This is an optimization exercise on Yosys and OpenROAD, whose aim is a short achievable clock period and few clock cycles, not a production implementation. In this exercise RTL edits were held to simulation tests only and were not proved equivalent to the original. Not every run is shown, and edits may drop behaviour that the tests do not exercise.

File: run.sh
#!/bin/bash
# synth_recipe.tcl (not shown) runs the flow's synth.tcl, then flattens the netlist and writes it again
# the make line also repeats each setting of config.mk as NAME=value (left out here)
make -C /OpenROAD-flow-scripts/flow DESIGN_CONFIG=/design/flow/config.mk WORK_HOME=/design/flow/orfs CLKGATE_MAP_FILE= SYNTH_SCRIPT=/design/flow/synth_recipe.tcl finish
File: config.mk
export PLATFORM = sky130hd
export DESIGN_NAME = CPU
export DESIGN_NICKNAME = CPU
export VERILOG_FILES = /design/flow/design.v
export SDC_FILE = /design/flow/constraint.sdc
export NUM_CORES = 4
export LEC_CHECK = 0
export CAP_MARGIN = 20
export CORE_MARGIN = 2
export CORE_UTILIZATION = 40
export PLACE_DENSITY = 0.6
export SLEW_MARGIN = 20
File: constraint.sdc
create_clock -name core_clock -period 13.0 [get_ports {Clock}]
set_input_delay 2.6000 -clock core_clock [delete_from_list [all_inputs] [get_ports {Clock}]]
set_output_delay 2.6000 -clock core_clock [all_outputs]
set_load 0.01 [all_outputs]
File: design.v
`timescale 1ns / 1ps
module ALUmod(
    input wire [15:0] A,
    input wire [15:0] B,
    input wire [3:0] opcode,
    output reg [15:0] S,
    input wire [3:0] opext,
    output reg [4:0] CLFZN
    );
always@(A,B,opcode,opext) 
	begin
	  casex({opcode, opext})
	    8'b0000_0101:  
		 begin
		   CLFZN = 0;
		   {CLFZN[4], S} = A + B;
			CLFZN[2] = (~A[15]&~B[15]&S[15]) | (A[15]&B[15]&~S[15]);
		 end
		 8'b0101_xxxx:  
		 begin
			CLFZN = 0;		 
		   {CLFZN[4], S} = A + B;
			CLFZN[2] = (~A[15]&~B[15]&S[15]) | (A[15]&B[15]&S[15]);
		 end
		 8'b0000_0110:  
		 begin
			CLFZN = 0;		 
		   {CLFZN[4], S} = A + B;			 
			CLFZN[2] = CLFZN[4];
		 end
		 8'b0110_xxxx:  
		 begin
			CLFZN = 0;
		   {CLFZN[4],S} = A + B;			 
			CLFZN[2] = CLFZN[4];	 
		 end
		8'b0000_1001:  
		begin
			CLFZN = 0;
			S = B - A;			
			if( A[15] != B[15] && B[15] == S[15]) CLFZN[2] = 1'b1;  
		end
		8'b1001_xxxx:  
		begin
			CLFZN = 0;
			S = B - A;			
			if( A[15] != B[15] && B[15] == S[15]) CLFZN[2] = 1'b1;  
		end 
		8'b0011_xxxx:  
		begin
			CLFZN = {1'b0,
				A > B,
				1'b0,
				A == B,
				$signed(A) > $signed(B)};
			S = 0;
		end 
		8'b1011_xxxx:  
		begin
			CLFZN = {1'b0,
						A > B,
						1'b0,
						A == B,
						$signed(A) > $signed(B)};
		   S = 0;
		end 		
		8'b0000_0001:  
		begin
		   CLFZN = 0;  
			S = A & B;
		end
		8'b0000_0010:  
		begin
			CLFZN = 0; 
			S = A | B;
		end
		8'b0000_0011:  
		begin
			CLFZN = 0;
			S = A ^ B;
		end
		8'b0000_0100:  
		begin
			CLFZN = 0;
			S = !A;
		end
		8'b0000_1100:  
		begin
			CLFZN = 0;
			S = A << 1;
		end
		8'b0000_1110:  
		begin
			CLFZN = 0;
			S = A >> 1;
		end
		8'b1110_xxxx:  
		begin
			CLFZN = 0;
			S = A >> 1;
		end
		8'b0000_0111:  
		begin
			CLFZN = 0;
			S = {A[14:0], A[0]};
		end
		8'b0000_1000:  
		begin
			CLFZN = 0;
			S = {A[15], A[15:1]};
		end
		8'b0000_1101:  
		begin
			CLFZN = 0;
			S = A;
		end
		8'b1000_xxxx:  
		begin
			CLFZN = 0;
			S = A;
		end
		8'b0111_xxxx:  
		begin
			CLFZN = 0;
			S = {A[15:8],B[7:0]};
		end
		default:
		begin
			CLFZN = 0;
			S = 0;
		end
	  endcase
	end
endmodule
`timescale 1ns / 1ps
module BusMux(
    input [1:0] Select,
    input [15:0] InputA,
    input [15:0] InputB,
    input [15:0] InputC,
	 input [15:0] InputD,
    output reg [15:0] Output
    );
	always @(*)
	begin
		case(Select)
			2'h0: Output = InputA;
			2'h1: Output = InputB;
			2'h2: Output = InputC;
			2'h3: Output = InputD;
		endcase
	end
endmodule
module Mux2(
    input [0:0] Select,
    input [15:0] InputA,
    input [15:0] InputB,
    output reg [15:0] Output
    );
	always @(*)
	begin
		case(Select)
			2'h0: Output = InputA;
			2'h1: Output = InputB;
		endcase
	end
endmodule
`timescale 1ns / 1ps
module program_counter(
    input Clock,
    input Reset,
    input increment,
	 input [7:0] In,
    input [15:0] ImmIn,
    input WriteEnable,
    output reg [15:0] PC
    );
always @(posedge Clock, negedge Reset)
begin
	if(~Reset)
		begin
		PC <= 16'H0000;
		end
	else if(WriteEnable == 1'b1)
		begin
		PC <= ImmIn;
		end
	else if(increment == 1'b1)
		begin
		PC <= PC + In;
		PC <= {PC[15],PC[15:0]} + {{9{In[7]}},In[7:0]};
		end
	else
		begin
		PC <= PC;
		end
end
endmodule
`timescale 1ns / 1ps
module Processor_Status_Register(
	 input clock,
	 input reset,
	 input enable,
    input [4:0] CZLFM_in,
    output reg[4:0] CZLFN_out 
    );
always@(posedge clock, negedge reset)
begin
	if (~reset)
		CZLFN_out <= 0;
	else	
	if (enable)
		CZLFN_out <= CZLFM_in;
end
endmodule
`timescale 1ns / 1ps
module Reg16(
    input Clock,
    input Reset,
    input Write,
    input [15:0] In,
    output reg [15:0] Out
    );
	always @(posedge Clock, negedge Reset)
	begin
		if (~Reset)
			Out <= 0;
		else if (Write)
			Out <= In;
	end
endmodule
`timescale 1ns / 1ps
module RegFile2(
    input Clock,
    input Reset,
    input WriteEnable,
    input [3:0] SelectInput,
    input [3:0] SelectA,
    input [3:0] SelectB,
    input [15:0] In,
    output [15:0] A,
    output [15:0] B
    ); 
	 reg [15:0] registers [15:0];
	 always @(posedge Clock, negedge Reset)
	 begin
		if (~Reset)
		begin
		registers[0] <= 16'h0000;
		registers[1] <= 16'h0000;
		registers[2] <= 16'h0000;
		registers[3] <= 16'h0000;
		registers[4] <= 16'h0000;
		registers[5] <= 16'h0000;
		registers[6] <= 16'h0000;
		registers[7] <= 16'h0000;
		registers[8] <= 16'h0000;
		registers[9] <= 16'h0000;
		registers[10] <= 16'h0000;
		registers[11] <= 16'h0000;
		registers[12] <= 16'h0000;
		registers[13] <= 16'h0000;
		registers[14] <= 16'h0000;
		registers[15] <= 16'h0000; 
		end
		else
		begin
			if (WriteEnable)
				registers[SelectInput] <= In;
		end
	end 
	assign A = registers[SelectA];
	assign B = registers[SelectB];
endmodule
`timescale 1ns / 1ps
module SystemClock(
    input Clock,
    input Reset,
    output reg [15:0] Time
    );
	reg [15:0] count;
	always @(posedge Clock, negedge Reset)
	begin
		if (~Reset)
			begin
				Time <= 0;
				count <= 0;
			end
		else
			begin
				if (count > 16'h61a8)
					begin
						Time <= Time + 16'h0001;
						count <= 16'h0000;
					end
				else
					count <= count + 16'h0001;
			end
	end
endmodule
`timescale 1ns / 1ps
module CPU_Controller(
    input Clock,
    input Reset,
    input [15:0] INS,
    input [4:0] PSR,
	 input [7:0] GamePad,
	 input [15:0] SerialDataIn,
	 input SerialValid,
	 input [15:0] Time,
    output reg [3:0] OpCode,
    output reg [3:0] OpExt,
    output reg RegWrite,
    output reg [3:0] RegIn,
    output reg [3:0] RegA,
    output reg [3:0] RegB,
    output reg [15:0] Immediate,
	 output reg [7:0] PCImmediate,
    output reg [1:0] SelALU,
    output reg SelMEM,
    output reg MemRW,
    output reg PCWrite,
    output reg PCIncrement,
    output reg PCReset,
    output reg IRReset,
    output reg IRWrite,
    output reg PSRReset,
	 output reg PSREnable,
	 output reg VGAS_R,
	 output reg VGAS_E,
	 output reg VGAR_R,
	 output reg VGAR_E,
	 output reg SerialWrite,
	 output reg SerialRead
    );
	 reg state;
	always@(posedge Clock, negedge Reset)
	begin
		if (~Reset)
		begin
			state <= 0;
		end
		else
		begin
			state <= ~state;
		end
	end
	always@(*)
	begin
		if (~Reset)
		begin
			OpCode = 0;
			OpExt = 0;
			RegWrite = 0;
			RegA = 0;
			RegB = 0; 
			RegIn = 0;
			Immediate = 0; 
			PCImmediate = 0;
			SelALU = 0;
			SelMEM = 0;
			MemRW = 0;
			PCWrite = 0; 
			PCIncrement = 0;
			PCReset = 0;
			IRReset = 0;
			IRWrite = 0;
			PSRReset = 0;
			PSREnable = 0;
		   VGAS_R = 0;
	      VGAS_E = 0;
	      VGAR_R = 0;
	      VGAR_E = 0;
	      SerialWrite = 0;
			SerialRead = 0;
		end
		else  
		begin
		if (~state)
		begin
			OpCode = 0;
			OpExt = 0;
			RegWrite = 0;
			RegA = 0;
			RegB = 0; 
			RegIn = 0;
			Immediate = 0; 
			PCImmediate = 0;
			SelALU = 0;
			SelMEM = 1;
			MemRW = 0;
			IRWrite = 1;
			PCWrite = 0;
			PCIncrement = 0;
			PCReset = 1;
			IRReset = 1;
			PSRReset = 1;
			PSREnable = 0;
			VGAS_R = 1;
	      VGAS_E = 0;
	      VGAR_R = 1;
	      VGAR_E = 0;
	      SerialWrite = 0;
			SerialRead = 0;
		end
		else
			begin
				PSREnable = 1;
			casex (INS[15:0])
				16'b0000_xxxx_xxxx_xxxx:
					begin
						OpCode = INS[15:12];
						OpExt = INS[11:8];
						RegWrite = 1'b1; 
						RegIn = INS[3:0];
						RegA = INS[7:4];
						RegB = INS[3:0];
						PCImmediate = 8'h01; 
						Immediate = 16'h0000; 
						SelALU = 2'b01; 
						SelMEM = 1'b0; 
						MemRW = 1'b0;
						IRWrite = 1'b0;
						PCWrite = 1'b0;
						PCIncrement = 1'b1; 
						PCReset = 1'b1;
						IRReset = 1'b1;
						PSRReset = 1'b1;
						VGAS_R = 1;
						VGAS_E = 0;
						VGAR_R = 1;
						VGAR_E = 0;
						SerialWrite = 0;
						SerialRead = 0;	
					end
				16'b0001_0000_xxxx_xxxx:
				begin
						OpCode = 4'h0;
						OpExt = 4'h0;
						RegWrite = 1'b0; 
						RegIn = 4'b0;
						RegA = 4'b0;
						RegB = 4'b0;
						if(PSR[1] == 1 || PSR[0] == 1)
							PCImmediate = 8'h01;
						else
							PCImmediate = 8'h02; 
						Immediate = 16'h0000; 
						SelALU = 2'b01; 
						SelMEM = 1'b0; 
						MemRW = 1'b0;
						IRWrite = 1'b0;
						PCWrite = 1'b0;
						PCIncrement = 1'b1; 
						PCReset = 1'b1;
						IRReset = 1'b1;
						PSRReset = 1'b1;
						VGAS_R = 1;
						VGAS_E = 0;
						VGAR_R = 1;
						VGAR_E = 0;
						SerialWrite = 0;
						SerialRead = 0;
				end
				16'b0001_0001_xxxx_xxxx:
				begin
						OpCode = 4'h0;
						OpExt = 4'h0;
						RegWrite = 1'b0; 
						RegIn = 4'b0;
						RegA = 4'b0;
						RegB = 4'b0;
						if(PSR[3] == 1 || PSR[1] == 1)
							PCImmediate = 8'h01;
						else
							PCImmediate = 8'h02; 
						Immediate = 16'h0000; 
						SelALU = 2'b01; 
						SelMEM = 1'b0; 
						MemRW = 1'b0;
						IRWrite = 1'b0;
						PCWrite = 1'b0;
						PCIncrement = 1'b1; 
						PCReset = 1'b1;
						IRReset = 1'b1;
						PSRReset = 1'b1;
						VGAS_R = 1;
						VGAS_E = 0;
						VGAR_R = 1;
						VGAR_E = 0;
						SerialWrite = 0;
						SerialRead = 0;	
				end
				16'b0001_0010_xxxx_xxxx:
				begin
						OpCode = 4'h0;
						OpExt = 4'h0;
						RegWrite = 1'b0; 
						RegIn = 4'b0;
						RegA = 4'b0;
						RegB = 4'b0;
						if(PSR[1] == 1)
							PCImmediate = 8'h01;
						else
							PCImmediate = 8'h02; 
						Immediate = 16'h0000; 
						SelALU = 2'b01; 
						SelMEM = 1'b0; 
						MemRW = 1'b0;
						IRWrite = 1'b0;
						PCWrite = 1'b0;
						PCIncrement = 1'b1; 
						PCReset = 1'b1;
						IRReset = 1'b1;
						PSRReset = 1'b1;
						VGAS_R = 1;
						VGAS_E = 0;
						VGAR_R = 1;
						VGAR_E = 0;
						SerialWrite = 0;
						SerialRead = 0;	
				end
				16'b0001_0011_xxxx_xxxx:
				begin
						OpCode = 4'h0;
						OpExt = 4'h0;
						RegWrite = 1'b0; 
						RegIn = 4'b0;
						RegA = 4'b0;
						RegB = 4'b0;
						if(PSR[1] == 0 && PSR[0] == 0)
							PCImmediate = 8'h01;
						else
							PCImmediate = 8'h02; 
						Immediate = 16'h0000; 
						SelALU = 2'b01; 
						SelMEM = 1'b0; 
						MemRW = 1'b0;
						IRWrite = 1'b0;
						PCWrite = 1'b0;
						PCIncrement = 1'b1; 
						PCReset = 1'b1;
						IRReset = 1'b1;
						PSRReset = 1'b1;
						VGAS_R = 1;
						VGAS_E = 0;
						VGAR_R = 1;
						VGAR_E = 0;
						SerialRead = 0;
						SerialWrite = 0;						
				end
				16'b0001_0100_xxxx_xxxx:
				begin
						OpCode = 4'h0;
						OpExt = 4'h0;
						RegWrite = 1'b0; 
						RegIn = 4'b0;
						RegA = 4'b0;
						RegB = 4'b0;
						if(PSR[3] == 0)
							PCImmediate = 8'h01;
						else
							PCImmediate = 8'h02; 
						Immediate = 16'h0000; 
						SelALU = 2'b01; 
						SelMEM = 1'b0; 
						MemRW = 1'b0;
						IRWrite = 1'b0;
						PCWrite = 1'b0;
						PCIncrement = 1'b1; 
						PCReset = 1'b1;
						IRReset = 1'b1;
						PSRReset = 1'b1;
						VGAS_R = 1;
						VGAS_E = 0;
						VGAR_R = 1;
						VGAR_E = 0;
						SerialRead = 0;
						SerialWrite = 0;						
				end				
				16'b0011_xxxx_xxxx_xxxx:
				begin 
						OpCode = INS[15:12];
						OpExt = INS[11:8];
						RegWrite = 1'b0;
						RegIn = 4'h0;
						RegA = INS[7:4];
						RegB = INS[3:0];
						PCImmediate = 8'h01;
						Immediate = 16'h0000; 
						SelALU = 2'b01; 
						SelMEM = 1'b0; 
						MemRW = 1'b0;
						IRWrite = 1'b0;
						PCWrite = 1'b0;
						PCIncrement = 1'b1; 
						PCReset = 1'b1;
						IRReset = 1'b1;
						PSRReset = 1'b1;
						VGAS_R = 1;
						VGAS_E = 0;
						VGAR_R = 1;
						VGAR_E = 0;
						SerialRead = 0;
						SerialWrite = 0;						
				end
				16'b0101_xxxx_xxxx_xxxx:
				begin
						OpCode = INS[15:12];
						OpExt = INS[11:8];
						RegWrite = 1'b1;
						RegIn = INS[3:0];
						RegA = 4'h0;
						RegB = INS[3:0];
						PCImmediate = 8'h01;
						Immediate = {{8{INS[11]}},INS[11:4]}; 
						SelALU = 2'b00; 
						SelMEM = 1'b0; 
						MemRW = 1'b0;
						IRWrite = 1'b0;
						PCWrite = 1'b0;
						PCIncrement = 1'b1; 
						PCReset = 1'b1;
						IRReset = 1'b1;
						PSRReset = 1'b1;
						VGAS_R = 1;
						VGAS_E = 0;
						VGAR_R = 1;
						VGAR_E = 0;
						SerialRead = 0;
						SerialWrite = 0;						
				end
				16'b0110_xxxx_xxxx_xxxx:
				begin
						OpCode = INS[15:12];
						OpExt = INS[11:8];
						RegWrite = 1'b1;
						RegIn = INS[3:0];
						RegA = 4'h0;
						RegB = INS[3:0];
						PCImmediate = 8'h01;
						Immediate = {{8{1'b0}},INS[11:4]}; 
						SelALU = 2'b00; 
						SelMEM = 1'b0; 
						MemRW = 1'b0;
						IRWrite = 1'b0;
						PCWrite = 1'b0;
						PCIncrement = 1'b1; 
						PCReset = 1'b1;
						IRReset = 1'b1;
						PSRReset = 1'b1;
						VGAS_R = 1;
						VGAS_E = 0;
						VGAR_R = 1;
						VGAR_E = 0;
						SerialRead = 0;
						SerialWrite = 0;						
				end
				16'b0111_xxxx_xxxx_xxxx:
				begin
						OpCode = INS[15:12];
						OpExt = INS[11:8];
						RegWrite = 1'b1;
						RegIn = INS[3:0];
						RegA = 4'h0;
						RegB = INS[3:0];
						PCImmediate = 8'h01;
						Immediate = {INS[11:4],{8{1'b0}}}; 
						SelALU = 2'b00; 
						SelMEM = 1'b0; 
						MemRW = 1'b0;
						IRWrite = 1'b0;
						PCWrite = 1'b0;
						PCIncrement = 1'b1; 
						PCReset = 1'b1;
						IRReset = 1'b1;
						PSRReset = 1'b1;
						VGAS_R = 1;
						VGAS_E = 0;
						VGAR_R = 1;
						VGAR_E = 0;
						SerialRead = 0;
						SerialWrite = 0;						
				end		
				16'b1000_xxxx_xxxx_xxxx:
				begin
						OpCode = INS[15:12];
						OpExt = INS[11:8];
						RegWrite = 1'b1;
						RegIn = INS[3:0];
						RegA = 4'h0;
						RegB = INS[3:0];
						PCImmediate = 8'h01;
						Immediate = {{8{1'b0}},INS[11:4]}; 
						SelALU = 2'b00; 
						SelMEM = 1'b0; 
						MemRW = 1'b0;
						IRWrite = 1'b0;
						PCWrite = 1'b0;
						PCIncrement = 1'b1; 
						PCReset = 1'b1;
						IRReset = 1'b1;
						PSRReset = 1'b1;
						VGAS_R = 1;
						VGAS_E = 0;
						VGAR_R = 1;
						VGAR_E = 0;
						SerialRead = 0;
						SerialWrite = 0;						
				end
				16'b1001_xxxx_xxxx_xxxx:
				begin
						OpCode = INS[15:12];
						OpExt = INS[11:8];
						RegWrite = 1'b1;
						RegIn = INS[3:0];
						RegA = 4'h0;
						RegB = INS[3:0];
						PCImmediate = 8'h01;
						Immediate = {{8{INS[11]}},INS[11:4]}; 
						SelALU = 2'b00; 
						SelMEM = 1'b0; 
						MemRW = 1'b0;
						IRWrite = 1'b0;
						PCWrite = 1'b0;
						PCIncrement = 1'b1; 
						PCReset = 1'b1;
						IRReset = 1'b1;
						PSRReset = 1'b1;
						VGAS_R = 1;
						VGAS_E = 0;
						VGAR_R = 1;
						VGAR_E = 0;
						SerialRead = 0;
						SerialWrite = 0;						
				end
				16'b1010_0000_xxxx_xxxx:
				begin
						OpCode = 4'h0;
						OpExt = 4'h0;
						RegWrite = 1'b0; 
						RegIn = 4'b0;
						RegA = 4'b0;
						RegB = 4'b0;
						if(PSR[1] == 1 || PSR[0] == 1)
							PCImmediate = INS[7:0];
						else
							PCImmediate = 8'h01; 
						Immediate = 16'h0000; 
						SelALU = 2'b01; 
						SelMEM = 1'b0; 
						MemRW = 1'b0;
						IRWrite = 1'b0;
						PCWrite = 1'b0;
						PCIncrement = 1'b1; 
						PCReset = 1'b1;
						IRReset = 1'b1;
						PSRReset = 1'b1;
						VGAS_R = 1;
						VGAS_E = 0;
						VGAR_R = 1;
						VGAR_E = 0;
						SerialRead = 0;
						SerialWrite = 0;						
				end
				16'b1010_0001_xxxx_xxxx:
				begin
						OpCode = 4'h0;
						OpExt = 4'h0;
						RegWrite = 1'b0; 
						RegIn = 4'b0;
						RegA = 4'b0;
						RegB = 4'b0;
						if(PSR[3] == 1 || PSR[1] == 1)
							PCImmediate = INS[7:0];
						else
							PCImmediate = 8'h01; 
						Immediate = 16'h0000; 
						SelALU = 2'b01; 
						SelMEM = 1'b0; 
						MemRW = 1'b0;
						IRWrite = 1'b0;
						PCWrite = 1'b0;
						PCIncrement = 1'b1; 
						PCReset = 1'b1;
						IRReset = 1'b1;
						PSRReset = 1'b1;
						VGAS_R = 1;
						VGAS_E = 0;
						VGAR_R = 1;
						VGAR_E = 0;
						SerialRead = 0;
						SerialWrite = 0;						
				end
				16'b1010_0010_xxxx_xxxx:
				begin
						OpCode = 4'h0;
						OpExt = 4'h0;
						RegWrite = 1'b0; 
						RegIn = 4'b0;
						RegA = 4'b0;
						RegB = 4'b0;
						if(PSR[1] == 1)
							PCImmediate = INS[7:0];
						else
							PCImmediate = 8'h01; 
						Immediate = 16'h0000; 
						SelALU = 2'b01; 
						SelMEM = 1'b0; 
						MemRW = 1'b0;
						IRWrite = 1'b0;
						PCWrite = 1'b0;
						PCIncrement = 1'b1; 
						PCReset = 1'b1;
						IRReset = 1'b1;
						PSRReset = 1'b1;
						VGAS_R = 1;
						VGAS_E = 0;
						VGAR_R = 1;
						VGAR_E = 0;
						SerialRead = 0;
						SerialWrite = 0;						
				end
				16'b1010_0011_xxxx_xxxx:
				begin
						OpCode = 4'h0;
						OpExt = 4'h0;
						RegWrite = 1'b0; 
						RegIn = 4'b0;
						RegA = 4'b0;
						RegB = 4'b0;
						if(PSR[1] == 0 && PSR[0] == 0)
							PCImmediate = INS[7:0];
						else
							PCImmediate = 8'h01; 
						Immediate = 16'h0000; 
						SelALU = 2'b01; 
						SelMEM = 1'b0; 
						MemRW = 1'b0;
						IRWrite = 1'b0;
						PCWrite = 1'b0;
						PCIncrement = 1'b1; 
						PCReset = 1'b1;
						IRReset = 1'b1;
						PSRReset = 1'b1;
						VGAS_R = 1;
						VGAS_E = 0;
						VGAR_R = 1;
						VGAR_E = 0;
						SerialRead = 0;
						SerialWrite = 0;						
				end
				16'b1010_0100_xxxx_xxxx:
				begin
						OpCode = 4'h0;
						OpExt = 4'h0;
						RegWrite = 1'b0; 
						RegIn = 4'b0;
						RegA = 4'b0;
						RegB = 4'b0;
						if(PSR[3] == 0)
							PCImmediate = INS[7:0];
						else
							PCImmediate = 8'h01; 
						Immediate = 16'h0000; 
						SelALU = 2'b01; 
						SelMEM = 1'b0; 
						MemRW = 1'b0;
						IRWrite = 1'b0;
						PCWrite = 1'b0;
						PCIncrement = 1'b1; 
						PCReset = 1'b1;
						IRReset = 1'b1;
						PSRReset = 1'b1;
						VGAS_R = 1;
						VGAS_E = 0;
						VGAR_R = 1;
						VGAR_E = 0;
						SerialRead = 0;
						SerialWrite = 0;						
				end
				16'b1010_0101_xxxx_xxxx:
				begin
						OpCode = 4'h0;
						OpExt = 4'h0;
						RegWrite = 1'b0; 
						RegIn = 4'b0;
						RegA = 4'b0;
						RegB = 4'b0;
						PCImmediate = INS[7:0]; 
						Immediate = 16'h0000; 
						SelALU = 2'b01; 
						SelMEM = 1'b0; 
						MemRW = 1'b0;
						IRWrite = 1'b0;
						PCWrite = 1'b0;
						PCIncrement = 1'b1; 
						PCReset = 1'b1;
						IRReset = 1'b1;
						PSRReset = 1'b1;
						VGAS_R = 1;
						VGAS_E = 0;
						VGAR_R = 1;
						VGAR_E = 0;
						SerialRead = 0;
						SerialWrite = 0;						
				end				
				16'b1100_0000_xxxx_xxxx:
				begin
						OpCode = 4'b0000;
						OpExt = 4'b1101;
						RegWrite = 1'b0; 
						RegIn = 4'b0;
						RegA = INS[7:4];
						RegB = 4'b0;
						PCImmediate = 8'h00;
						Immediate = 16'h0000; 
						SelALU = 2'b01; 
						SelMEM = 1'b0; 
						MemRW = 1'b0;
						IRWrite = 1'b0;
						PCWrite = 1'b1;
						PCIncrement = 1'b0; 
						PCReset = 1'b1;
						IRReset = 1'b1;
						PSRReset = 1'b1;
						VGAS_R = 1;
						VGAS_E = 0;
						VGAR_R = 1;
						VGAR_E = 0;
						SerialRead = 0;
						SerialWrite = 0;						
				end
				16'b1100_0001_xxxx_xxxx:
				begin
						OpCode = 4'b0000;
						OpExt = 4'b1101;
						RegWrite = 1'b1; 
						RegIn = INS[3:0];
						RegA = 4'b0;
						RegB = 4'b0;
						PCImmediate = 8'h01;
						Immediate = 16'h0000; 
						SelALU = 2'b11; 
						SelMEM = 1'b0; 
						MemRW = 1'b0;
						IRWrite = 1'b0;
						PCWrite = 1'b0;
						PCIncrement = 1'b1; 
						PCReset = 1'b1;
						IRReset = 1'b1;
						PSRReset = 1'b1;
						VGAS_R = 1;
						VGAS_E = 0;
						VGAR_R = 1;
						VGAR_E = 0;
						SerialRead = 0;
						SerialWrite = 0;						
				end
				16'b1011_xxxx_xxxx_xxxx:
				begin 
						OpCode = INS[15:12];
						OpExt = INS[11:8];
						RegWrite = 1'b0;
						RegIn = 4'h0;
						RegA = INS[7:4];
						RegB = INS[3:0];
						PCImmediate = 8'h01;
						Immediate = {{8{INS[11]}},INS[11:4]}; 
						SelALU = 2'b00; 
						SelMEM = 1'b0; 
						MemRW = 1'b0;
						IRWrite = 1'b0;
						PCWrite = 1'b0;
						PCIncrement = 1'b1; 
						PCReset = 1'b1;
						IRReset = 1'b1;
						PSRReset = 1'b1;
						VGAS_R = 1;
						VGAS_E = 0;
						VGAR_R = 1;
						VGAR_E = 0;
						SerialRead = 0;
						SerialWrite = 0;						
				end
				16'b0100_0000_XXXX_XXXX:
				begin
						OpCode = 4'b0000;
						OpExt = 4'b1101;
						RegWrite = 1'b1;
						RegIn = INS[3:0];
						RegA = 4'h0;
						RegB = INS[7:4];
						PCImmediate = 8'h01;
						Immediate = 16'h0000; 
						SelALU = 2'b10; 
						SelMEM = 1'b0; 
						MemRW = 1'b0;
						IRWrite = 1'b0;
						PCWrite = 1'b0;
						PCIncrement = 1'b1; 
						PCReset = 1'b1;
						IRReset = 1'b1;
						PSRReset = 1'b1;
						VGAS_R = 1;
						VGAS_E = 0;
						VGAR_R = 1;
						VGAR_E = 0;
						SerialRead = 0;
						SerialWrite = 0;						
				end
				16'b0100_0001_XXXX_XXXX:
				begin
						OpCode = 4'b0000;
						OpExt = 4'b1101;
						RegWrite = 1'b0;
						RegIn = 4'h0;
						RegA = INS[3:0];
						RegB = INS[7:4];
						PCImmediate = 8'h01;
						Immediate = 16'h0000; 
						SelALU = 2'b01; 
						SelMEM = 1'b0; 
						MemRW = 1'b1;
						IRWrite = 1'b1;
						PCWrite = 1'b0;
						PCIncrement = 1'b1; 
						PCReset = 1'b1;
						IRReset = 1'b1;
						PSRReset = 1'b1;
						VGAS_R = 1;
						VGAS_E = 0;
						VGAR_R = 1;
						VGAR_E = 0;
						SerialRead = 0;
						SerialWrite = 0;						
				end
				16'b1101_0000_xxxx_xxxx:
				begin
						OpCode = 4'b0000;
						OpExt = 4'b1101;
						RegWrite = 1'b0;
						RegIn = 4'h0;
						RegA = INS[7:4];
						RegB = 4'h0;
						PCImmediate = 8'h01;
						Immediate = 16'h0000; 
						SelALU = 2'b01; 
						SelMEM = 1'b0; 
						MemRW = 1'b0;
						IRWrite = 1'b0;
						PCWrite = 1'b0;
						PCIncrement = 1'b1; 
						PCReset = 1'b1;
						IRReset = 1'b1;
						PSRReset = 1'b1;
						VGAS_R = 1;
						VGAS_E = 1;
						VGAR_R = 1;
						VGAR_E = 0;
						SerialRead = 0;
						SerialWrite = 0;						
				end	
				16'b1101_0001_xxxx_xxxx:
				begin
						OpCode = 4'b0000;
						OpExt = 4'b1101;
						RegWrite = 1'b0;
						RegIn = 4'h0;
						RegA = INS[7:4];
						RegB = 4'h0;
						PCImmediate = 8'h01;
						Immediate = 16'h0000; 
						SelALU = 2'b01; 
						SelMEM = 1'b0; 
						MemRW = 1'b0;
						IRWrite = 1'b0;
						PCWrite = 1'b0;
						PCIncrement = 1'b1; 
						PCReset = 1'b1;
						IRReset = 1'b1;
						PSRReset = 1'b1;
						VGAS_R = 1;
						VGAS_E = 0;
						VGAR_R = 1;
						VGAR_E = 1;
						SerialRead = 0;
						SerialWrite = 0;						
				end	
				16'b1101_0010_xxxx_xxxx:
				begin
						OpCode = 4'b0000;
						OpExt = 4'b1101;
						RegWrite = SerialValid; 
						RegIn = INS[3:0];
						RegA = 4'b0;
						RegB = 4'b0;
						if(~SerialValid)
							PCImmediate = 8'h01;
						else
							PCImmediate = 8'h02; 
						Immediate = SerialDataIn; 
						SelALU = 2'b00; 
						SelMEM = 1'b0; 
						MemRW = 1'b0;
						IRWrite = 1'b0;
						PCWrite = 1'b0;
						PCIncrement = 1'b1; 
						PCReset = 1'b1;
						IRReset = 1'b1;
						PSRReset = 1'b1;
						VGAS_R = 1;
						VGAS_E = 0;
						VGAR_R = 1;
						VGAR_E = 0;
						SerialRead = 1;
						SerialWrite = 0;						
				end
				16'b1101_0011_xxxx_xxxx:
				begin
						OpCode = 4'b0000;
						OpExt = 4'b1101;
						RegWrite = 1'b0; 
						RegIn = 4'b0;
						RegA = INS[7:4];
						RegB = 4'b0;
						PCImmediate = 8'h01; 
						Immediate = 16'h0000; 
						SelALU = 2'b01; 
						SelMEM = 1'b0; 
						MemRW = 1'b0;
						IRWrite = 1'b0;
						PCWrite = 1'b0;
						PCIncrement = 1'b1; 
						PCReset = 1'b1;
						IRReset = 1'b1;
						PSRReset = 1'b1;
						VGAS_R = 1;
						VGAS_E = 0;
						VGAR_R = 1;
						VGAR_E = 0;
						SerialRead = 0;
						SerialWrite = 1;						
				end				
				16'b1101_0100_xxxx_xxxx:
				begin
						OpCode = 4'b0000;
						OpExt = 4'b1101;
						RegWrite = 1'b1;
						RegIn = INS[3:0];
						RegA = 4'h0;
						RegB = 4'h0;
						PCImmediate = 8'h01;
						Immediate = {8'h00,GamePad[7:0]}; 
						SelALU = 2'b00; 
						SelMEM = 1'b0; 
						MemRW = 1'b0;
						IRWrite = 1'b0;
						PCWrite = 1'b0;
						PCIncrement = 1'b1; 
						PCReset = 1'b1;
						IRReset = 1'b1;
						PSRReset = 1'b1;
						VGAS_R = 1;
						VGAS_E = 0;
						VGAR_R = 1;
						VGAR_E = 0;
						SerialRead = 0;
						SerialWrite = 0;						
				end
				16'b1101_0101_xxxx_xxxx:
				begin
						OpCode = 4'b0000;
						OpExt = 4'b1101;
						RegWrite = 1'b1;
						RegIn = INS[3:0];
						RegA = 4'h0;
						RegB = 4'h0;
						PCImmediate = 8'h01;
						Immediate = Time; 
						SelALU = 2'b00; 
						SelMEM = 1'b0; 
						MemRW = 1'b0;
						IRWrite = 1'b0;
						PCWrite = 1'b0;
						PCIncrement = 1'b1; 
						PCReset = 1'b1;
						IRReset = 1'b1;
						PSRReset = 1'b1;
						VGAS_R = 1;
						VGAS_E = 0;
						VGAR_R = 1;
						VGAR_E = 0;
						SerialRead = 0;
						SerialWrite = 0;						
				end								
				16'bXXXX_XXXX_XXXX_XXXX:
				begin
						OpCode = 0;
						OpExt = 0;
						RegWrite = 1'b0;
						RegIn = 0;
						RegA = 0;
						RegB = 0;
						PCImmediate = 8'h01;
						Immediate = {{8{1'b1}},INS[11:4]}; 
						SelALU = 2'b00; 
						SelMEM = 2'b00; 
						MemRW = 1'b0;
						IRWrite = 1'b0;
						PCWrite = 1'b0;
						PCIncrement = 1'b1; 
						PCReset = 1'b1;
						IRReset = 1'b1;
						PSRReset = 1'b1;
						VGAS_R = 1;
						VGAS_E = 0;
						VGAR_R = 1;
						VGAR_E = 0;
						SerialRead = 0;
						SerialWrite = 0;						
				end
			endcase
			end
		end
	end
endmodule
`timescale 1ns / 1ps
module CPU(
    input Clock,
    input Reset,
    input [15:0] Mem_Data,
	 input SerialValid,
	 input [15:0] SerialDataIn,
	 input [7:0] GamePad,
    output [15:0] Mem_Addr,
    output Mem_Write,
    output [15:0] Data_Out,
	 output [15:0] VGA_Start,
	 output [15:0] VGA_Row,
	 output SerialSend,
	 output SerialRead,
	 output [15:0] SerialDataOut
    );
	 wire [15:0] INS_TO_CPU;
	 wire [4:0] PSR_TO_CPU;
	 wire [3:0] OpCode;
	 wire [3:0] OpExt;
	 wire [3:0] RegIn;
	 wire [3:0] RegA;
	 wire [3:0] RegB;
	 wire [15:0] Immediate;
	 wire [7:0] PCImmediate;
	 wire [1:0] SelALU;
	 wire [15:0] A_to_Mux;
	 wire [15:0] A_to_ALU;
	 wire [15:0] B;
	 wire [15:0] S;
	 wire [15:0] PC_OUT;
	 wire [4:0] ALU_TO_PSR;
	 wire [15:0] Time;
	 CPU_Controller CPU_Control(Clock, Reset, INS_TO_CPU, PSR_TO_CPU, 
											GamePad, SerialDataIn, SerialValid, Time,
											OpCode, OpExt, RegWrite, RegIn, RegA, RegB, 
											Immediate, PCImmediate, SelALU, SelMEM, 
											Mem_Write, PCWrite, PCIncrement, 
											PCReset, IRReset, IRWrite, PSRReset, PSREnable,
											VGAS_R, VGAS_E, VGAR_R, VGAR_E,
											SerialSend, SerialRead);
	 RegFile2 rf(Clock, Reset, RegWrite, RegIn, RegA, RegB, S, A_to_Mux, B);
	 ALUmod brain(A_to_ALU, B, OpCode, S, OpExt, ALU_TO_PSR);
	 BusMux alu_mux(SelALU, Immediate, A_to_Mux, Mem_Data, PC_OUT, A_to_ALU);
	 Mux2 mem_mux(SelMEM, B, PC_OUT, Mem_Addr);
	 program_counter pc(Clock, PCReset, PCIncrement, PCImmediate, S, PCWrite, PC_OUT);
	 Processor_Status_Register psr( Clock, PSRReset, PSREnable, ALU_TO_PSR, PSR_TO_CPU);
	 Reg16 InstructionRegister( Clock, IRReset,IRWrite, Mem_Data, INS_TO_CPU);
	 Reg16 VGASRegister( Clock, VGAS_R, VGAS_E, S, VGA_Start);
	 Reg16 VGARRegister( Clock, VGAR_R, VGAR_E, S, VGA_Row);
	 SystemClock timer(Clock, Reset, Time);
	 assign Data_Out = S;
	 assign SerialDataOut = S;
endmodule
### Wires at chosen ports, followed through buffers, run 1

Bar = 50 um.
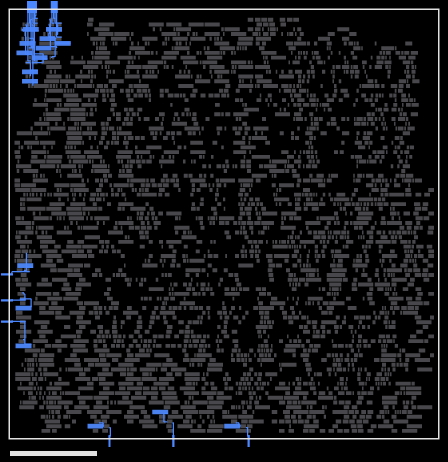
legend:
  VGA_Row:
    color: blue
    bits: 16
    direction: output
    edge: 10 top, 3 bottom, 3 left
    end_cells: 16
    buffers: 16
    wire: 462 um
I/O pin count: 126
I/O Buffers: 125

### Metal layers overlaid, run 1

Bar = 50 um.
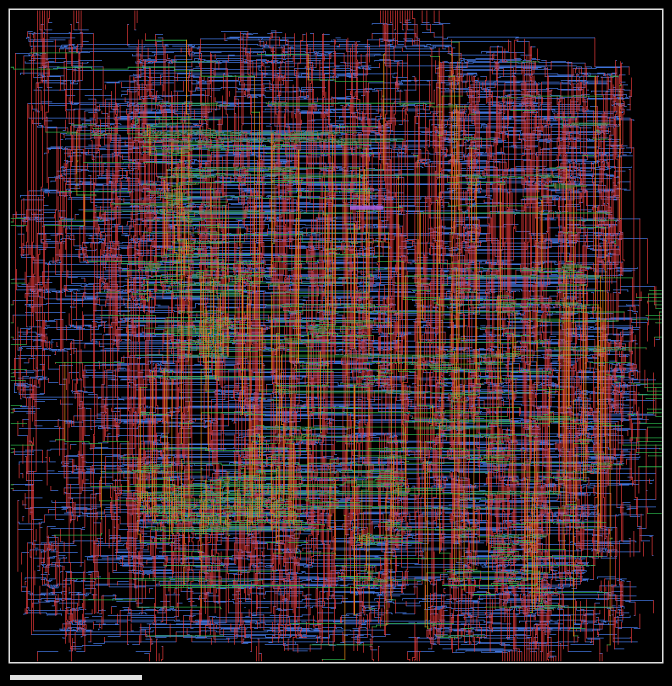
legend:
  metal 5:
    color: purple
    wire_length: 11.0 um
  metal 4:
    color: orange
    wire_length: 7720 um
  metal 3:
    color: green
    wire_length: 10900 um
  metal 2:
    color: red
    wire_length: 50.8 mm
  metal 1:
    color: blue
    wire_length: 46.3 mm
via count: 24000
overall routing resource usage: 37.7%
Wirelength per Cell: 32.8 um
drt total wl: 116000 um

### Supply network, run 1

Bar = 50 um. Pins as bars on the die edge.
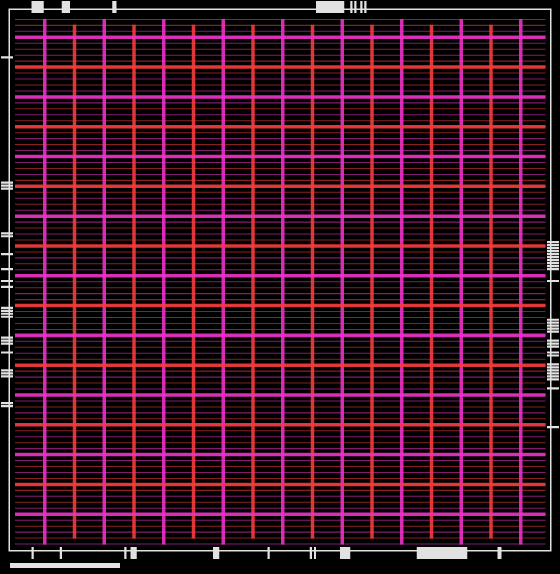
legend:
  VSS:
    color: magenta
  VDD:
    color: red
met1 rails: 89
signal pins: 126
met4 straps: 17
Die Y: 246 um
die span in x: 246 um
CORE AREA: 57900 sq um

==> impl_metrics.toml, run 1 <==
[outcome]
status = "complete, no violations"

[worst_setup_path]
worstReg2RegEnd = "rf.registers[11][14]"
critPathLaunchType = "primary input"
cp_data_arrival_time_ps = 10030
crit_fanout = 59
crit_family = "compound AO/OA/AOI/OAI gates"
r2r-start = "InstructionRegister.Out[9]"
cp-end-kind = "output port"
cp_cell_sequence = "buf_8, nand2_2, nor4_1, o21ai_1, and2_1, buf_4, a221oi_1, a21oi_1, a2111o_1, o21a_1, ha_1, o21ai_0, a21oi_1, o211ai_1, a2111oi_0, buf_4, o31ai_1, o31ai_1, o221a_2, o2111a_1, inv_1, clkdlybuf4s50_1"
rr_worst_depth = 21

[drt]
highest_layer = "met5"
wl_met1_um = 46300
route.met2.wl_um = 50800
viasPerCell = 6.79

[global_route]
use_met2_pct = 57.7
use_met3_pct = 8.14
antenna_found_initial = 4
grt_pass1_vias = 22900
grt_max_degree = 82
grt_busiest_layer = "met2"

[final_layout]
largest_reg_flops = 256
final_common_cell = "dfrtp_1"
clock_area_share_pct = 5.42
multi_input_area_sq_um = 13400
stdcell_area_sq_um = 27400
largest_cell_class = "multi-input gates"
nonClkBufAreaFrac_pct = 8.58
layout_common_cells = "dfrtp_1 (356), nor2_1 (247), a21oi_1 (212)"
regArea_sq_um = 8910
multi_input_area_share_pct = 48.8
post-route-util_pct = 47.4
nets = 2859
top_register = "rf.registers"
fill_cells = 5683

[logic_synthesis]
synth_top_area_share_pct = 37.9
async_reset_ff_share_pct = 100
seq_area_frac_synth_pct = 37.9
muxShareOfSynthArea_pct = 6.43
ys.flop_type = "dfrtp_1"
synth_cell_type_count = 101

[sta]
rsz0062_at_grt = "false"
slew_headroom_pct = 22.5
finalMaxSlewViolations = 0
tightest_slew_ps = 1160
post-route-min-period_ps = 12630

[floorplanning]
die-area_sq_um = 60700
initial_utilization_pct = 40.6

[clocking]
cts_setup_buffers = 0
cts_hold_buffers = 0
clk_path_buf_depth = 3

[placement]
dpl_cell_area_sq_um = 25900
dp.cells = 3450
Testbench counts for the RTL of run 1, summed over its fixed seeds: cycles 134,012.
### Clock routing, run 1

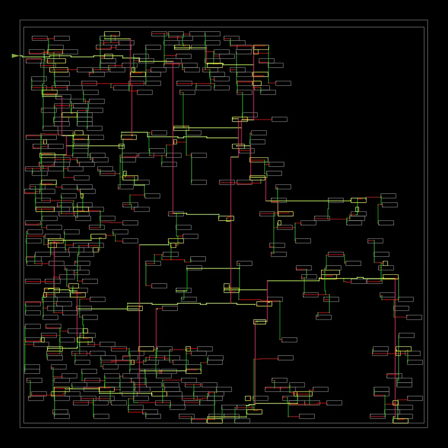

## Run 2: files that changed since run 1, shown whole
==> design.v <==
`timescale 1ns / 1ps
module CPU(
    input Clock,
    input Reset,
    input [15:0] Mem_Data,
    input SerialValid,
    input [15:0] SerialDataIn,
    input [7:0] GamePad,
    output [15:0] Mem_Addr,
    output Mem_Write,
    output [15:0] Data_Out,
    output [15:0] VGA_Start,
    output [15:0] VGA_Row,
    output SerialSend,
    output SerialRead,
    output [15:0] SerialDataOut
    );
    reg        mop;           
    reg        mld;           
    reg [15:0] mrd_oh;        
    reg [15:0] maddr;         
    reg [15:0] mdata;         
    reg        mwe;           
    reg        irv;           
    reg [15:0] fpc;           
    reg        s_mad, s_fpc, s_tgt, s_pc2, s_pc1;    
    reg [15:0] ir;
    reg [15:0] pc1, pc2, tgt;        
    reg [15:0] ra_oh;         
    reg [15:0] rb_oh;         
    reg [15:0] rd_oh;         
    reg [15:0] immv;          
    reg        p_wr, p_cmp, p_ld, p_st, p_jr, p_vgas, p_vgar, p_send, p_rdser;
    reg        a_add, a_sub, a_and, a_or, a_xor, a_not, a_lsh, a_rsh, a_alsh, a_arsh, a_mov, a_moviu;
    reg        fl, fz, fn;    
    reg        sr_q, ss_q;
    reg [15:0] sdo;
    reg [15:0] vgas, vgar;
    reg [7:0]  pad;
    reg [15:0] rf [0:15];
    reg [15:0] count, Time;
    wire [15:0] addr = ({16{s_mad}} & maddr) | ({16{s_fpc}} & fpc) | ({16{s_tgt}} & tgt)
                     | ({16{s_pc2}} & pc2) | ({16{s_pc1}} & pc1);
    assign Mem_Addr = addr;
    assign Mem_Write = mwe & Reset;
    assign Data_Out = mdata;
    assign VGA_Start = vgas;
    assign VGA_Row = vgar;
    assign SerialSend = ss_q & Reset;
    assign SerialRead = sr_q & Reset;
    assign SerialDataOut = sdo;
    wire exec = irv & ~mop;
    reg [15:0] rfa, rfb;
    integer k;
    always @(*) begin
        rfa = 16'h0000;
        rfb = 16'h0000;
        for (k = 0; k < 16; k = k + 1) begin
            rfa = rfa | ({16{ra_oh[k]}} & rf[k]);
            rfb = rfb | ({16{rb_oh[k]}} & rf[k]);
        end
    end
    wire [15:0] opa = rfa | immv;
    wire [15:0] opb = rfb;
    wire [15:0] r_add = opa + opb;
    wire [15:0] r_sub = opb - opa;
    wire [15:0] result =
          ({16{a_add}}   & r_add)
        | ({16{a_sub}}   & r_sub)
        | ({16{a_and}}   & (opa & opb))
        | ({16{a_or}}    & (opa | opb))
        | ({16{a_xor}}   & (opa ^ opb))
        | ({16{a_not}}   & {15'b0, ~|opa})
        | ({16{a_lsh}}   & {opa[14:0], 1'b0})
        | ({16{a_rsh}}   & {1'b0, opa[15:1]})
        | ({16{a_alsh}}  & {opa[14:0], opa[0]})
        | ({16{a_arsh}}  & {opa[15], opa[15:1]})
        | ({16{a_mov}}   & opa)
        | ({16{a_moviu}} & {opa[15:8], opb[7:0]});
    wire c_l = opa > opb;
    wire c_z = opa == opb;
    wire c_n = $signed(opa) > $signed(opb);
    wire nf_l = exec ? (p_cmp & c_l) : fl;
    wire nf_z = exec ? (p_cmp & c_z) : fz;
    wire nf_n = exec ? (p_cmp & c_n) : fn;
    wire x_jr   = exec & p_jr;
    wire x_ldst = exec & (p_ld | p_st);
    wire x_sv   = exec & p_rdser & SerialValid;    
    wire [15:0] wdata = mop ? Mem_Data : (p_rdser ? SerialDataIn : result);
    wire        wen_m = mop & mld;
    wire        wen_e = exec & (p_wr | (p_rdser & SerialValid));
    wire [15:0] ins = Mem_Data;
    wire [3:0] op  = ins[15:12];
    wire [3:0] ext = ins[11:8];
    wire [7:0] imm = ins[11:4];
    wire d_alu   = op == 4'h0;
    wire d_cmp   = op == 4'h3;
    wire d_ld    = op == 4'h4 && ext == 4'h0;
    wire d_st    = op == 4'h4 && ext == 4'h1;
    wire d_addi  = op == 4'h5;
    wire d_addui = op == 4'h6;
    wire d_moviu = op == 4'h7;
    wire d_movi  = op == 4'h8;
    wire d_subi  = op == 4'h9;
    wire d_cmpi  = op == 4'hB;
    wire d_jr    = op == 4'hC && ext == 4'h0;
    wire d_spc   = op == 4'hC && ext == 4'h1;
    wire d_vgas  = op == 4'hD && ext == 4'h0;
    wire d_vgar  = op == 4'hD && ext == 4'h1;
    wire d_rdser = op == 4'hD && ext == 4'h2;
    wire d_send  = op == 4'hD && ext == 4'h3;
    wire d_pad   = op == 4'hD && ext == 4'h4;
    wire d_clk   = op == 4'hD && ext == 4'h5;
    wire d_immA = d_addi | d_addui | d_moviu | d_movi | d_subi | d_cmpi | d_spc | d_pad | d_clk;
    wire d_regA = d_alu | d_cmp | d_ld | d_st | d_jr | d_vgas | d_vgar | d_send;
    wire d_regB = d_alu | d_cmp | d_st | d_addi | d_addui | d_moviu | d_subi | d_cmpi;
    wire [15:0] d_immv =
          (d_addi | d_subi | d_cmpi) ? {{8{imm[7]}}, imm}
        : (d_addui | d_movi)         ? {8'h00, imm}
        : d_moviu                    ? {imm, 8'h00}
        : d_spc                      ? addr
        : d_pad                      ? {8'h00, pad}
        : d_clk                      ? Time
        :                              16'h0000;
    wire [15:0] oh_a = 16'h0001 << ins[7:4];
    wire [15:0] oh_b = 16'h0001 << ins[3:0];
    wire [3:0] j_op  = mop ? ir[15:12] : op;
    wire [3:0] j_ext = mop ? ir[11:8]  : ext;
    wire j_isj = (j_op == 4'hA) && (j_ext <= 4'h5);
    wire j_isb = (j_op == 4'h1) && (j_ext <= 4'h4);
    wire j_rdser = mop ? p_rdser : d_rdser;
    reg cond;
    always @(*) begin
        case (j_ext)
            4'h0: cond = nf_z | nf_n;
            4'h1: cond = nf_l | nf_z;
            4'h2: cond = nf_z;
            4'h3: cond = ~nf_z & ~nf_n;
            4'h4: cond = ~nf_l;
            default: cond = 1'b1;
        endcase
    end
    wire n_mop = x_ldst;
    wire n_fo_kill = x_jr | x_sv;              
    wire n_norm = ~n_mop & ~n_fo_kill;         
    always @(posedge Clock, negedge Reset) begin
        if (~Reset) begin
            mop <= 1'b0;
            mld <= 1'b0;
            mwe <= 1'b0;
            irv <= 1'b0;
            fpc <= 16'h0000;
            s_mad <= 1'b0; s_fpc <= 1'b1; s_tgt <= 1'b0; s_pc2 <= 1'b0; s_pc1 <= 1'b0;
            fl <= 1'b0; fz <= 1'b0; fn <= 1'b0;
            sr_q <= 1'b0;
            ss_q <= 1'b0;
            vgas <= 16'h0000;
            vgar <= 16'h0000;
        end else begin
            mop <= n_mop;
            mld <= exec & p_ld;
            mwe <= exec & p_st;
            if (~mop) irv <= ~n_fo_kill;
            if (x_jr) fpc <= rfa;
            else if (x_sv) fpc <= pc2;
            s_mad <= n_mop;
            s_fpc <= ~n_mop & n_fo_kill;
            s_tgt <= n_norm & j_isj & cond;
            s_pc2 <= n_norm & j_isb & ~cond;
            s_pc1 <= n_norm & ~(j_isj & cond) & ~(j_isb & ~cond);
            if (exec) begin
                fl <= p_cmp & c_l;
                fz <= p_cmp & c_z;
                fn <= p_cmp & c_n;
            end
            sr_q <= n_norm & j_rdser;
            ss_q <= exec & p_send;
            if (exec & p_vgas) vgas <= opa;
            if (exec & p_vgar) vgar <= opa;
        end
    end
    always @(posedge Clock) begin
        pad <= GamePad;
        sdo <= opa;
        maddr <= opa;
        mdata <= opb;
        mrd_oh <= rd_oh;
        if (~mop) begin
            ir <= ins;
            pc1 <= addr + 16'h0001;
            pc2 <= addr + 16'h0002;
            tgt <= addr + {{8{ins[7]}}, ins[7:0]};
            ra_oh <= d_regA ? oh_a : 16'h0000;
            rb_oh <= d_regB ? oh_b : 16'h0000;
            rd_oh <= oh_b;
            immv <= d_immv;
            p_wr <= d_alu | d_addi | d_addui | d_moviu | d_movi | d_subi | d_spc | d_pad | d_clk;
            p_cmp <= d_cmp | d_cmpi;
            p_ld <= d_ld;
            p_st <= d_st;
            p_jr <= d_jr;
            p_vgas <= d_vgas;
            p_vgar <= d_vgar;
            p_send <= d_send;
            p_rdser <= d_rdser;
            a_and  <= d_alu & ext == 4'h1;
            a_or   <= d_alu & ext == 4'h2;
            a_xor  <= d_alu & ext == 4'h3;
            a_not  <= d_alu & ext == 4'h4;
            a_add  <= (d_alu & (ext == 4'h5 || ext == 4'h6)) | d_addi | d_addui;
            a_alsh <= d_alu & ext == 4'h7;
            a_arsh <= d_alu & ext == 4'h8;
            a_sub  <= (d_alu & ext == 4'h9) | d_subi;
            a_lsh  <= d_alu & ext == 4'hC;
            a_mov  <= (d_alu & ext == 4'hD) | d_movi | d_spc | d_pad | d_clk;
            a_rsh  <= d_alu & ext == 4'hE;
            a_moviu <= d_moviu;
        end
    end
    integer i;
    always @(posedge Clock, negedge Reset) begin
        if (~Reset) begin
            for (i = 0; i < 16; i = i + 1) rf[i] <= 16'h0000;
        end else begin
            for (i = 0; i < 16; i = i + 1)
                if ((wen_m & mrd_oh[i]) | (wen_e & rd_oh[i])) rf[i] <= wdata;
        end
    end
    always @(posedge Clock, negedge Reset) begin
        if (~Reset) begin
            Time <= 16'h0000;
            count <= 16'h0000;
        end else if (count > 16'h61a8) begin
            Time <= Time + 16'h0001;
            count <= 16'h0000;
        end else begin
            count <= count + 16'h0001;
        end
    end
endmodule
==> config.mk <==
export PLATFORM = sky130hd
export DESIGN_NAME = CPU
export DESIGN_NICKNAME = CPU
export VERILOG_FILES = /design/flow/design.v
export SDC_FILE = /design/flow/constraint.sdc
export NUM_CORES = 4
export LEC_CHECK = 0
export ABC_CLOCK_PERIOD_IN_PS = 4000
export CAP_MARGIN = 20
export CORE_MARGIN = 2
export CORE_UTILIZATION = 40
export PLACE_DENSITY = 0.6
export SLEW_MARGIN = 20
### Clock routing, run 2

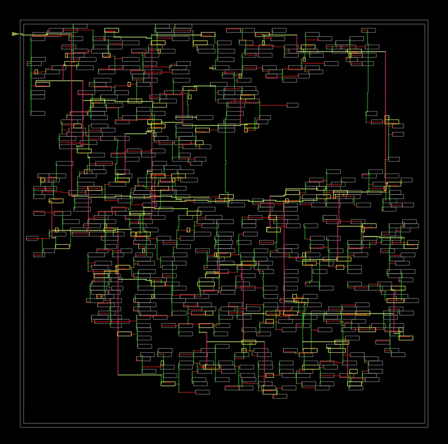
Worst-Skew Late Latency: 630 ps
FFs & Latches: 546
Final Skew: 32.3 ps
CTS Buf Count: 59

### Metal layers overlaid, run 2

Bar = 100 um.
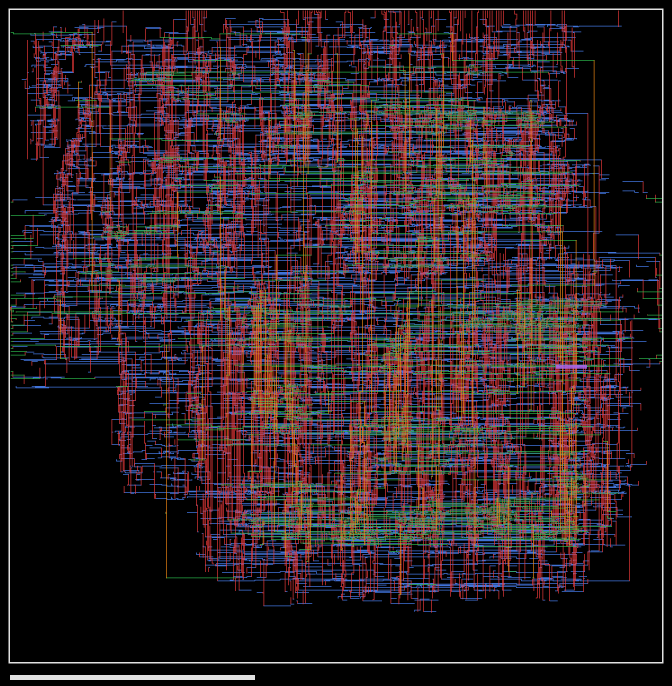
legend:
  metal 2:
    color: red
    wire_length: 41.4 mm
  metal 1:
    color: blue
    wire_length: 41.5 mm
  metal 3:
    color: green
    wire_length: 12000 um
  metal 5:
    color: purple
    wire_length: 11.0 um
  metal 4:
    color: orange
    wire_length: 4850 um
drt total wl: 99700 um
via count: 22500
Wirelength per Cell: 28.1 um
overall routing resource usage: 27.8%

==> run 2 against run 1 <==
  * Still clean
  * Final cell count increased by 0.42%
  * First-iteration DRC count decreased by 4.8%
  * Critical path depth decreased by 18
  * Cell area increased by 16%
  * Synthesized cell count decreased by 4.3%
  * Clock skew increased by 1.1 ps
  * Maximum frequency increased by 91%
  * Area after synthesis increased by 17%
  * Utilization decreased by 0.78 points
  * Critical path type unchanged
  * Largest cell class is now sequential cells
==> impl_metrics.toml, run 2 <==
[logic_synthesis]
synth_top_area_share_pct = 31.6
ys.flop_type = "dfrtp_1"
seq_area_frac_synth_pct = 51.1
async_reset_ff_share_pct = 63.9
muxShareOfSynthArea_pct = 8.87

[sta]
slew_headroom_pct = 16.3
rsz0062_at_grt = "false"

[worst_setup_path]
cp_cell_sequence = "buf_8, buf_4, and2_1, clkdlybuf4s50_1"
rr_worst_depth = 14
crit_fanout = 35
cp-end-kind = "output port"
r2r-start = "ra_oh[10]"
critPathLaunchType = "primary input"

[global_route]
antenna_found_initial = 8
grt_busiest_layer = "met2"
grt_max_degree = 124
use_met3_pct = 7.99

[placement]
dp.cells = 3427
portBuffers = 125
dpl_cell_area_sq_um = 29800

[clocking]
clk_path_buf_depth = 3
cts_setup_buffers = 0
cts_hold_buffers = 0

[final_layout]
nonClkBufAreaFrac_pct = 5.79
clock_area_share_pct = 6.34
largest_cell_class = "sequential cells"
multi_input_area_share_pct = 39.3
fill_cells = 6219
top_register = "rf"
largest_reg_flops = 256

[drt]
viasPerCell = 6.35
route.met2.wl_um = 41400

[floorplanning]
die_h_um = 267
ios = 126

[outcome]
status = "complete, no violations"
Testbench counts for the RTL of run 2, summed over its fixed seeds: cycles 74,209.
==> run 3: changes to the inputs <==
--- a/config.mk
+++ b/config.mk
@@ -6,5 +6,4 @@
 export NUM_CORES = 4
 export LEC_CHECK = 0
-export ABC_CLOCK_PERIOD_IN_PS = 4000
 export CAP_MARGIN = 20
 export CORE_MARGIN = 2
### Supply network, run 3

Bar = 100 um. Pins as bars on the die edge.
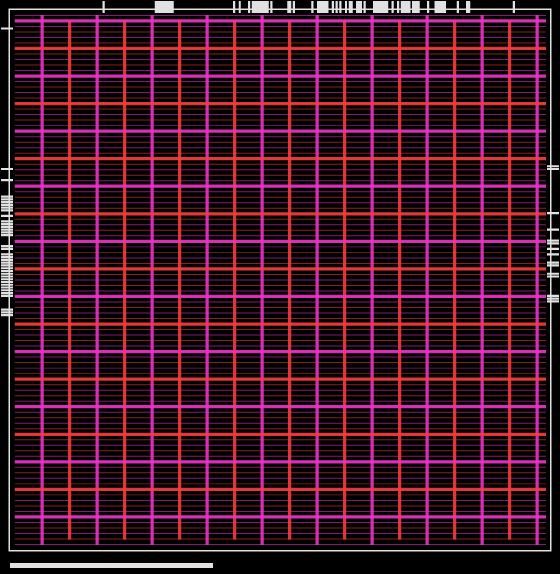
legend:
  VSS:
    color: magenta
  VDD:
    color: red
met5 straps: 19
met1 rails: 97
met4 straps: 19
rows: 96
signal pins: 126
die span in x: 267 um

==> run 3 against run 2 <==
  * Area after synthesis did not move
  * Routed wire length unchanged
  * Sequential share of layout area unchanged
  * Hold slack stayed put
  * Final cell count stayed put
  * Count of clock-buffer cells in the layout stayed put
  * Global-route usage is the same
  * Non-clock buffer count stayed put
  * Cell area is the same
  * Highest routed layer unchanged
  * Largest cell class unchanged
  * Flip-flop and latch count unchanged
==> impl_metrics.toml, run 3 <==
[floorplanning]
ios = 126

[worst_setup_path]
cp_slowest_stage_delay_ps = 540
cp_cell_sequence = "buf_8, buf_4, and2_1, clkdlybuf4s50_1"
rr_worst_depth = 14
r2r-start = "ra_oh[10]"
critPathLaunchType = "primary input"
cp-end-kind = "output port"
crit_fanout = 35

[final_layout]
nets = 2736
layout_common_cells = "dfrtp_1 (347), nand2_1 (239), mux2_2 (211)"
top_register = "rf"
largest_reg_flops = 256
seq_cell_count = 546
clock_area_share_pct = 6.34
fill_cells = 6219
multi_input_area_share_pct = 39.3

[sta]
rsz0062_at_grt = "false"
slew_headroom_pct = 16.3
fin_worst_skew_ps = 32.3

[global_route]
grt_busiest_layer = "met2"
grt_max_degree = 124
grtUsageTotal_pct = 27.8
antenna_found_initial = 8

[clocking]
cts_setup_buffers = 0
clock_latency_ps = 630

[placement]
dpl_cell_area_sq_um = 29800
portBuffers = 125
dp.cells = 3427

[logic_synthesis]
synth_top_area_share_pct = 31.6
ys.flop_type = "dfrtp_1"
async_reset_ff_share_pct = 63.9
seq_area_frac_synth_pct = 51.1

[outcome]
status = "complete, no violations"

[drt]
num_vias = 22500
route.met2.wl_um = 41400
wl_um = 99700
### Metal 3, run 3

Bar = 100 um. Cells faint in the background.
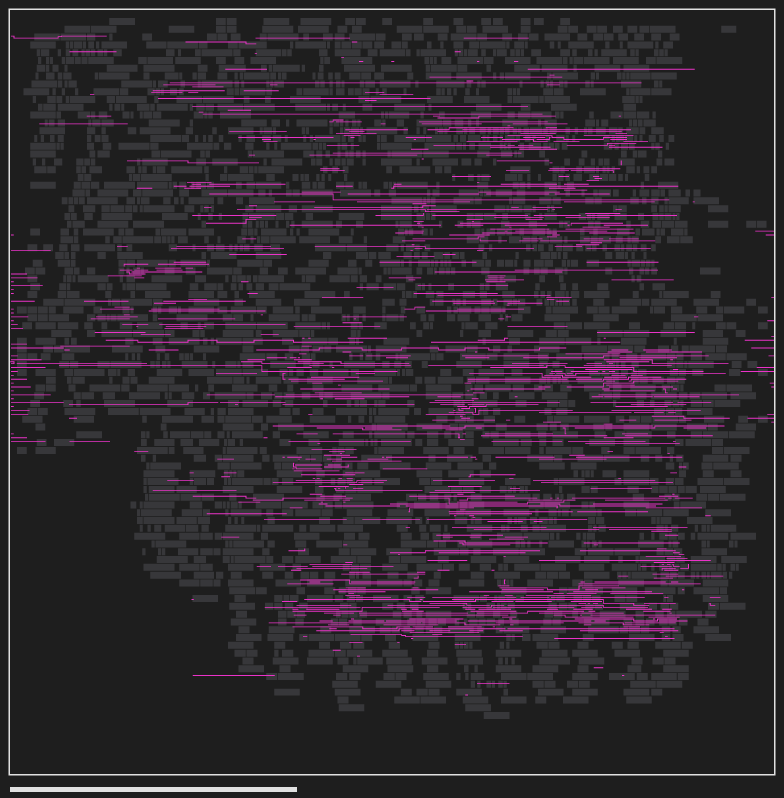
nets with wire on the layer: 383
wire length on this layer: 12000 um
met3 usage: 7.99%

### Placement view, run 3

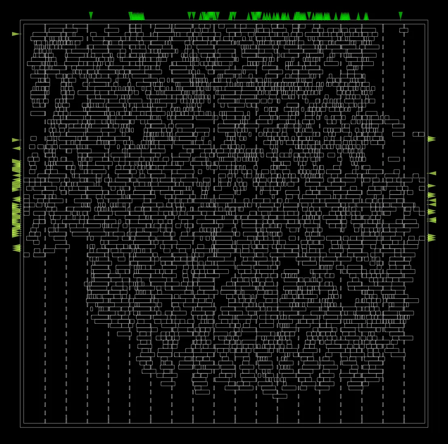

==> run 4: changes to the inputs <==
--- a/design.v
+++ b/design.v
@@ -24,5 +24,6 @@
     reg        irv;           
     reg [15:0] fpc;           
-    reg        s_mad, s_fpc, s_tgt, s_pc2, s_pc1;    
+    reg        s_mad, s_fpc, s_tgt, s_pc2, s_pc1, s_jrt;    
+    reg [15:0] jrt;           
     reg [15:0] ir;
     reg [15:0] pc1, pc2, tgt;        
@@ -40,5 +41,5 @@
     reg [15:0] rf [0:15];
     reg [15:0] count, Time;
-    wire [15:0] addr = ({16{s_mad}} & maddr) | ({16{s_fpc}} & fpc) | ({16{s_tgt}} & tgt)
+    wire [15:0] addr = ({16{s_mad}} & maddr) | ({16{s_fpc}} & fpc) | ({16{s_tgt}} & tgt) | ({16{s_jrt}} & jrt)
                      | ({16{s_pc2}} & pc2) | ({16{s_pc1}} & pc1);
     assign Mem_Addr = addr;
@@ -84,5 +85,4 @@
     wire nf_z = exec ? (p_cmp & c_z) : fz;
     wire nf_n = exec ? (p_cmp & c_n) : fn;
-    wire x_jr   = exec & p_jr;
     wire x_ldst = exec & (p_ld | p_st);
     wire x_sv   = exec & p_rdser & SerialValid;    
@@ -141,6 +141,16 @@
         endcase
     end
+    wire j_jr = mop ? p_jr : d_jr;
+    reg [15:0] rfj;
+    always @(*) begin
+        rfj = 16'h0000;
+        for (k = 0; k < 16; k = k + 1)
+            rfj = rfj | ({16{oh_a[k]}} & rf[k]);
+    end
+    wire [15:0] ir_ra_oh = 16'h0001 << ir[7:4];
+    wire [15:0] jrt_next = mop ? (((mld & |(mrd_oh & ir_ra_oh)) ? Mem_Data : jrt))
+                               : ((wen_e & |(rd_oh & oh_a)) ? wdata : rfj);
     wire n_mop = x_ldst;
-    wire n_fo_kill = x_jr | x_sv;              
+    wire n_fo_kill = x_sv;                     
     wire n_norm = ~n_mop & ~n_fo_kill;         
     always @(posedge Clock, negedge Reset) begin
@@ -151,5 +161,5 @@
             irv <= 1'b0;
             fpc <= 16'h0000;
-            s_mad <= 1'b0; s_fpc <= 1'b1; s_tgt <= 1'b0; s_pc2 <= 1'b0; s_pc1 <= 1'b0;
+            s_mad <= 1'b0; s_fpc <= 1'b1; s_tgt <= 1'b0; s_pc2 <= 1'b0; s_pc1 <= 1'b0; s_jrt <= 1'b0;
             fl <= 1'b0; fz <= 1'b0; fn <= 1'b0;
             sr_q <= 1'b0;
@@ -162,11 +172,11 @@
             mwe <= exec & p_st;
             if (~mop) irv <= ~n_fo_kill;
-            if (x_jr) fpc <= rfa;
-            else if (x_sv) fpc <= pc2;
+            if (x_sv) fpc <= pc2;
             s_mad <= n_mop;
             s_fpc <= ~n_mop & n_fo_kill;
             s_tgt <= n_norm & j_isj & cond;
             s_pc2 <= n_norm & j_isb & ~cond;
-            s_pc1 <= n_norm & ~(j_isj & cond) & ~(j_isb & ~cond);
+            s_jrt <= n_norm & j_jr;
+            s_pc1 <= n_norm & ~j_jr & ~(j_isj & cond) & ~(j_isb & ~cond);
             if (exec) begin
                 fl <= p_cmp & c_l;
@@ -186,4 +196,5 @@
         mdata <= opb;
         mrd_oh <= rd_oh;
+        jrt <= jrt_next;
         if (~mop) begin
             ir <= ins;
==> flow/run.sh (new file) <==
#!/bin/bash
set -euo pipefail
bash standard.sh SETUP_SLACK_MARGIN=8 finish > make_finish.log 2>&1
==> standard.sh (new file) <==
#!/bin/bash
# synth_recipe.tcl (not shown) runs the flow's synth.tcl, then flattens the netlist and writes it again
# the make line also repeats each setting of config.mk as NAME=value (left out here)
make -C /OpenROAD-flow-scripts/flow DESIGN_CONFIG=/design/flow/config.mk WORK_HOME=/design/flow/orfs CLKGATE_MAP_FILE= SYNTH_SCRIPT=/design/flow/synth_recipe.tcl "${@:-finish}"
removed: run.sh
### Placement view, run 4

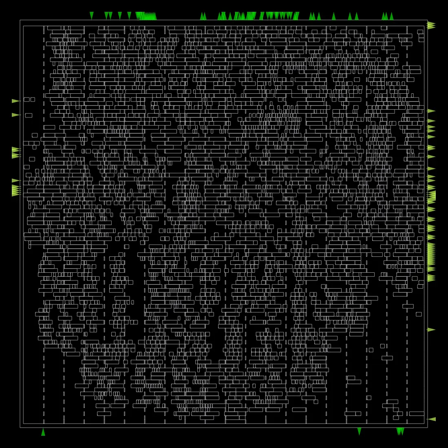
# Taps: 969
fraction of area in registers: 40.9%
final core utilization: 48.2%
row cnt: 100
post-route insts no fill: 4263

==> run 4 against run 3 <==
  * Hold slack better by 82 ps
  * Largest cell class is now multi-input gates
  * Still clean
  * Maximum frequency up 18%
  * Final cell count rose by 20%
==> impl_metrics.toml, run 4 <==
[worst_setup_path]
cp_cell_sequence = "buf_16, and2_4, buf_6"
cp-end-kind = "output port"
critPathLaunchType = "primary input"
cp_slowest_stage_delay_ps = 140
path_class = "primary input to output port"
crit_fanout = 7
r2r-start = "ra_oh[3]"

[sta]
fin_worst_skew_ps = 31.1
post-route-min-period_ps = 5600
slew_headroom_pct = 18.4

[final_layout]
largest_reg_flops = 256
clkbuf_count = 89
fill_cells = 6918
multi_input_area_share_pct = 41.1
clock_area_share_pct = 5.82
top_register = "rf"
layout_common_cells = "nor2_1 (538), dfrtp_1 (344), a22oi_1 (331)"
seq_cell_count = 567
nonClkBufAreaFrac_pct = 7.90

[logic_synthesis]
synth_top_family_by_area = "compound AO/OA/AOI/OAI gates"
seq_area_frac_synth_pct = 48.7
ys.flop_type = "dfrtp_1"
synth_compound_area_share_pct = 23.1
synth_xor_area_share_pct = 2.38
async_reset_ff_share_pct = 61.7
synth_top_area_share_pct = 28.9

[placement]
portBuffers = 125

[global_route]
grt_max_degree = 77
antenna_found_initial = 4

[floorplanning]
die_w_um = 279
ios = 126

[worst_hold_path]
min_to = "Time[15]"

[outcome]
status = "complete, no violations"

[clocking]
clock_latency_ps = 630
Testbench counts for the RTL of run 4, summed over its fixed seeds: cycles 73,441.
### Metal 3, run 4

Bar = 100 um. Cells faint in the background.
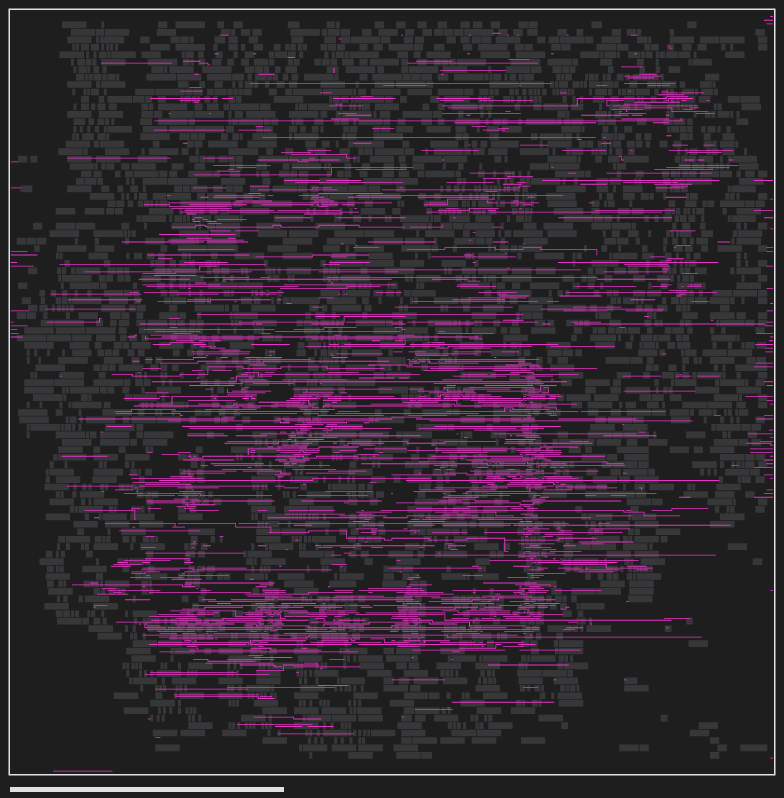
wire length on this layer: 18100 um
share of all routed wire: 13%
nets with wire on the layer: 595
longest straight run: 193 um
met3 usage: 12.2%
via count: 28700
drt total wl: 141000 um

### Wires at chosen ports, followed through buffers, run 4

Bar = 100 um.
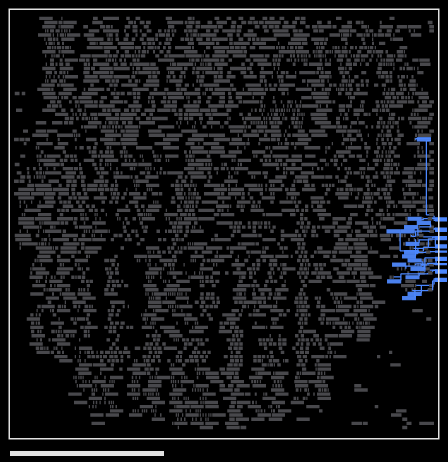

==> run 5: changes to the inputs <==
==> run.sh (new file) <==
#!/bin/bash
# synth_recipe.tcl (not shown) runs the flow's synth.tcl, then flattens the netlist and writes it again
# the make line also repeats each setting of config.mk as NAME=value (left out here)
make -C /OpenROAD-flow-scripts/flow DESIGN_CONFIG=/design/flow/config.mk WORK_HOME=/design/flow/orfs CLKGATE_MAP_FILE= SYNTH_SCRIPT=/design/flow/synth_recipe.tcl finish
removed: flow/run.sh
removed: standard.sh
### Wires at chosen ports, followed through buffers, run 5

Bar = 100 um.
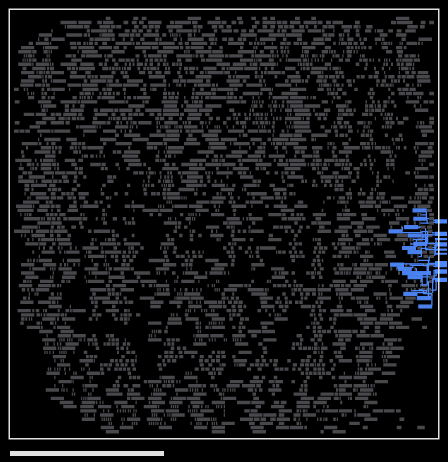
legend:
  VGA_Row:
    color: blue
    bits: 16
    direction: output
    edge: right
    end_cells: 16
    buffers: 16
    wire: 356 um

==> run 5 against run 4 <==
  * Routed wire length grew 2.2%
  * Synthesized cell count stayed put
  * Via count down 2.1%
  * Count of clock-buffer cells in the layout rose by 7
==> impl_metrics.toml, run 5 <==
[outcome]
status = "complete, no violations"

[floorplanning]
die_w_um = 279
nWellTaps = 969
ios = 126
row_count = 100

[clocking]
clock_latency_ps = 640
cts_tree = "yes"
cts.clk_slew.worst_paths_ps = 60

[final_layout]
fill_cells = 6993
nonClkBufAreaFrac_pct = 6.09
top_register = "rf"
sh_seq_area_pct = 42.0
multi_input_area_share_pct = 41.0
largest_reg_flops = 256
clock_area_share_pct = 6.61
post-route-util_pct = 46.9
finalNonFillerCells = 4199
layout_common_cells = "nor2_1 (542), dfrtp_1 (348), a22oi_1 (334)"
clkbuf_count = 96
seq_cell_count = 567

[drt]
route.met2.wl_um = 60900
highest_layer = "met4"
viasPerCell = 6.69
num_vias = 28100

[sta]
post-route-min-period_ps = 6340
fin_worst_skew_ps = 35.6
slew_headroom_pct = 19.3

[worst_setup_path]
crit_family = "buffers and inverters"
r2r-start = "rb_oh[0]"
cp-end-kind = "output port"
cp.required_ps = 10400
crit_fanout = 55
path_class = "primary input to output port"
cp_cell_sequence = "buf_8, and2_1, clkdlybuf4s50_1"
critPathLaunchType = "primary input"
cp_data_arrival_time_ps = 3740

[logic_synthesis]
synth_xor_area_share_pct = 2.38
yosys_warnings = 2
synth_top_area_share_pct = 28.9
async_reset_ff_share_pct = 61.7
synth_compound_area_share_pct = 23.1
syn_area_per_cell_sq_um = 9.72
synth_top_family_by_area = "compound AO/OA/AOI/OAI gates"

[placement]
portBuffers = 125

[global_route]
antenna_found_initial = 2
grt_max_degree = 82

[worst_hold_path]
min_to = "mrd_oh[2]"
### Metal layers overlaid, run 5

Bar = 100 um.
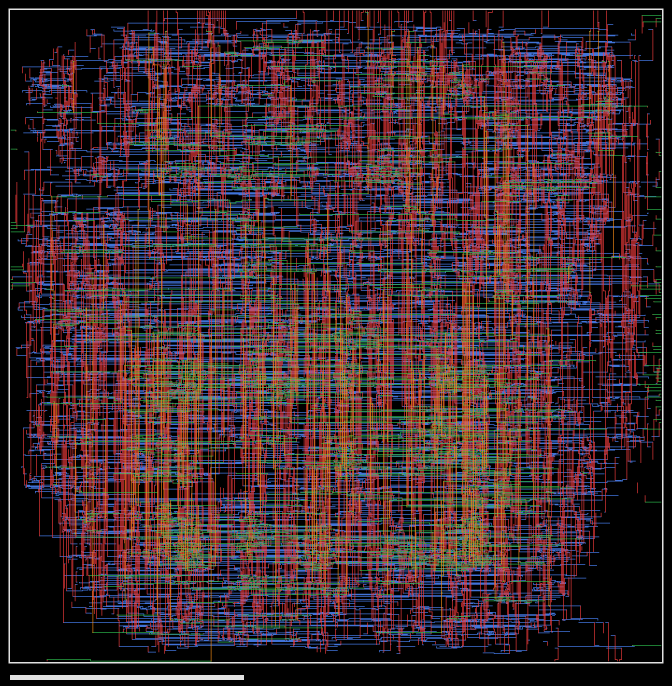
legend:
  metal 4:
    color: orange
    wire_length: 9410 um
  metal 3:
    color: green
    wire_length: 15600 um
  metal 2:
    color: red
    wire_length: 60.9 mm
  metal 1:
    color: blue
    wire_length: 57.9 mm
Wirelength per Cell: 34.2 um
drt total wl: 144000 um
overall routing resource usage: 36.3%

### Clock routing, run 5

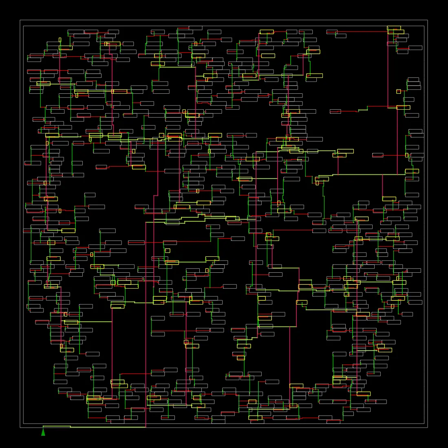

--- run 6 (changed files replaced; the others as in run 5) ---
removed: run.sh
==> design.v <==
`timescale 1ns / 1ps
module CPU(
    input Clock,
    input Reset,
    input [15:0] Mem_Data,
    input SerialValid,
    input [15:0] SerialDataIn,
    input [7:0] GamePad,
    output [15:0] Mem_Addr,
    output Mem_Write,
    output [15:0] Data_Out,
    output [15:0] VGA_Start,
    output [15:0] VGA_Row,
    output SerialSend,
    output SerialRead,
    output [15:0] SerialDataOut
    );
    reg        mop;           
    reg        mld;           
    reg [15:0] mrd_oh;        
    reg [15:0] maddr;         
    reg [15:0] mdata;         
    reg        mwe;           
    reg        irv;           
    reg [15:0] fpc;           
    reg        s_fpc, s_tgt, s_pc2, s_pc1, s_jrt;    
    reg [15:0] jrt;           
    reg [15:0] ir;
    reg [15:0] pc1, pc2, tgt;        
    reg [15:0] ra_oh;         
    reg [15:0] rb_oh;         
    reg [15:0] rd_oh;         
    reg [15:0] immv;          
    reg        p_wr, p_cmp, p_ld, p_st, p_jr, p_vgas, p_vgar, p_send, p_rdser;
    reg        a_add, a_sub, a_and, a_or, a_xor, a_not, a_lsh, a_rsh, a_alsh, a_arsh, a_mov, a_moviu;
    reg        fl, fz, fn;    
    reg        sr_q, ss_q;
    reg [15:0] sdo;
    reg [15:0] vgas, vgar;
    reg [7:0]  pad;
    reg [15:0] rf [0:15];
    reg [15:0] count, Time;
    reg        cv   [0:31];
    reg [10:0] ctag [0:31];
    reg [15:0] cdat [0:31];
    wire [15:0] faddr = ({16{s_fpc}} & fpc) | ({16{s_tgt}} & tgt) | ({16{s_jrt}} & jrt)
                      | ({16{s_pc2}} & pc2) | ({16{s_pc1}} & pc1);
    assign Mem_Addr = mop ? maddr : faddr;
    assign Mem_Write = mwe & Reset;
    assign Data_Out = mdata;
    assign VGA_Start = vgas;
    assign VGA_Row = vgar;
    assign SerialSend = ss_q & Reset;
    assign SerialRead = sr_q & Reset;
    assign SerialDataOut = sdo;
    wire [4:0]  cidx  = faddr[4:0];
    wire        chit  = cv[cidx] & (ctag[cidx] == faddr[15:5]);
    wire [15:0] cword = cdat[cidx];
    wire dep  = mld & |(mrd_oh & (ra_oh | rb_oh));    
    wire exec = irv & ~(mop & dep);
    reg [15:0] rfa, rfb;
    integer k;
    always @(*) begin
        rfa = 16'h0000;
        rfb = 16'h0000;
        for (k = 0; k < 16; k = k + 1) begin
            rfa = rfa | ({16{ra_oh[k]}} & rf[k]);
            rfb = rfb | ({16{rb_oh[k]}} & rf[k]);
        end
    end
    wire [15:0] opa = rfa | immv;
    wire [15:0] opb = rfb;
    wire [15:0] r_add = opa + opb;
    wire [15:0] r_sub = opb - opa;
    wire [15:0] result =
          ({16{a_add}}   & r_add)
        | ({16{a_sub}}   & r_sub)
        | ({16{a_and}}   & (opa & opb))
        | ({16{a_or}}    & (opa | opb))
        | ({16{a_xor}}   & (opa ^ opb))
        | ({16{a_not}}   & {15'b0, ~|opa})
        | ({16{a_lsh}}   & {opa[14:0], 1'b0})
        | ({16{a_rsh}}   & {1'b0, opa[15:1]})
        | ({16{a_alsh}}  & {opa[14:0], opa[0]})
        | ({16{a_arsh}}  & {opa[15], opa[15:1]})
        | ({16{a_mov}}   & opa)
        | ({16{a_moviu}} & {opa[15:8], opb[7:0]});
    wire c_l = opa > opb;
    wire c_z = opa == opb;
    wire c_n = $signed(opa) > $signed(opb);
    wire nf_l = exec ? (p_cmp & c_l) : fl;
    wire nf_z = exec ? (p_cmp & c_z) : fz;
    wire nf_n = exec ? (p_cmp & c_n) : fn;
    wire x_ldst = exec & (p_ld | p_st);
    wire x_nv   = exec & p_rdser & ~SerialValid;
    wire [15:0] wdata = p_rdser ? SerialDataIn : result;
    wire        wen_e = exec & (p_wr | (p_rdser & SerialValid));
    wire        wen_m = mop & mld;
    wire ir_free = ~irv | exec;
    wire got     = ~mop | chit;
    wire load_ir = ir_free & got;
    wire [15:0] ins = mop ? cword : Mem_Data;
    wire [3:0] op  = ins[15:12];
    wire [3:0] ext = ins[11:8];
    wire [7:0] imm = ins[11:4];
    wire d_alu   = op == 4'h0;
    wire d_cmp   = op == 4'h3;
    wire d_ld    = op == 4'h4 && ext == 4'h0;
    wire d_st    = op == 4'h4 && ext == 4'h1;
    wire d_addi  = op == 4'h5;
    wire d_addui = op == 4'h6;
    wire d_moviu = op == 4'h7;
    wire d_movi  = op == 4'h8;
    wire d_subi  = op == 4'h9;
    wire d_cmpi  = op == 4'hB;
    wire d_jr    = op == 4'hC && ext == 4'h0;
    wire d_spc   = op == 4'hC && ext == 4'h1;
    wire d_vgas  = op == 4'hD && ext == 4'h0;
    wire d_vgar  = op == 4'hD && ext == 4'h1;
    wire d_rdser = op == 4'hD && ext == 4'h2;
    wire d_send  = op == 4'hD && ext == 4'h3;
    wire d_pad   = op == 4'hD && ext == 4'h4;
    wire d_clk   = op == 4'hD && ext == 4'h5;
    wire d_regA = d_alu | d_cmp | d_ld | d_st | d_jr | d_vgas | d_vgar | d_send;
    wire d_regB = d_alu | d_cmp | d_st | d_addi | d_addui | d_moviu | d_subi | d_cmpi;
    wire [15:0] d_immv =
          (d_addi | d_subi | d_cmpi) ? {{8{imm[7]}}, imm}
        : (d_addui | d_movi)         ? {8'h00, imm}
        : d_moviu                    ? {imm, 8'h00}
        : d_spc                      ? faddr
        : d_pad                      ? {8'h00, pad}
        : d_clk                      ? Time
        :                              16'h0000;
    wire [15:0] oh_a = 16'h0001 << ins[7:4];
    wire [15:0] oh_b = 16'h0001 << ins[3:0];
    reg [15:0] rfj;
    always @(*) begin
        rfj = 16'h0000;
        for (k = 0; k < 16; k = k + 1)
            rfj = rfj | ({16{oh_a[k]}} & rf[k]);
    end
    wire [15:0] ir_ra_oh = 16'h0001 << ir[7:4];
    wire [15:0] jrt_new  = (wen_e & |(rd_oh & oh_a)) ? wdata
                         : (wen_m & |(mrd_oh & oh_a)) ? Mem_Data : rfj;
    wire [15:0] jrt_held = (wen_m & |(mrd_oh & ir_ra_oh)) ? Mem_Data : jrt;
    wire [3:0] j_op  = load_ir ? op  : ir[15:12];
    wire [3:0] j_ext = load_ir ? ext : ir[11:8];
    wire j_isj   = (j_op == 4'hA) && (j_ext <= 4'h5);
    wire j_isb   = (j_op == 4'h1) && (j_ext <= 4'h4);
    wire j_rdser = load_ir ? d_rdser : p_rdser;
    wire j_jr    = load_ir ? d_jr : p_jr;
    reg cond;
    always @(*) begin
        case (j_ext)
            4'h0: cond = nf_z | nf_n;
            4'h1: cond = nf_l | nf_z;
            4'h2: cond = nf_z;
            4'h3: cond = ~nf_z & ~nf_n;
            4'h4: cond = ~nf_l;
            default: cond = 1'b1;
        endcase
    end
    wire n_irv = ir_free ? (got & ~x_nv) : 1'b1;
    wire j_tk  = j_isj & cond;
    wire j_sk  = (j_isb & ~cond) | j_rdser;
    always @(posedge Clock, negedge Reset) begin
        if (~Reset) begin
            mop <= 1'b0;
            mld <= 1'b0;
            mwe <= 1'b0;
            irv <= 1'b0;
            fpc <= 16'h0000;
            s_fpc <= 1'b1; s_tgt <= 1'b0; s_pc2 <= 1'b0; s_pc1 <= 1'b0; s_jrt <= 1'b0;
            fl <= 1'b0; fz <= 1'b0; fn <= 1'b0;
            sr_q <= 1'b0;
            ss_q <= 1'b0;
            vgas <= 16'h0000;
            vgar <= 16'h0000;
        end else begin
            mop <= x_ldst;
            mld <= exec & p_ld;
            mwe <= exec & p_st;
            irv <= n_irv;
            if (x_nv) fpc <= pc1;
            else if (ir_free & ~got) fpc <= faddr;
            s_fpc <= ~n_irv;
            s_tgt <= n_irv & j_tk;
            s_pc2 <= n_irv & j_sk;
            s_jrt <= n_irv & j_jr;
            s_pc1 <= n_irv & ~j_jr & ~j_tk & ~j_sk;
            if (exec) begin
                fl <= p_cmp & c_l;
                fz <= p_cmp & c_z;
                fn <= p_cmp & c_n;
            end
            sr_q <= n_irv & j_rdser;
            ss_q <= exec & p_send;
            if (exec & p_vgas) vgas <= opa;
            if (exec & p_vgar) vgar <= opa;
        end
    end
    always @(posedge Clock) begin
        pad <= GamePad;
        sdo <= opa;
        if (exec) begin
            maddr <= opa;
            mdata <= opb;
            mrd_oh <= rd_oh;
        end
        jrt <= load_ir ? jrt_new : jrt_held;
        if (load_ir) begin
            ir <= ins;
            pc1 <= faddr + 16'h0001;
            pc2 <= faddr + 16'h0002;
            tgt <= faddr + {{8{ins[7]}}, ins[7:0]};
            ra_oh <= d_regA ? oh_a : 16'h0000;
            rb_oh <= d_regB ? oh_b : 16'h0000;
            rd_oh <= oh_b;
            immv <= d_immv;
            p_wr <= d_alu | d_addi | d_addui | d_moviu | d_movi | d_subi | d_spc | d_pad | d_clk;
            p_cmp <= d_cmp | d_cmpi;
            p_ld <= d_ld;
            p_st <= d_st;
            p_jr <= d_jr;
            p_vgas <= d_vgas;
            p_vgar <= d_vgar;
            p_send <= d_send;
            p_rdser <= d_rdser;
            a_and  <= d_alu & ext == 4'h1;
            a_or   <= d_alu & ext == 4'h2;
            a_xor  <= d_alu & ext == 4'h3;
            a_not  <= d_alu & ext == 4'h4;
            a_add  <= (d_alu & (ext == 4'h5 || ext == 4'h6)) | d_addi | d_addui;
            a_alsh <= d_alu & ext == 4'h7;
            a_arsh <= d_alu & ext == 4'h8;
            a_sub  <= (d_alu & ext == 4'h9) | d_subi;
            a_lsh  <= d_alu & ext == 4'hC;
            a_mov  <= (d_alu & ext == 4'hD) | d_movi | d_spc | d_pad | d_clk;
            a_rsh  <= d_alu & ext == 4'hE;
            a_moviu <= d_moviu;
        end
    end
    integer i;
    always @(posedge Clock, negedge Reset) begin
        if (~Reset) begin
            for (i = 0; i < 16; i = i + 1) rf[i] <= 16'h0000;
        end else begin
            for (i = 0; i < 16; i = i + 1)
                if (wen_e & rd_oh[i]) rf[i] <= wdata;
                else if (wen_m & mrd_oh[i]) rf[i] <= Mem_Data;
        end
    end
    wire [4:0] sidx = maddr[4:0];
    always @(posedge Clock, negedge Reset) begin
        if (~Reset) begin
            for (i = 0; i < 32; i = i + 1) cv[i] <= 1'b0;
        end else if (~mop) begin
            cv[cidx] <= 1'b1;
        end
    end
    always @(posedge Clock) begin
        if (~mop) begin
            ctag[cidx] <= faddr[15:5];
            cdat[cidx] <= Mem_Data;
        end else if (mwe & cv[sidx] & (ctag[sidx] == maddr[15:5])) begin
            cdat[sidx] <= mdata;
        end
    end
    always @(posedge Clock, negedge Reset) begin
        if (~Reset) begin
            Time <= 16'h0000;
            count <= 16'h0000;
        end else if (count > 16'h61a8) begin
            Time <= Time + 16'h0001;
            count <= 16'h0000;
        end else begin
            count <= count + 16'h0001;
        end
    end
endmodule
==> flow/run.sh <==
#!/bin/bash
set -euo pipefail
bash standard.sh SETUP_SLACK_MARGIN=8 finish > make_finish.log 2>&1
==> standard.sh <==
#!/bin/bash
# synth_recipe.tcl (not shown) runs the flow's synth.tcl, then flattens the netlist and writes it again
# the make line also repeats each setting of config.mk as NAME=value (left out here)
make -C /OpenROAD-flow-scripts/flow DESIGN_CONFIG=/design/flow/config.mk WORK_HOME=/design/flow/orfs CLKGATE_MAP_FILE= SYNTH_SCRIPT=/design/flow/synth_recipe.tcl "${@:-finish}"
### Clock routing, run 6

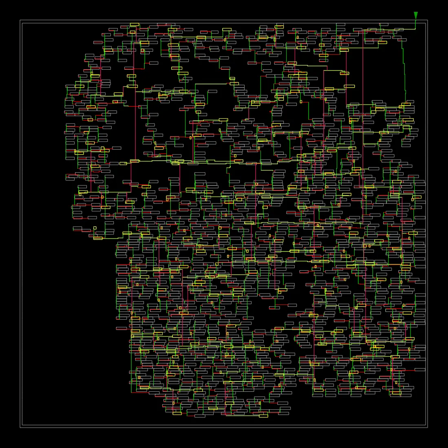
Sink Count: 1484
Final Skew: 46.5 ps
Worst-Skew Late Latency: 870 ps

==> run 6 against run 5 <==
  * First-iteration DRC count grew 120%
  * Via count grew 110%
  * Non-clock buffer count grew 544
  * Count of clock-buffer cells in the layout grew 137
  * Maximum frequency grew 9.2%
  * Sequential share of layout area grew 5.1 points
  * Flip-flop and latch count grew 917
  * Synthesized cell count grew 97%
  * Critical path depth grew 24
  * Utilization grew 2.8 points
==> impl_metrics.toml, run 6 <==
[final_layout]
clkbuf_count = 233
multi_input_area_share_pct = 33.2
layout_common_cells = "edfxtp_1 (1071), nand2_1 (947), o21ai_0 (413)"
finalNonFillerCells = 9086
largest_reg_flops = 512
post-route-util_pct = 49.7
seq_cell_count = 1484
top_register = "cdat"

[floorplanning]
die_w_um = 430
nWellTaps = 2370
row_count = 156

[drt]
num_vias = 60100
viasPerCell = 6.61
route.met2.wl_um = 132000
wl_um = 314000
wl_per_cell_um = 34.6
highest_layer = "met5"

[worst_setup_path]
crit_family = "compound AO/OA/AOI/OAI gates"
cp_data_arrival_time_ps = 6390
cp.required_ps = 13590
critPathLaunchType = "register"
r2r-start = "s_fpc"

[placement]
portBuffers = 125

[logic_synthesis]
synth_top_family_by_area = "compound AO/OA/AOI/OAI gates"
syn_area_per_cell_sq_um = 11.9
synth_compound_area_share_pct = 14.1
synth_xor_area_share_pct = 1.16

[global_route]
grt_max_degree = 146

[sta]
post-route-min-period_ps = 5810

[clocking]
cts.clk_slew.worst_paths_ps = 70

[outcome]
status = "complete, no violations"

[worst_hold_path]
min_to = "Time[15]"
Testbench counts for the RTL of run 6, summed over its fixed seeds: cycles 70,277.
### Placement view, run 6

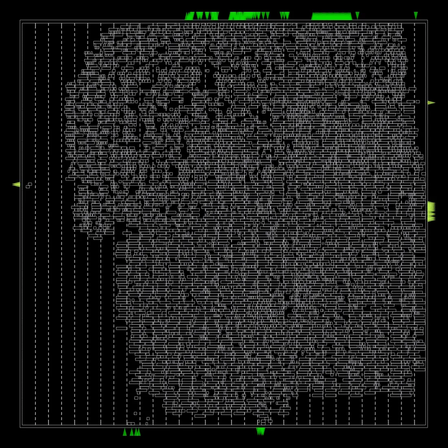
fill count: 15600
CORE AREA: 181000 sq um

### Supply network, run 6

Bar = 100 um. Pins as bars on the die edge.
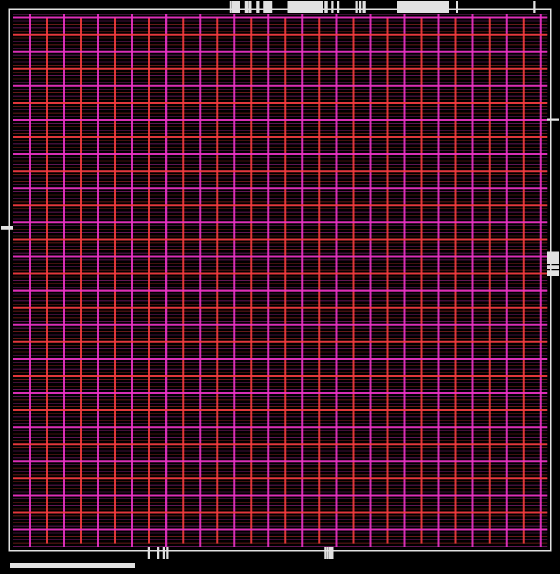

==> run 7: changes to the inputs <==
==> run.sh (new file) <==
#!/bin/bash
# synth_recipe.tcl (not shown) runs the flow's synth.tcl, then flattens the netlist and writes it again
# the make line also repeats each setting of config.mk as NAME=value (left out here)
make -C /OpenROAD-flow-scripts/flow DESIGN_CONFIG=/design/flow/config.mk WORK_HOME=/design/flow/orfs CLKGATE_MAP_FILE= SYNTH_SCRIPT=/design/flow/synth_recipe.tcl finish
removed: flow/run.sh
removed: standard.sh
### Supply network, run 7

Bar = 100 um. Pins as bars on the die edge.
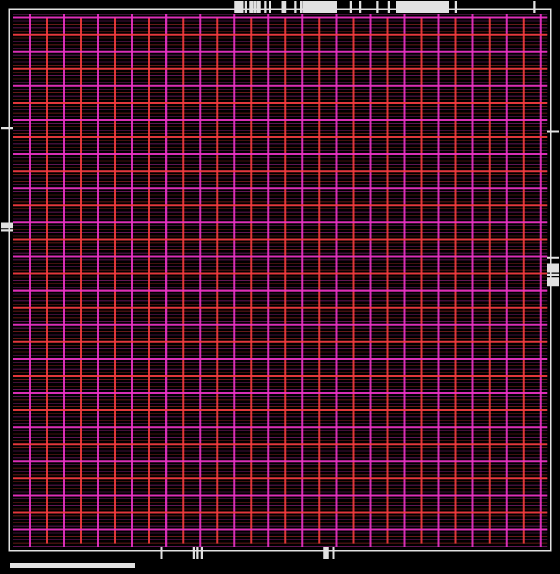
legend:
  VSS:
    color: magenta
  VDD:
    color: red
signal pins: 126
rows: 156
met1 rails: 157
die span in x: 430 um
Die Y: 430 um

==> run 7 against run 6 <==
  * Routed wire length down 7.7%
  * Still clean
  * Area after synthesis unchanged
  * Die area unchanged
  * Clock skew down 15 ps
  * Flip-flop and latch count unchanged
  * Via count down 6.1%
  * First-iteration DRC count down 12%
==> impl_metrics.toml, run 7 <==
[final_layout]
seq_cell_count = 1484
post-route-util_pct = 45.5
fill_cells = 16200
multi_input_area_share_pct = 34.3
clkbuf_count = 207
finalNonFillerCells = 8652
layout_common_cells = "edfxtp_1 (1071), nand2_1 (973), o21ai_0 (452)"

[logic_synthesis]
synth_compound_area_share_pct = 14.1
syn_area_per_cell_sq_um = 11.9
synth_top_family_by_area = "compound AO/OA/AOI/OAI gates"
synth_xor_area_share_pct = 1.16

[drt]
wl_um = 290000
viasPerCell = 6.52
route.met2.wl_um = 125000
wl_per_cell_um = 33.5
highest_layer = "met5"
num_vias = 56400

[clocking]
clock_latency_ps = 840
cts.clk_slew.worst_paths_ps = 60
numClockSinks = 1484

[placement]
portBuffers = 125

[worst_setup_path]
critPathLaunchType = "register"
r2r-start = "s_jrt"
crit_family = "simple AND/OR/NAND/NOR gates"

[outcome]
status = "complete, no violations"

[floorplanning]
core_area_sq_um = 181000

[worst_hold_path]
min_to = "mrd_oh[7]"

[global_route]
grt_max_degree = 166

[sta]
post-route-min-period_ps = 8600
fin_worst_skew_ps = 31.4
### Placement view, run 7

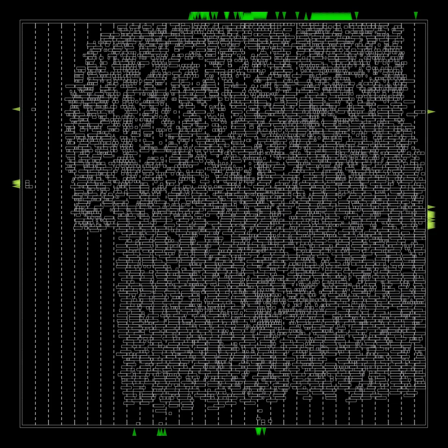
# Taps: 2370
row cnt: 156

### Metal layers overlaid, run 7

Bar = 100 um.
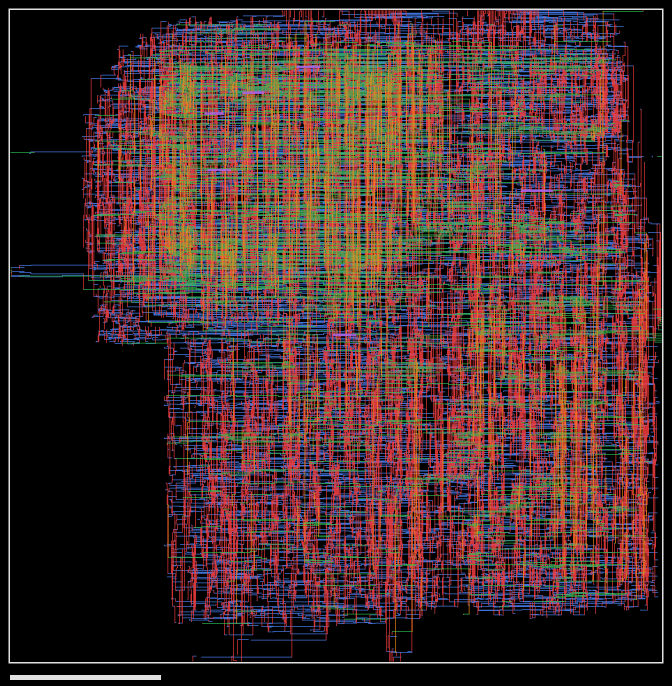

--- run 8: outline of the changes from run 7 ---
design.v: 280 -> 504 lines; modules unchanged: 0
  CPU: edited, 279 -> 503 lines
==> flow/run.sh (new file) <==
#!/bin/bash
set -euo pipefail
bash standard.sh SETUP_SLACK_MARGIN=8 finish > make_finish.log 2>&1
==> standard.sh (new file) <==
#!/bin/bash
# synth_recipe.tcl (not shown) runs the flow's synth.tcl, then flattens the netlist and writes it again
# the make line also repeats each setting of config.mk as NAME=value (left out here)
make -C /OpenROAD-flow-scripts/flow DESIGN_CONFIG=/design/flow/config.mk WORK_HOME=/design/flow/orfs CLKGATE_MAP_FILE= SYNTH_SCRIPT=/design/flow/synth_recipe.tcl "${@:-finish}"
removed: run.sh
### Metal layers overlaid, run 8

Bar = 100 um.
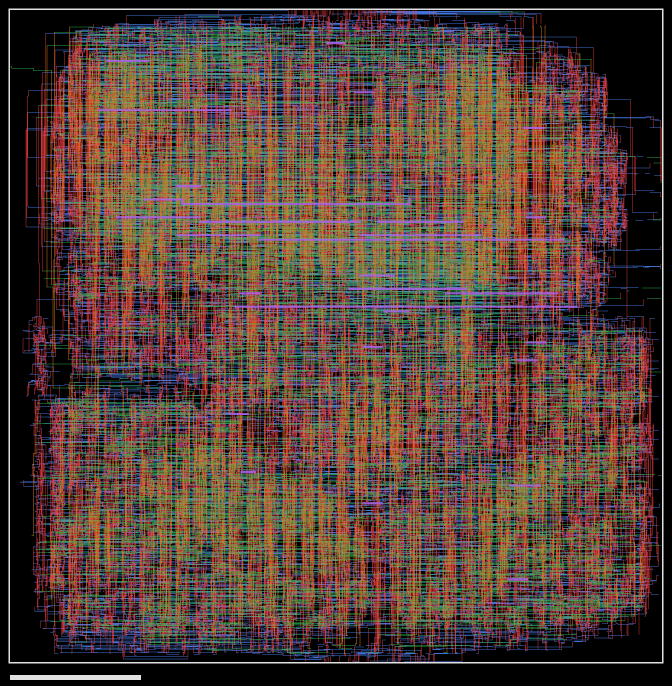
legend:
  metal 2:
    color: red
    wire_length: 233 mm
  metal 1:
    color: blue
    wire_length: 218 mm
  metal 5:
    color: purple
    wire_length: 1650 um
  metal 3:
    color: green
    wire_length: 113 mm
  metal 4:
    color: orange
    wire_length: 62.2 mm
via count: 104000
Wirelength per Cell: 46.2 um
overall routing resource usage: 48.9%

==> run 8 against run 7 <==
  * Still clean
  * Routed wire length increased by 120%
  * Clock skew is 62 ps higher
  * Area after synthesis is 33% higher
  * Count of clock-buffer cells in the layout rose by 39
  * First-iteration DRC count rose by 140%
  * Maximum frequency up 42%
  * Utilization grew 5.1 points
  * Via count rose by 85%
  * Register-to-register slack gained 2500 ps
==> impl_metrics.toml, run 8 <==
[global_route]
grt_max_degree = 141

[outcome]
status = "complete, no violations"

[clocking]
numClockSinks = 1630
cts.clk_slew.worst_paths_ps = 60

[worst_setup_path]
r2r-start = "ra_oh[4]"
cp_data_arrival_time_ps = 6750
rr_worst_depth = 23
critPathLaunchType = "register"
crit_family = "buffers and inverters"
crit_fanout = 17

[final_layout]
seq_cell_count = 1630
multi_input_area_share_pct = 41.8
fill_cells = 21100
layout_common_cells = "nand2_1 (1802), edfxtp_1 (1188), buf_4 (581)"
post-route-util_pct = 50.7
finalNonFillerCells = 13600

[logic_synthesis]
synth_xor_area_share_pct = 1.88
synth_compound_area_share_pct = 19.8
synth_top_family_by_area = "compound AO/OA/AOI/OAI gates"

[drt]
route.met2.wl_um = 233000
viasPerCell = 7.66
drc_errors = 0
wl_um = 628000
highest_layer = "met5"

[sta]
post-route-min-period_ps = 6050
fin_worst_skew_ps = 92.9

[floorplanning]
die_w_um = 496
row_count = 180
core_area_sq_um = 241000
die_h_um = 496
nWellTaps = 3185

[placement]
portBuffers = 125
Testbench counts for the RTL of run 8, summed over its fixed seeds: cycles 63,901.
### Wires at chosen ports, followed through buffers, run 8

Bar = 100 um.
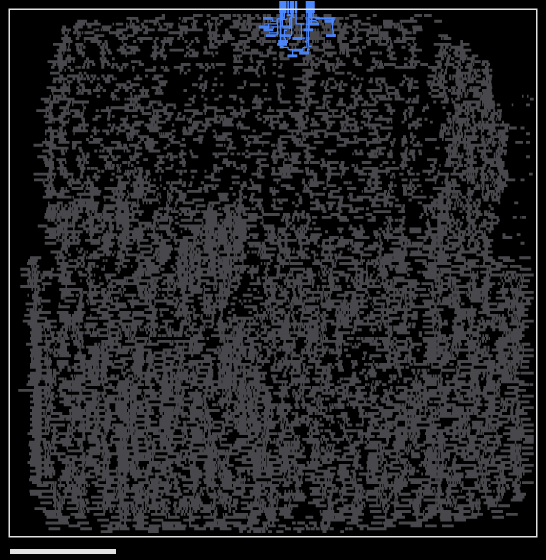
legend:
  VGA_Row:
    color: blue
    bits: 16
    direction: output
    edge: top
    end_cells: 16
    buffers: 16
    wire: 577 um

### Placement view, run 8

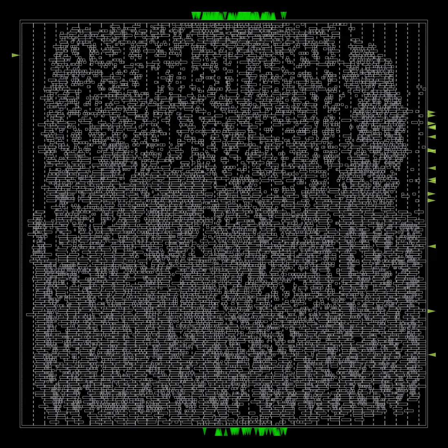

==> run 9: changes to the inputs <==
--- a/config.mk
+++ b/config.mk
@@ -8,5 +8,5 @@
 export CAP_MARGIN = 20
 export CORE_MARGIN = 2
-export CORE_UTILIZATION = 40
-export PLACE_DENSITY = 0.6
+export CORE_UTILIZATION = 30
+export PLACE_DENSITY = 0.5
 export SLEW_MARGIN = 20
### Placement view, run 9

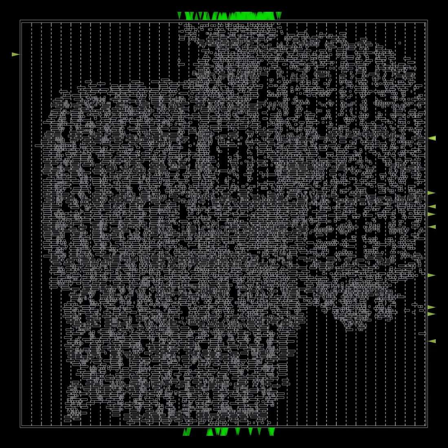
fill count: 31100
CORE AREA: 321000 sq um
post-route insts no fill: 14800
row cnt: 208

### Metal layers overlaid, run 9

Bar = 200 um.
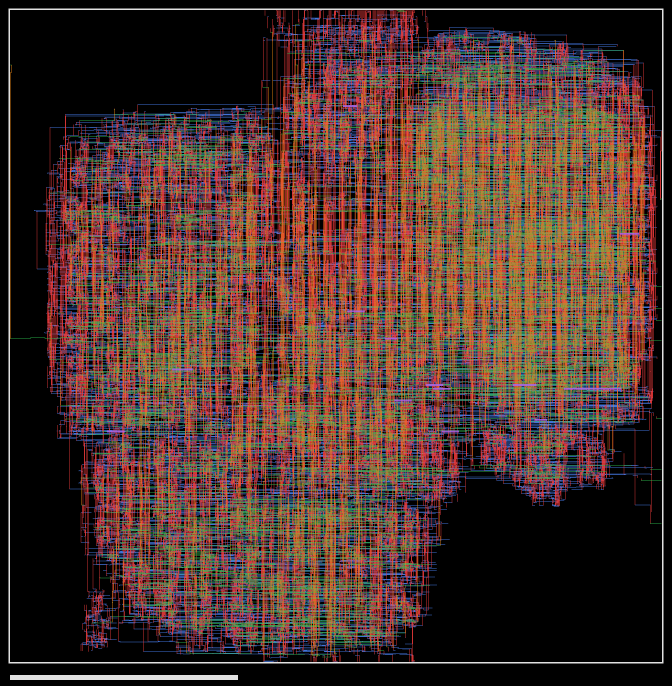
legend:
  metal 2:
    color: red
    wire_length: 249 mm
  metal 1:
    color: blue
    wire_length: 218 mm
  metal 3:
    color: green
    wire_length: 90.6 mm
  metal 4:
    color: orange
    wire_length: 64.1 mm
  metal 5:
    color: purple
    wire_length: 213 um
via count: 101000
Wirelength per Cell: 42.0 um
drt total wl: 622000 um
overall routing resource usage: 36.2%

==> run 9 against run 8 <==
  * The layout now fails its checks (max-capacitance violations, max-slew violations)
  * Clock skew is 4.9 ps lower
  * Count of clock-buffer cells in the layout is 8 lower
  * Cell area is 2.8% higher
  * Global-route usage is 13 points lower
  * Area after synthesis stayed put
  * Critical endpoint is now tgt1[14]
  * Highest routed layer unchanged
==> impl_metrics.toml, run 9 <==
[sta]
finalMaxSlewViolations = 21
post-route-min-period_ps = 5920
fin_worst_skew_ps = 88.0

[outcome]
so.violations = "max-capacitance violations, max-slew violations"
status = "finished with violations"

[run]
cap_violations = 2

[worst_setup_path]
rr_worst_depth = 26
crit_family = "compound AO/OA/AOI/OAI gates"
r2r-start = "jrt[0]"
critPathLaunchType = "register"
crit_fanout = 6

[final_layout]
multi_input_area_share_pct = 41.3
layout_common_cells = "nand2_1 (1798), edfxtp_1 (1188), buf_4 (659)"

[drt]
viasPerCell = 6.82
route.met2.wl_um = 249000
drc_errors = 0

[placement]
portBuffers = 125

[floorplanning]
die_h_um = 572
die_w_um = 572

[logic_synthesis]
synth_xor_area_share_pct = 1.88
synth_compound_area_share_pct = 19.8

[global_route]
grt_max_degree = 131

[clocking]
cts.clk_slew.worst_paths_ps = 70

## static timing again, ports no longer ideal
In the flow no input, the clock included, has a driving cell. The finished layouts below were timed again as built, in two steps.
Step 1 (the two cells are an assumption about what drives the block):
set clk [get_ports {Clock}]
set_driving_cell -lib_cell sky130_fd_sc_hd__clkbuf_16 $clk
set_driving_cell -lib_cell sky130_fd_sc_hd__buf_2 [delete_from_list [all_inputs] $clk]
Step 2 adds t to the input delays and takes it off the output delays; t is the mean of the earliest and latest rising clock arrival at the registers after step 1. Input paths then give back, and output paths get back, about the clock's delay inside the block.
Three values: no drivers, after step 1, after step 2; two values: the first two.
| run | t, ns | setup WS [ns] | latest minus earliest clock arrival (ns) | worst data-port slew with drivers (ns) | cell pins on the clock port's net |
|---|---|---|---|---|---|
| run 1 | 0.653 | 0.370 / 0.318 / 0.318 | 0.031 / 0.031 | 0.05 | 1 |
| run 2 | 0.681 | 6.372 / 6.322 / 6.322 | 0.032 / 0.032 | 0.06 | 1 |
| run 3 | 0.681 | 6.372 / 6.322 / 6.322 | 0.032 / 0.032 | 0.06 | 1 |
| run 4 | 0.691 | 7.400 / 7.224 / 7.224 | 0.031 / 0.031 | 0.21 | 1 |
| run 5 | 0.692 | 6.660 / 6.605 / 6.605 | 0.035 / 0.035 | 0.09 | 1 |
| run 6 | 0.939 | 7.194 / 7.126 / 6.500 | 0.047 / 0.047 | 0.24 | 1 |
| run 7 | 0.913 | 4.400 / 4.400 / 4.400 | 0.032 / 0.031 | 0.10 | 1 |
| run 8 | 1.014 | 6.949 / 6.949 / 6.327 | 0.093 / 0.093 | 0.15 | 1 |
| run 9 | 1.022 | 7.079 / 7.030 / 6.324 | 0.089 / 0.089 | 0.20 | 1 |
The setup slack of run 9, which loses most, moves by -0.049 ns with the drivers and by -0.755 ns with both steps.
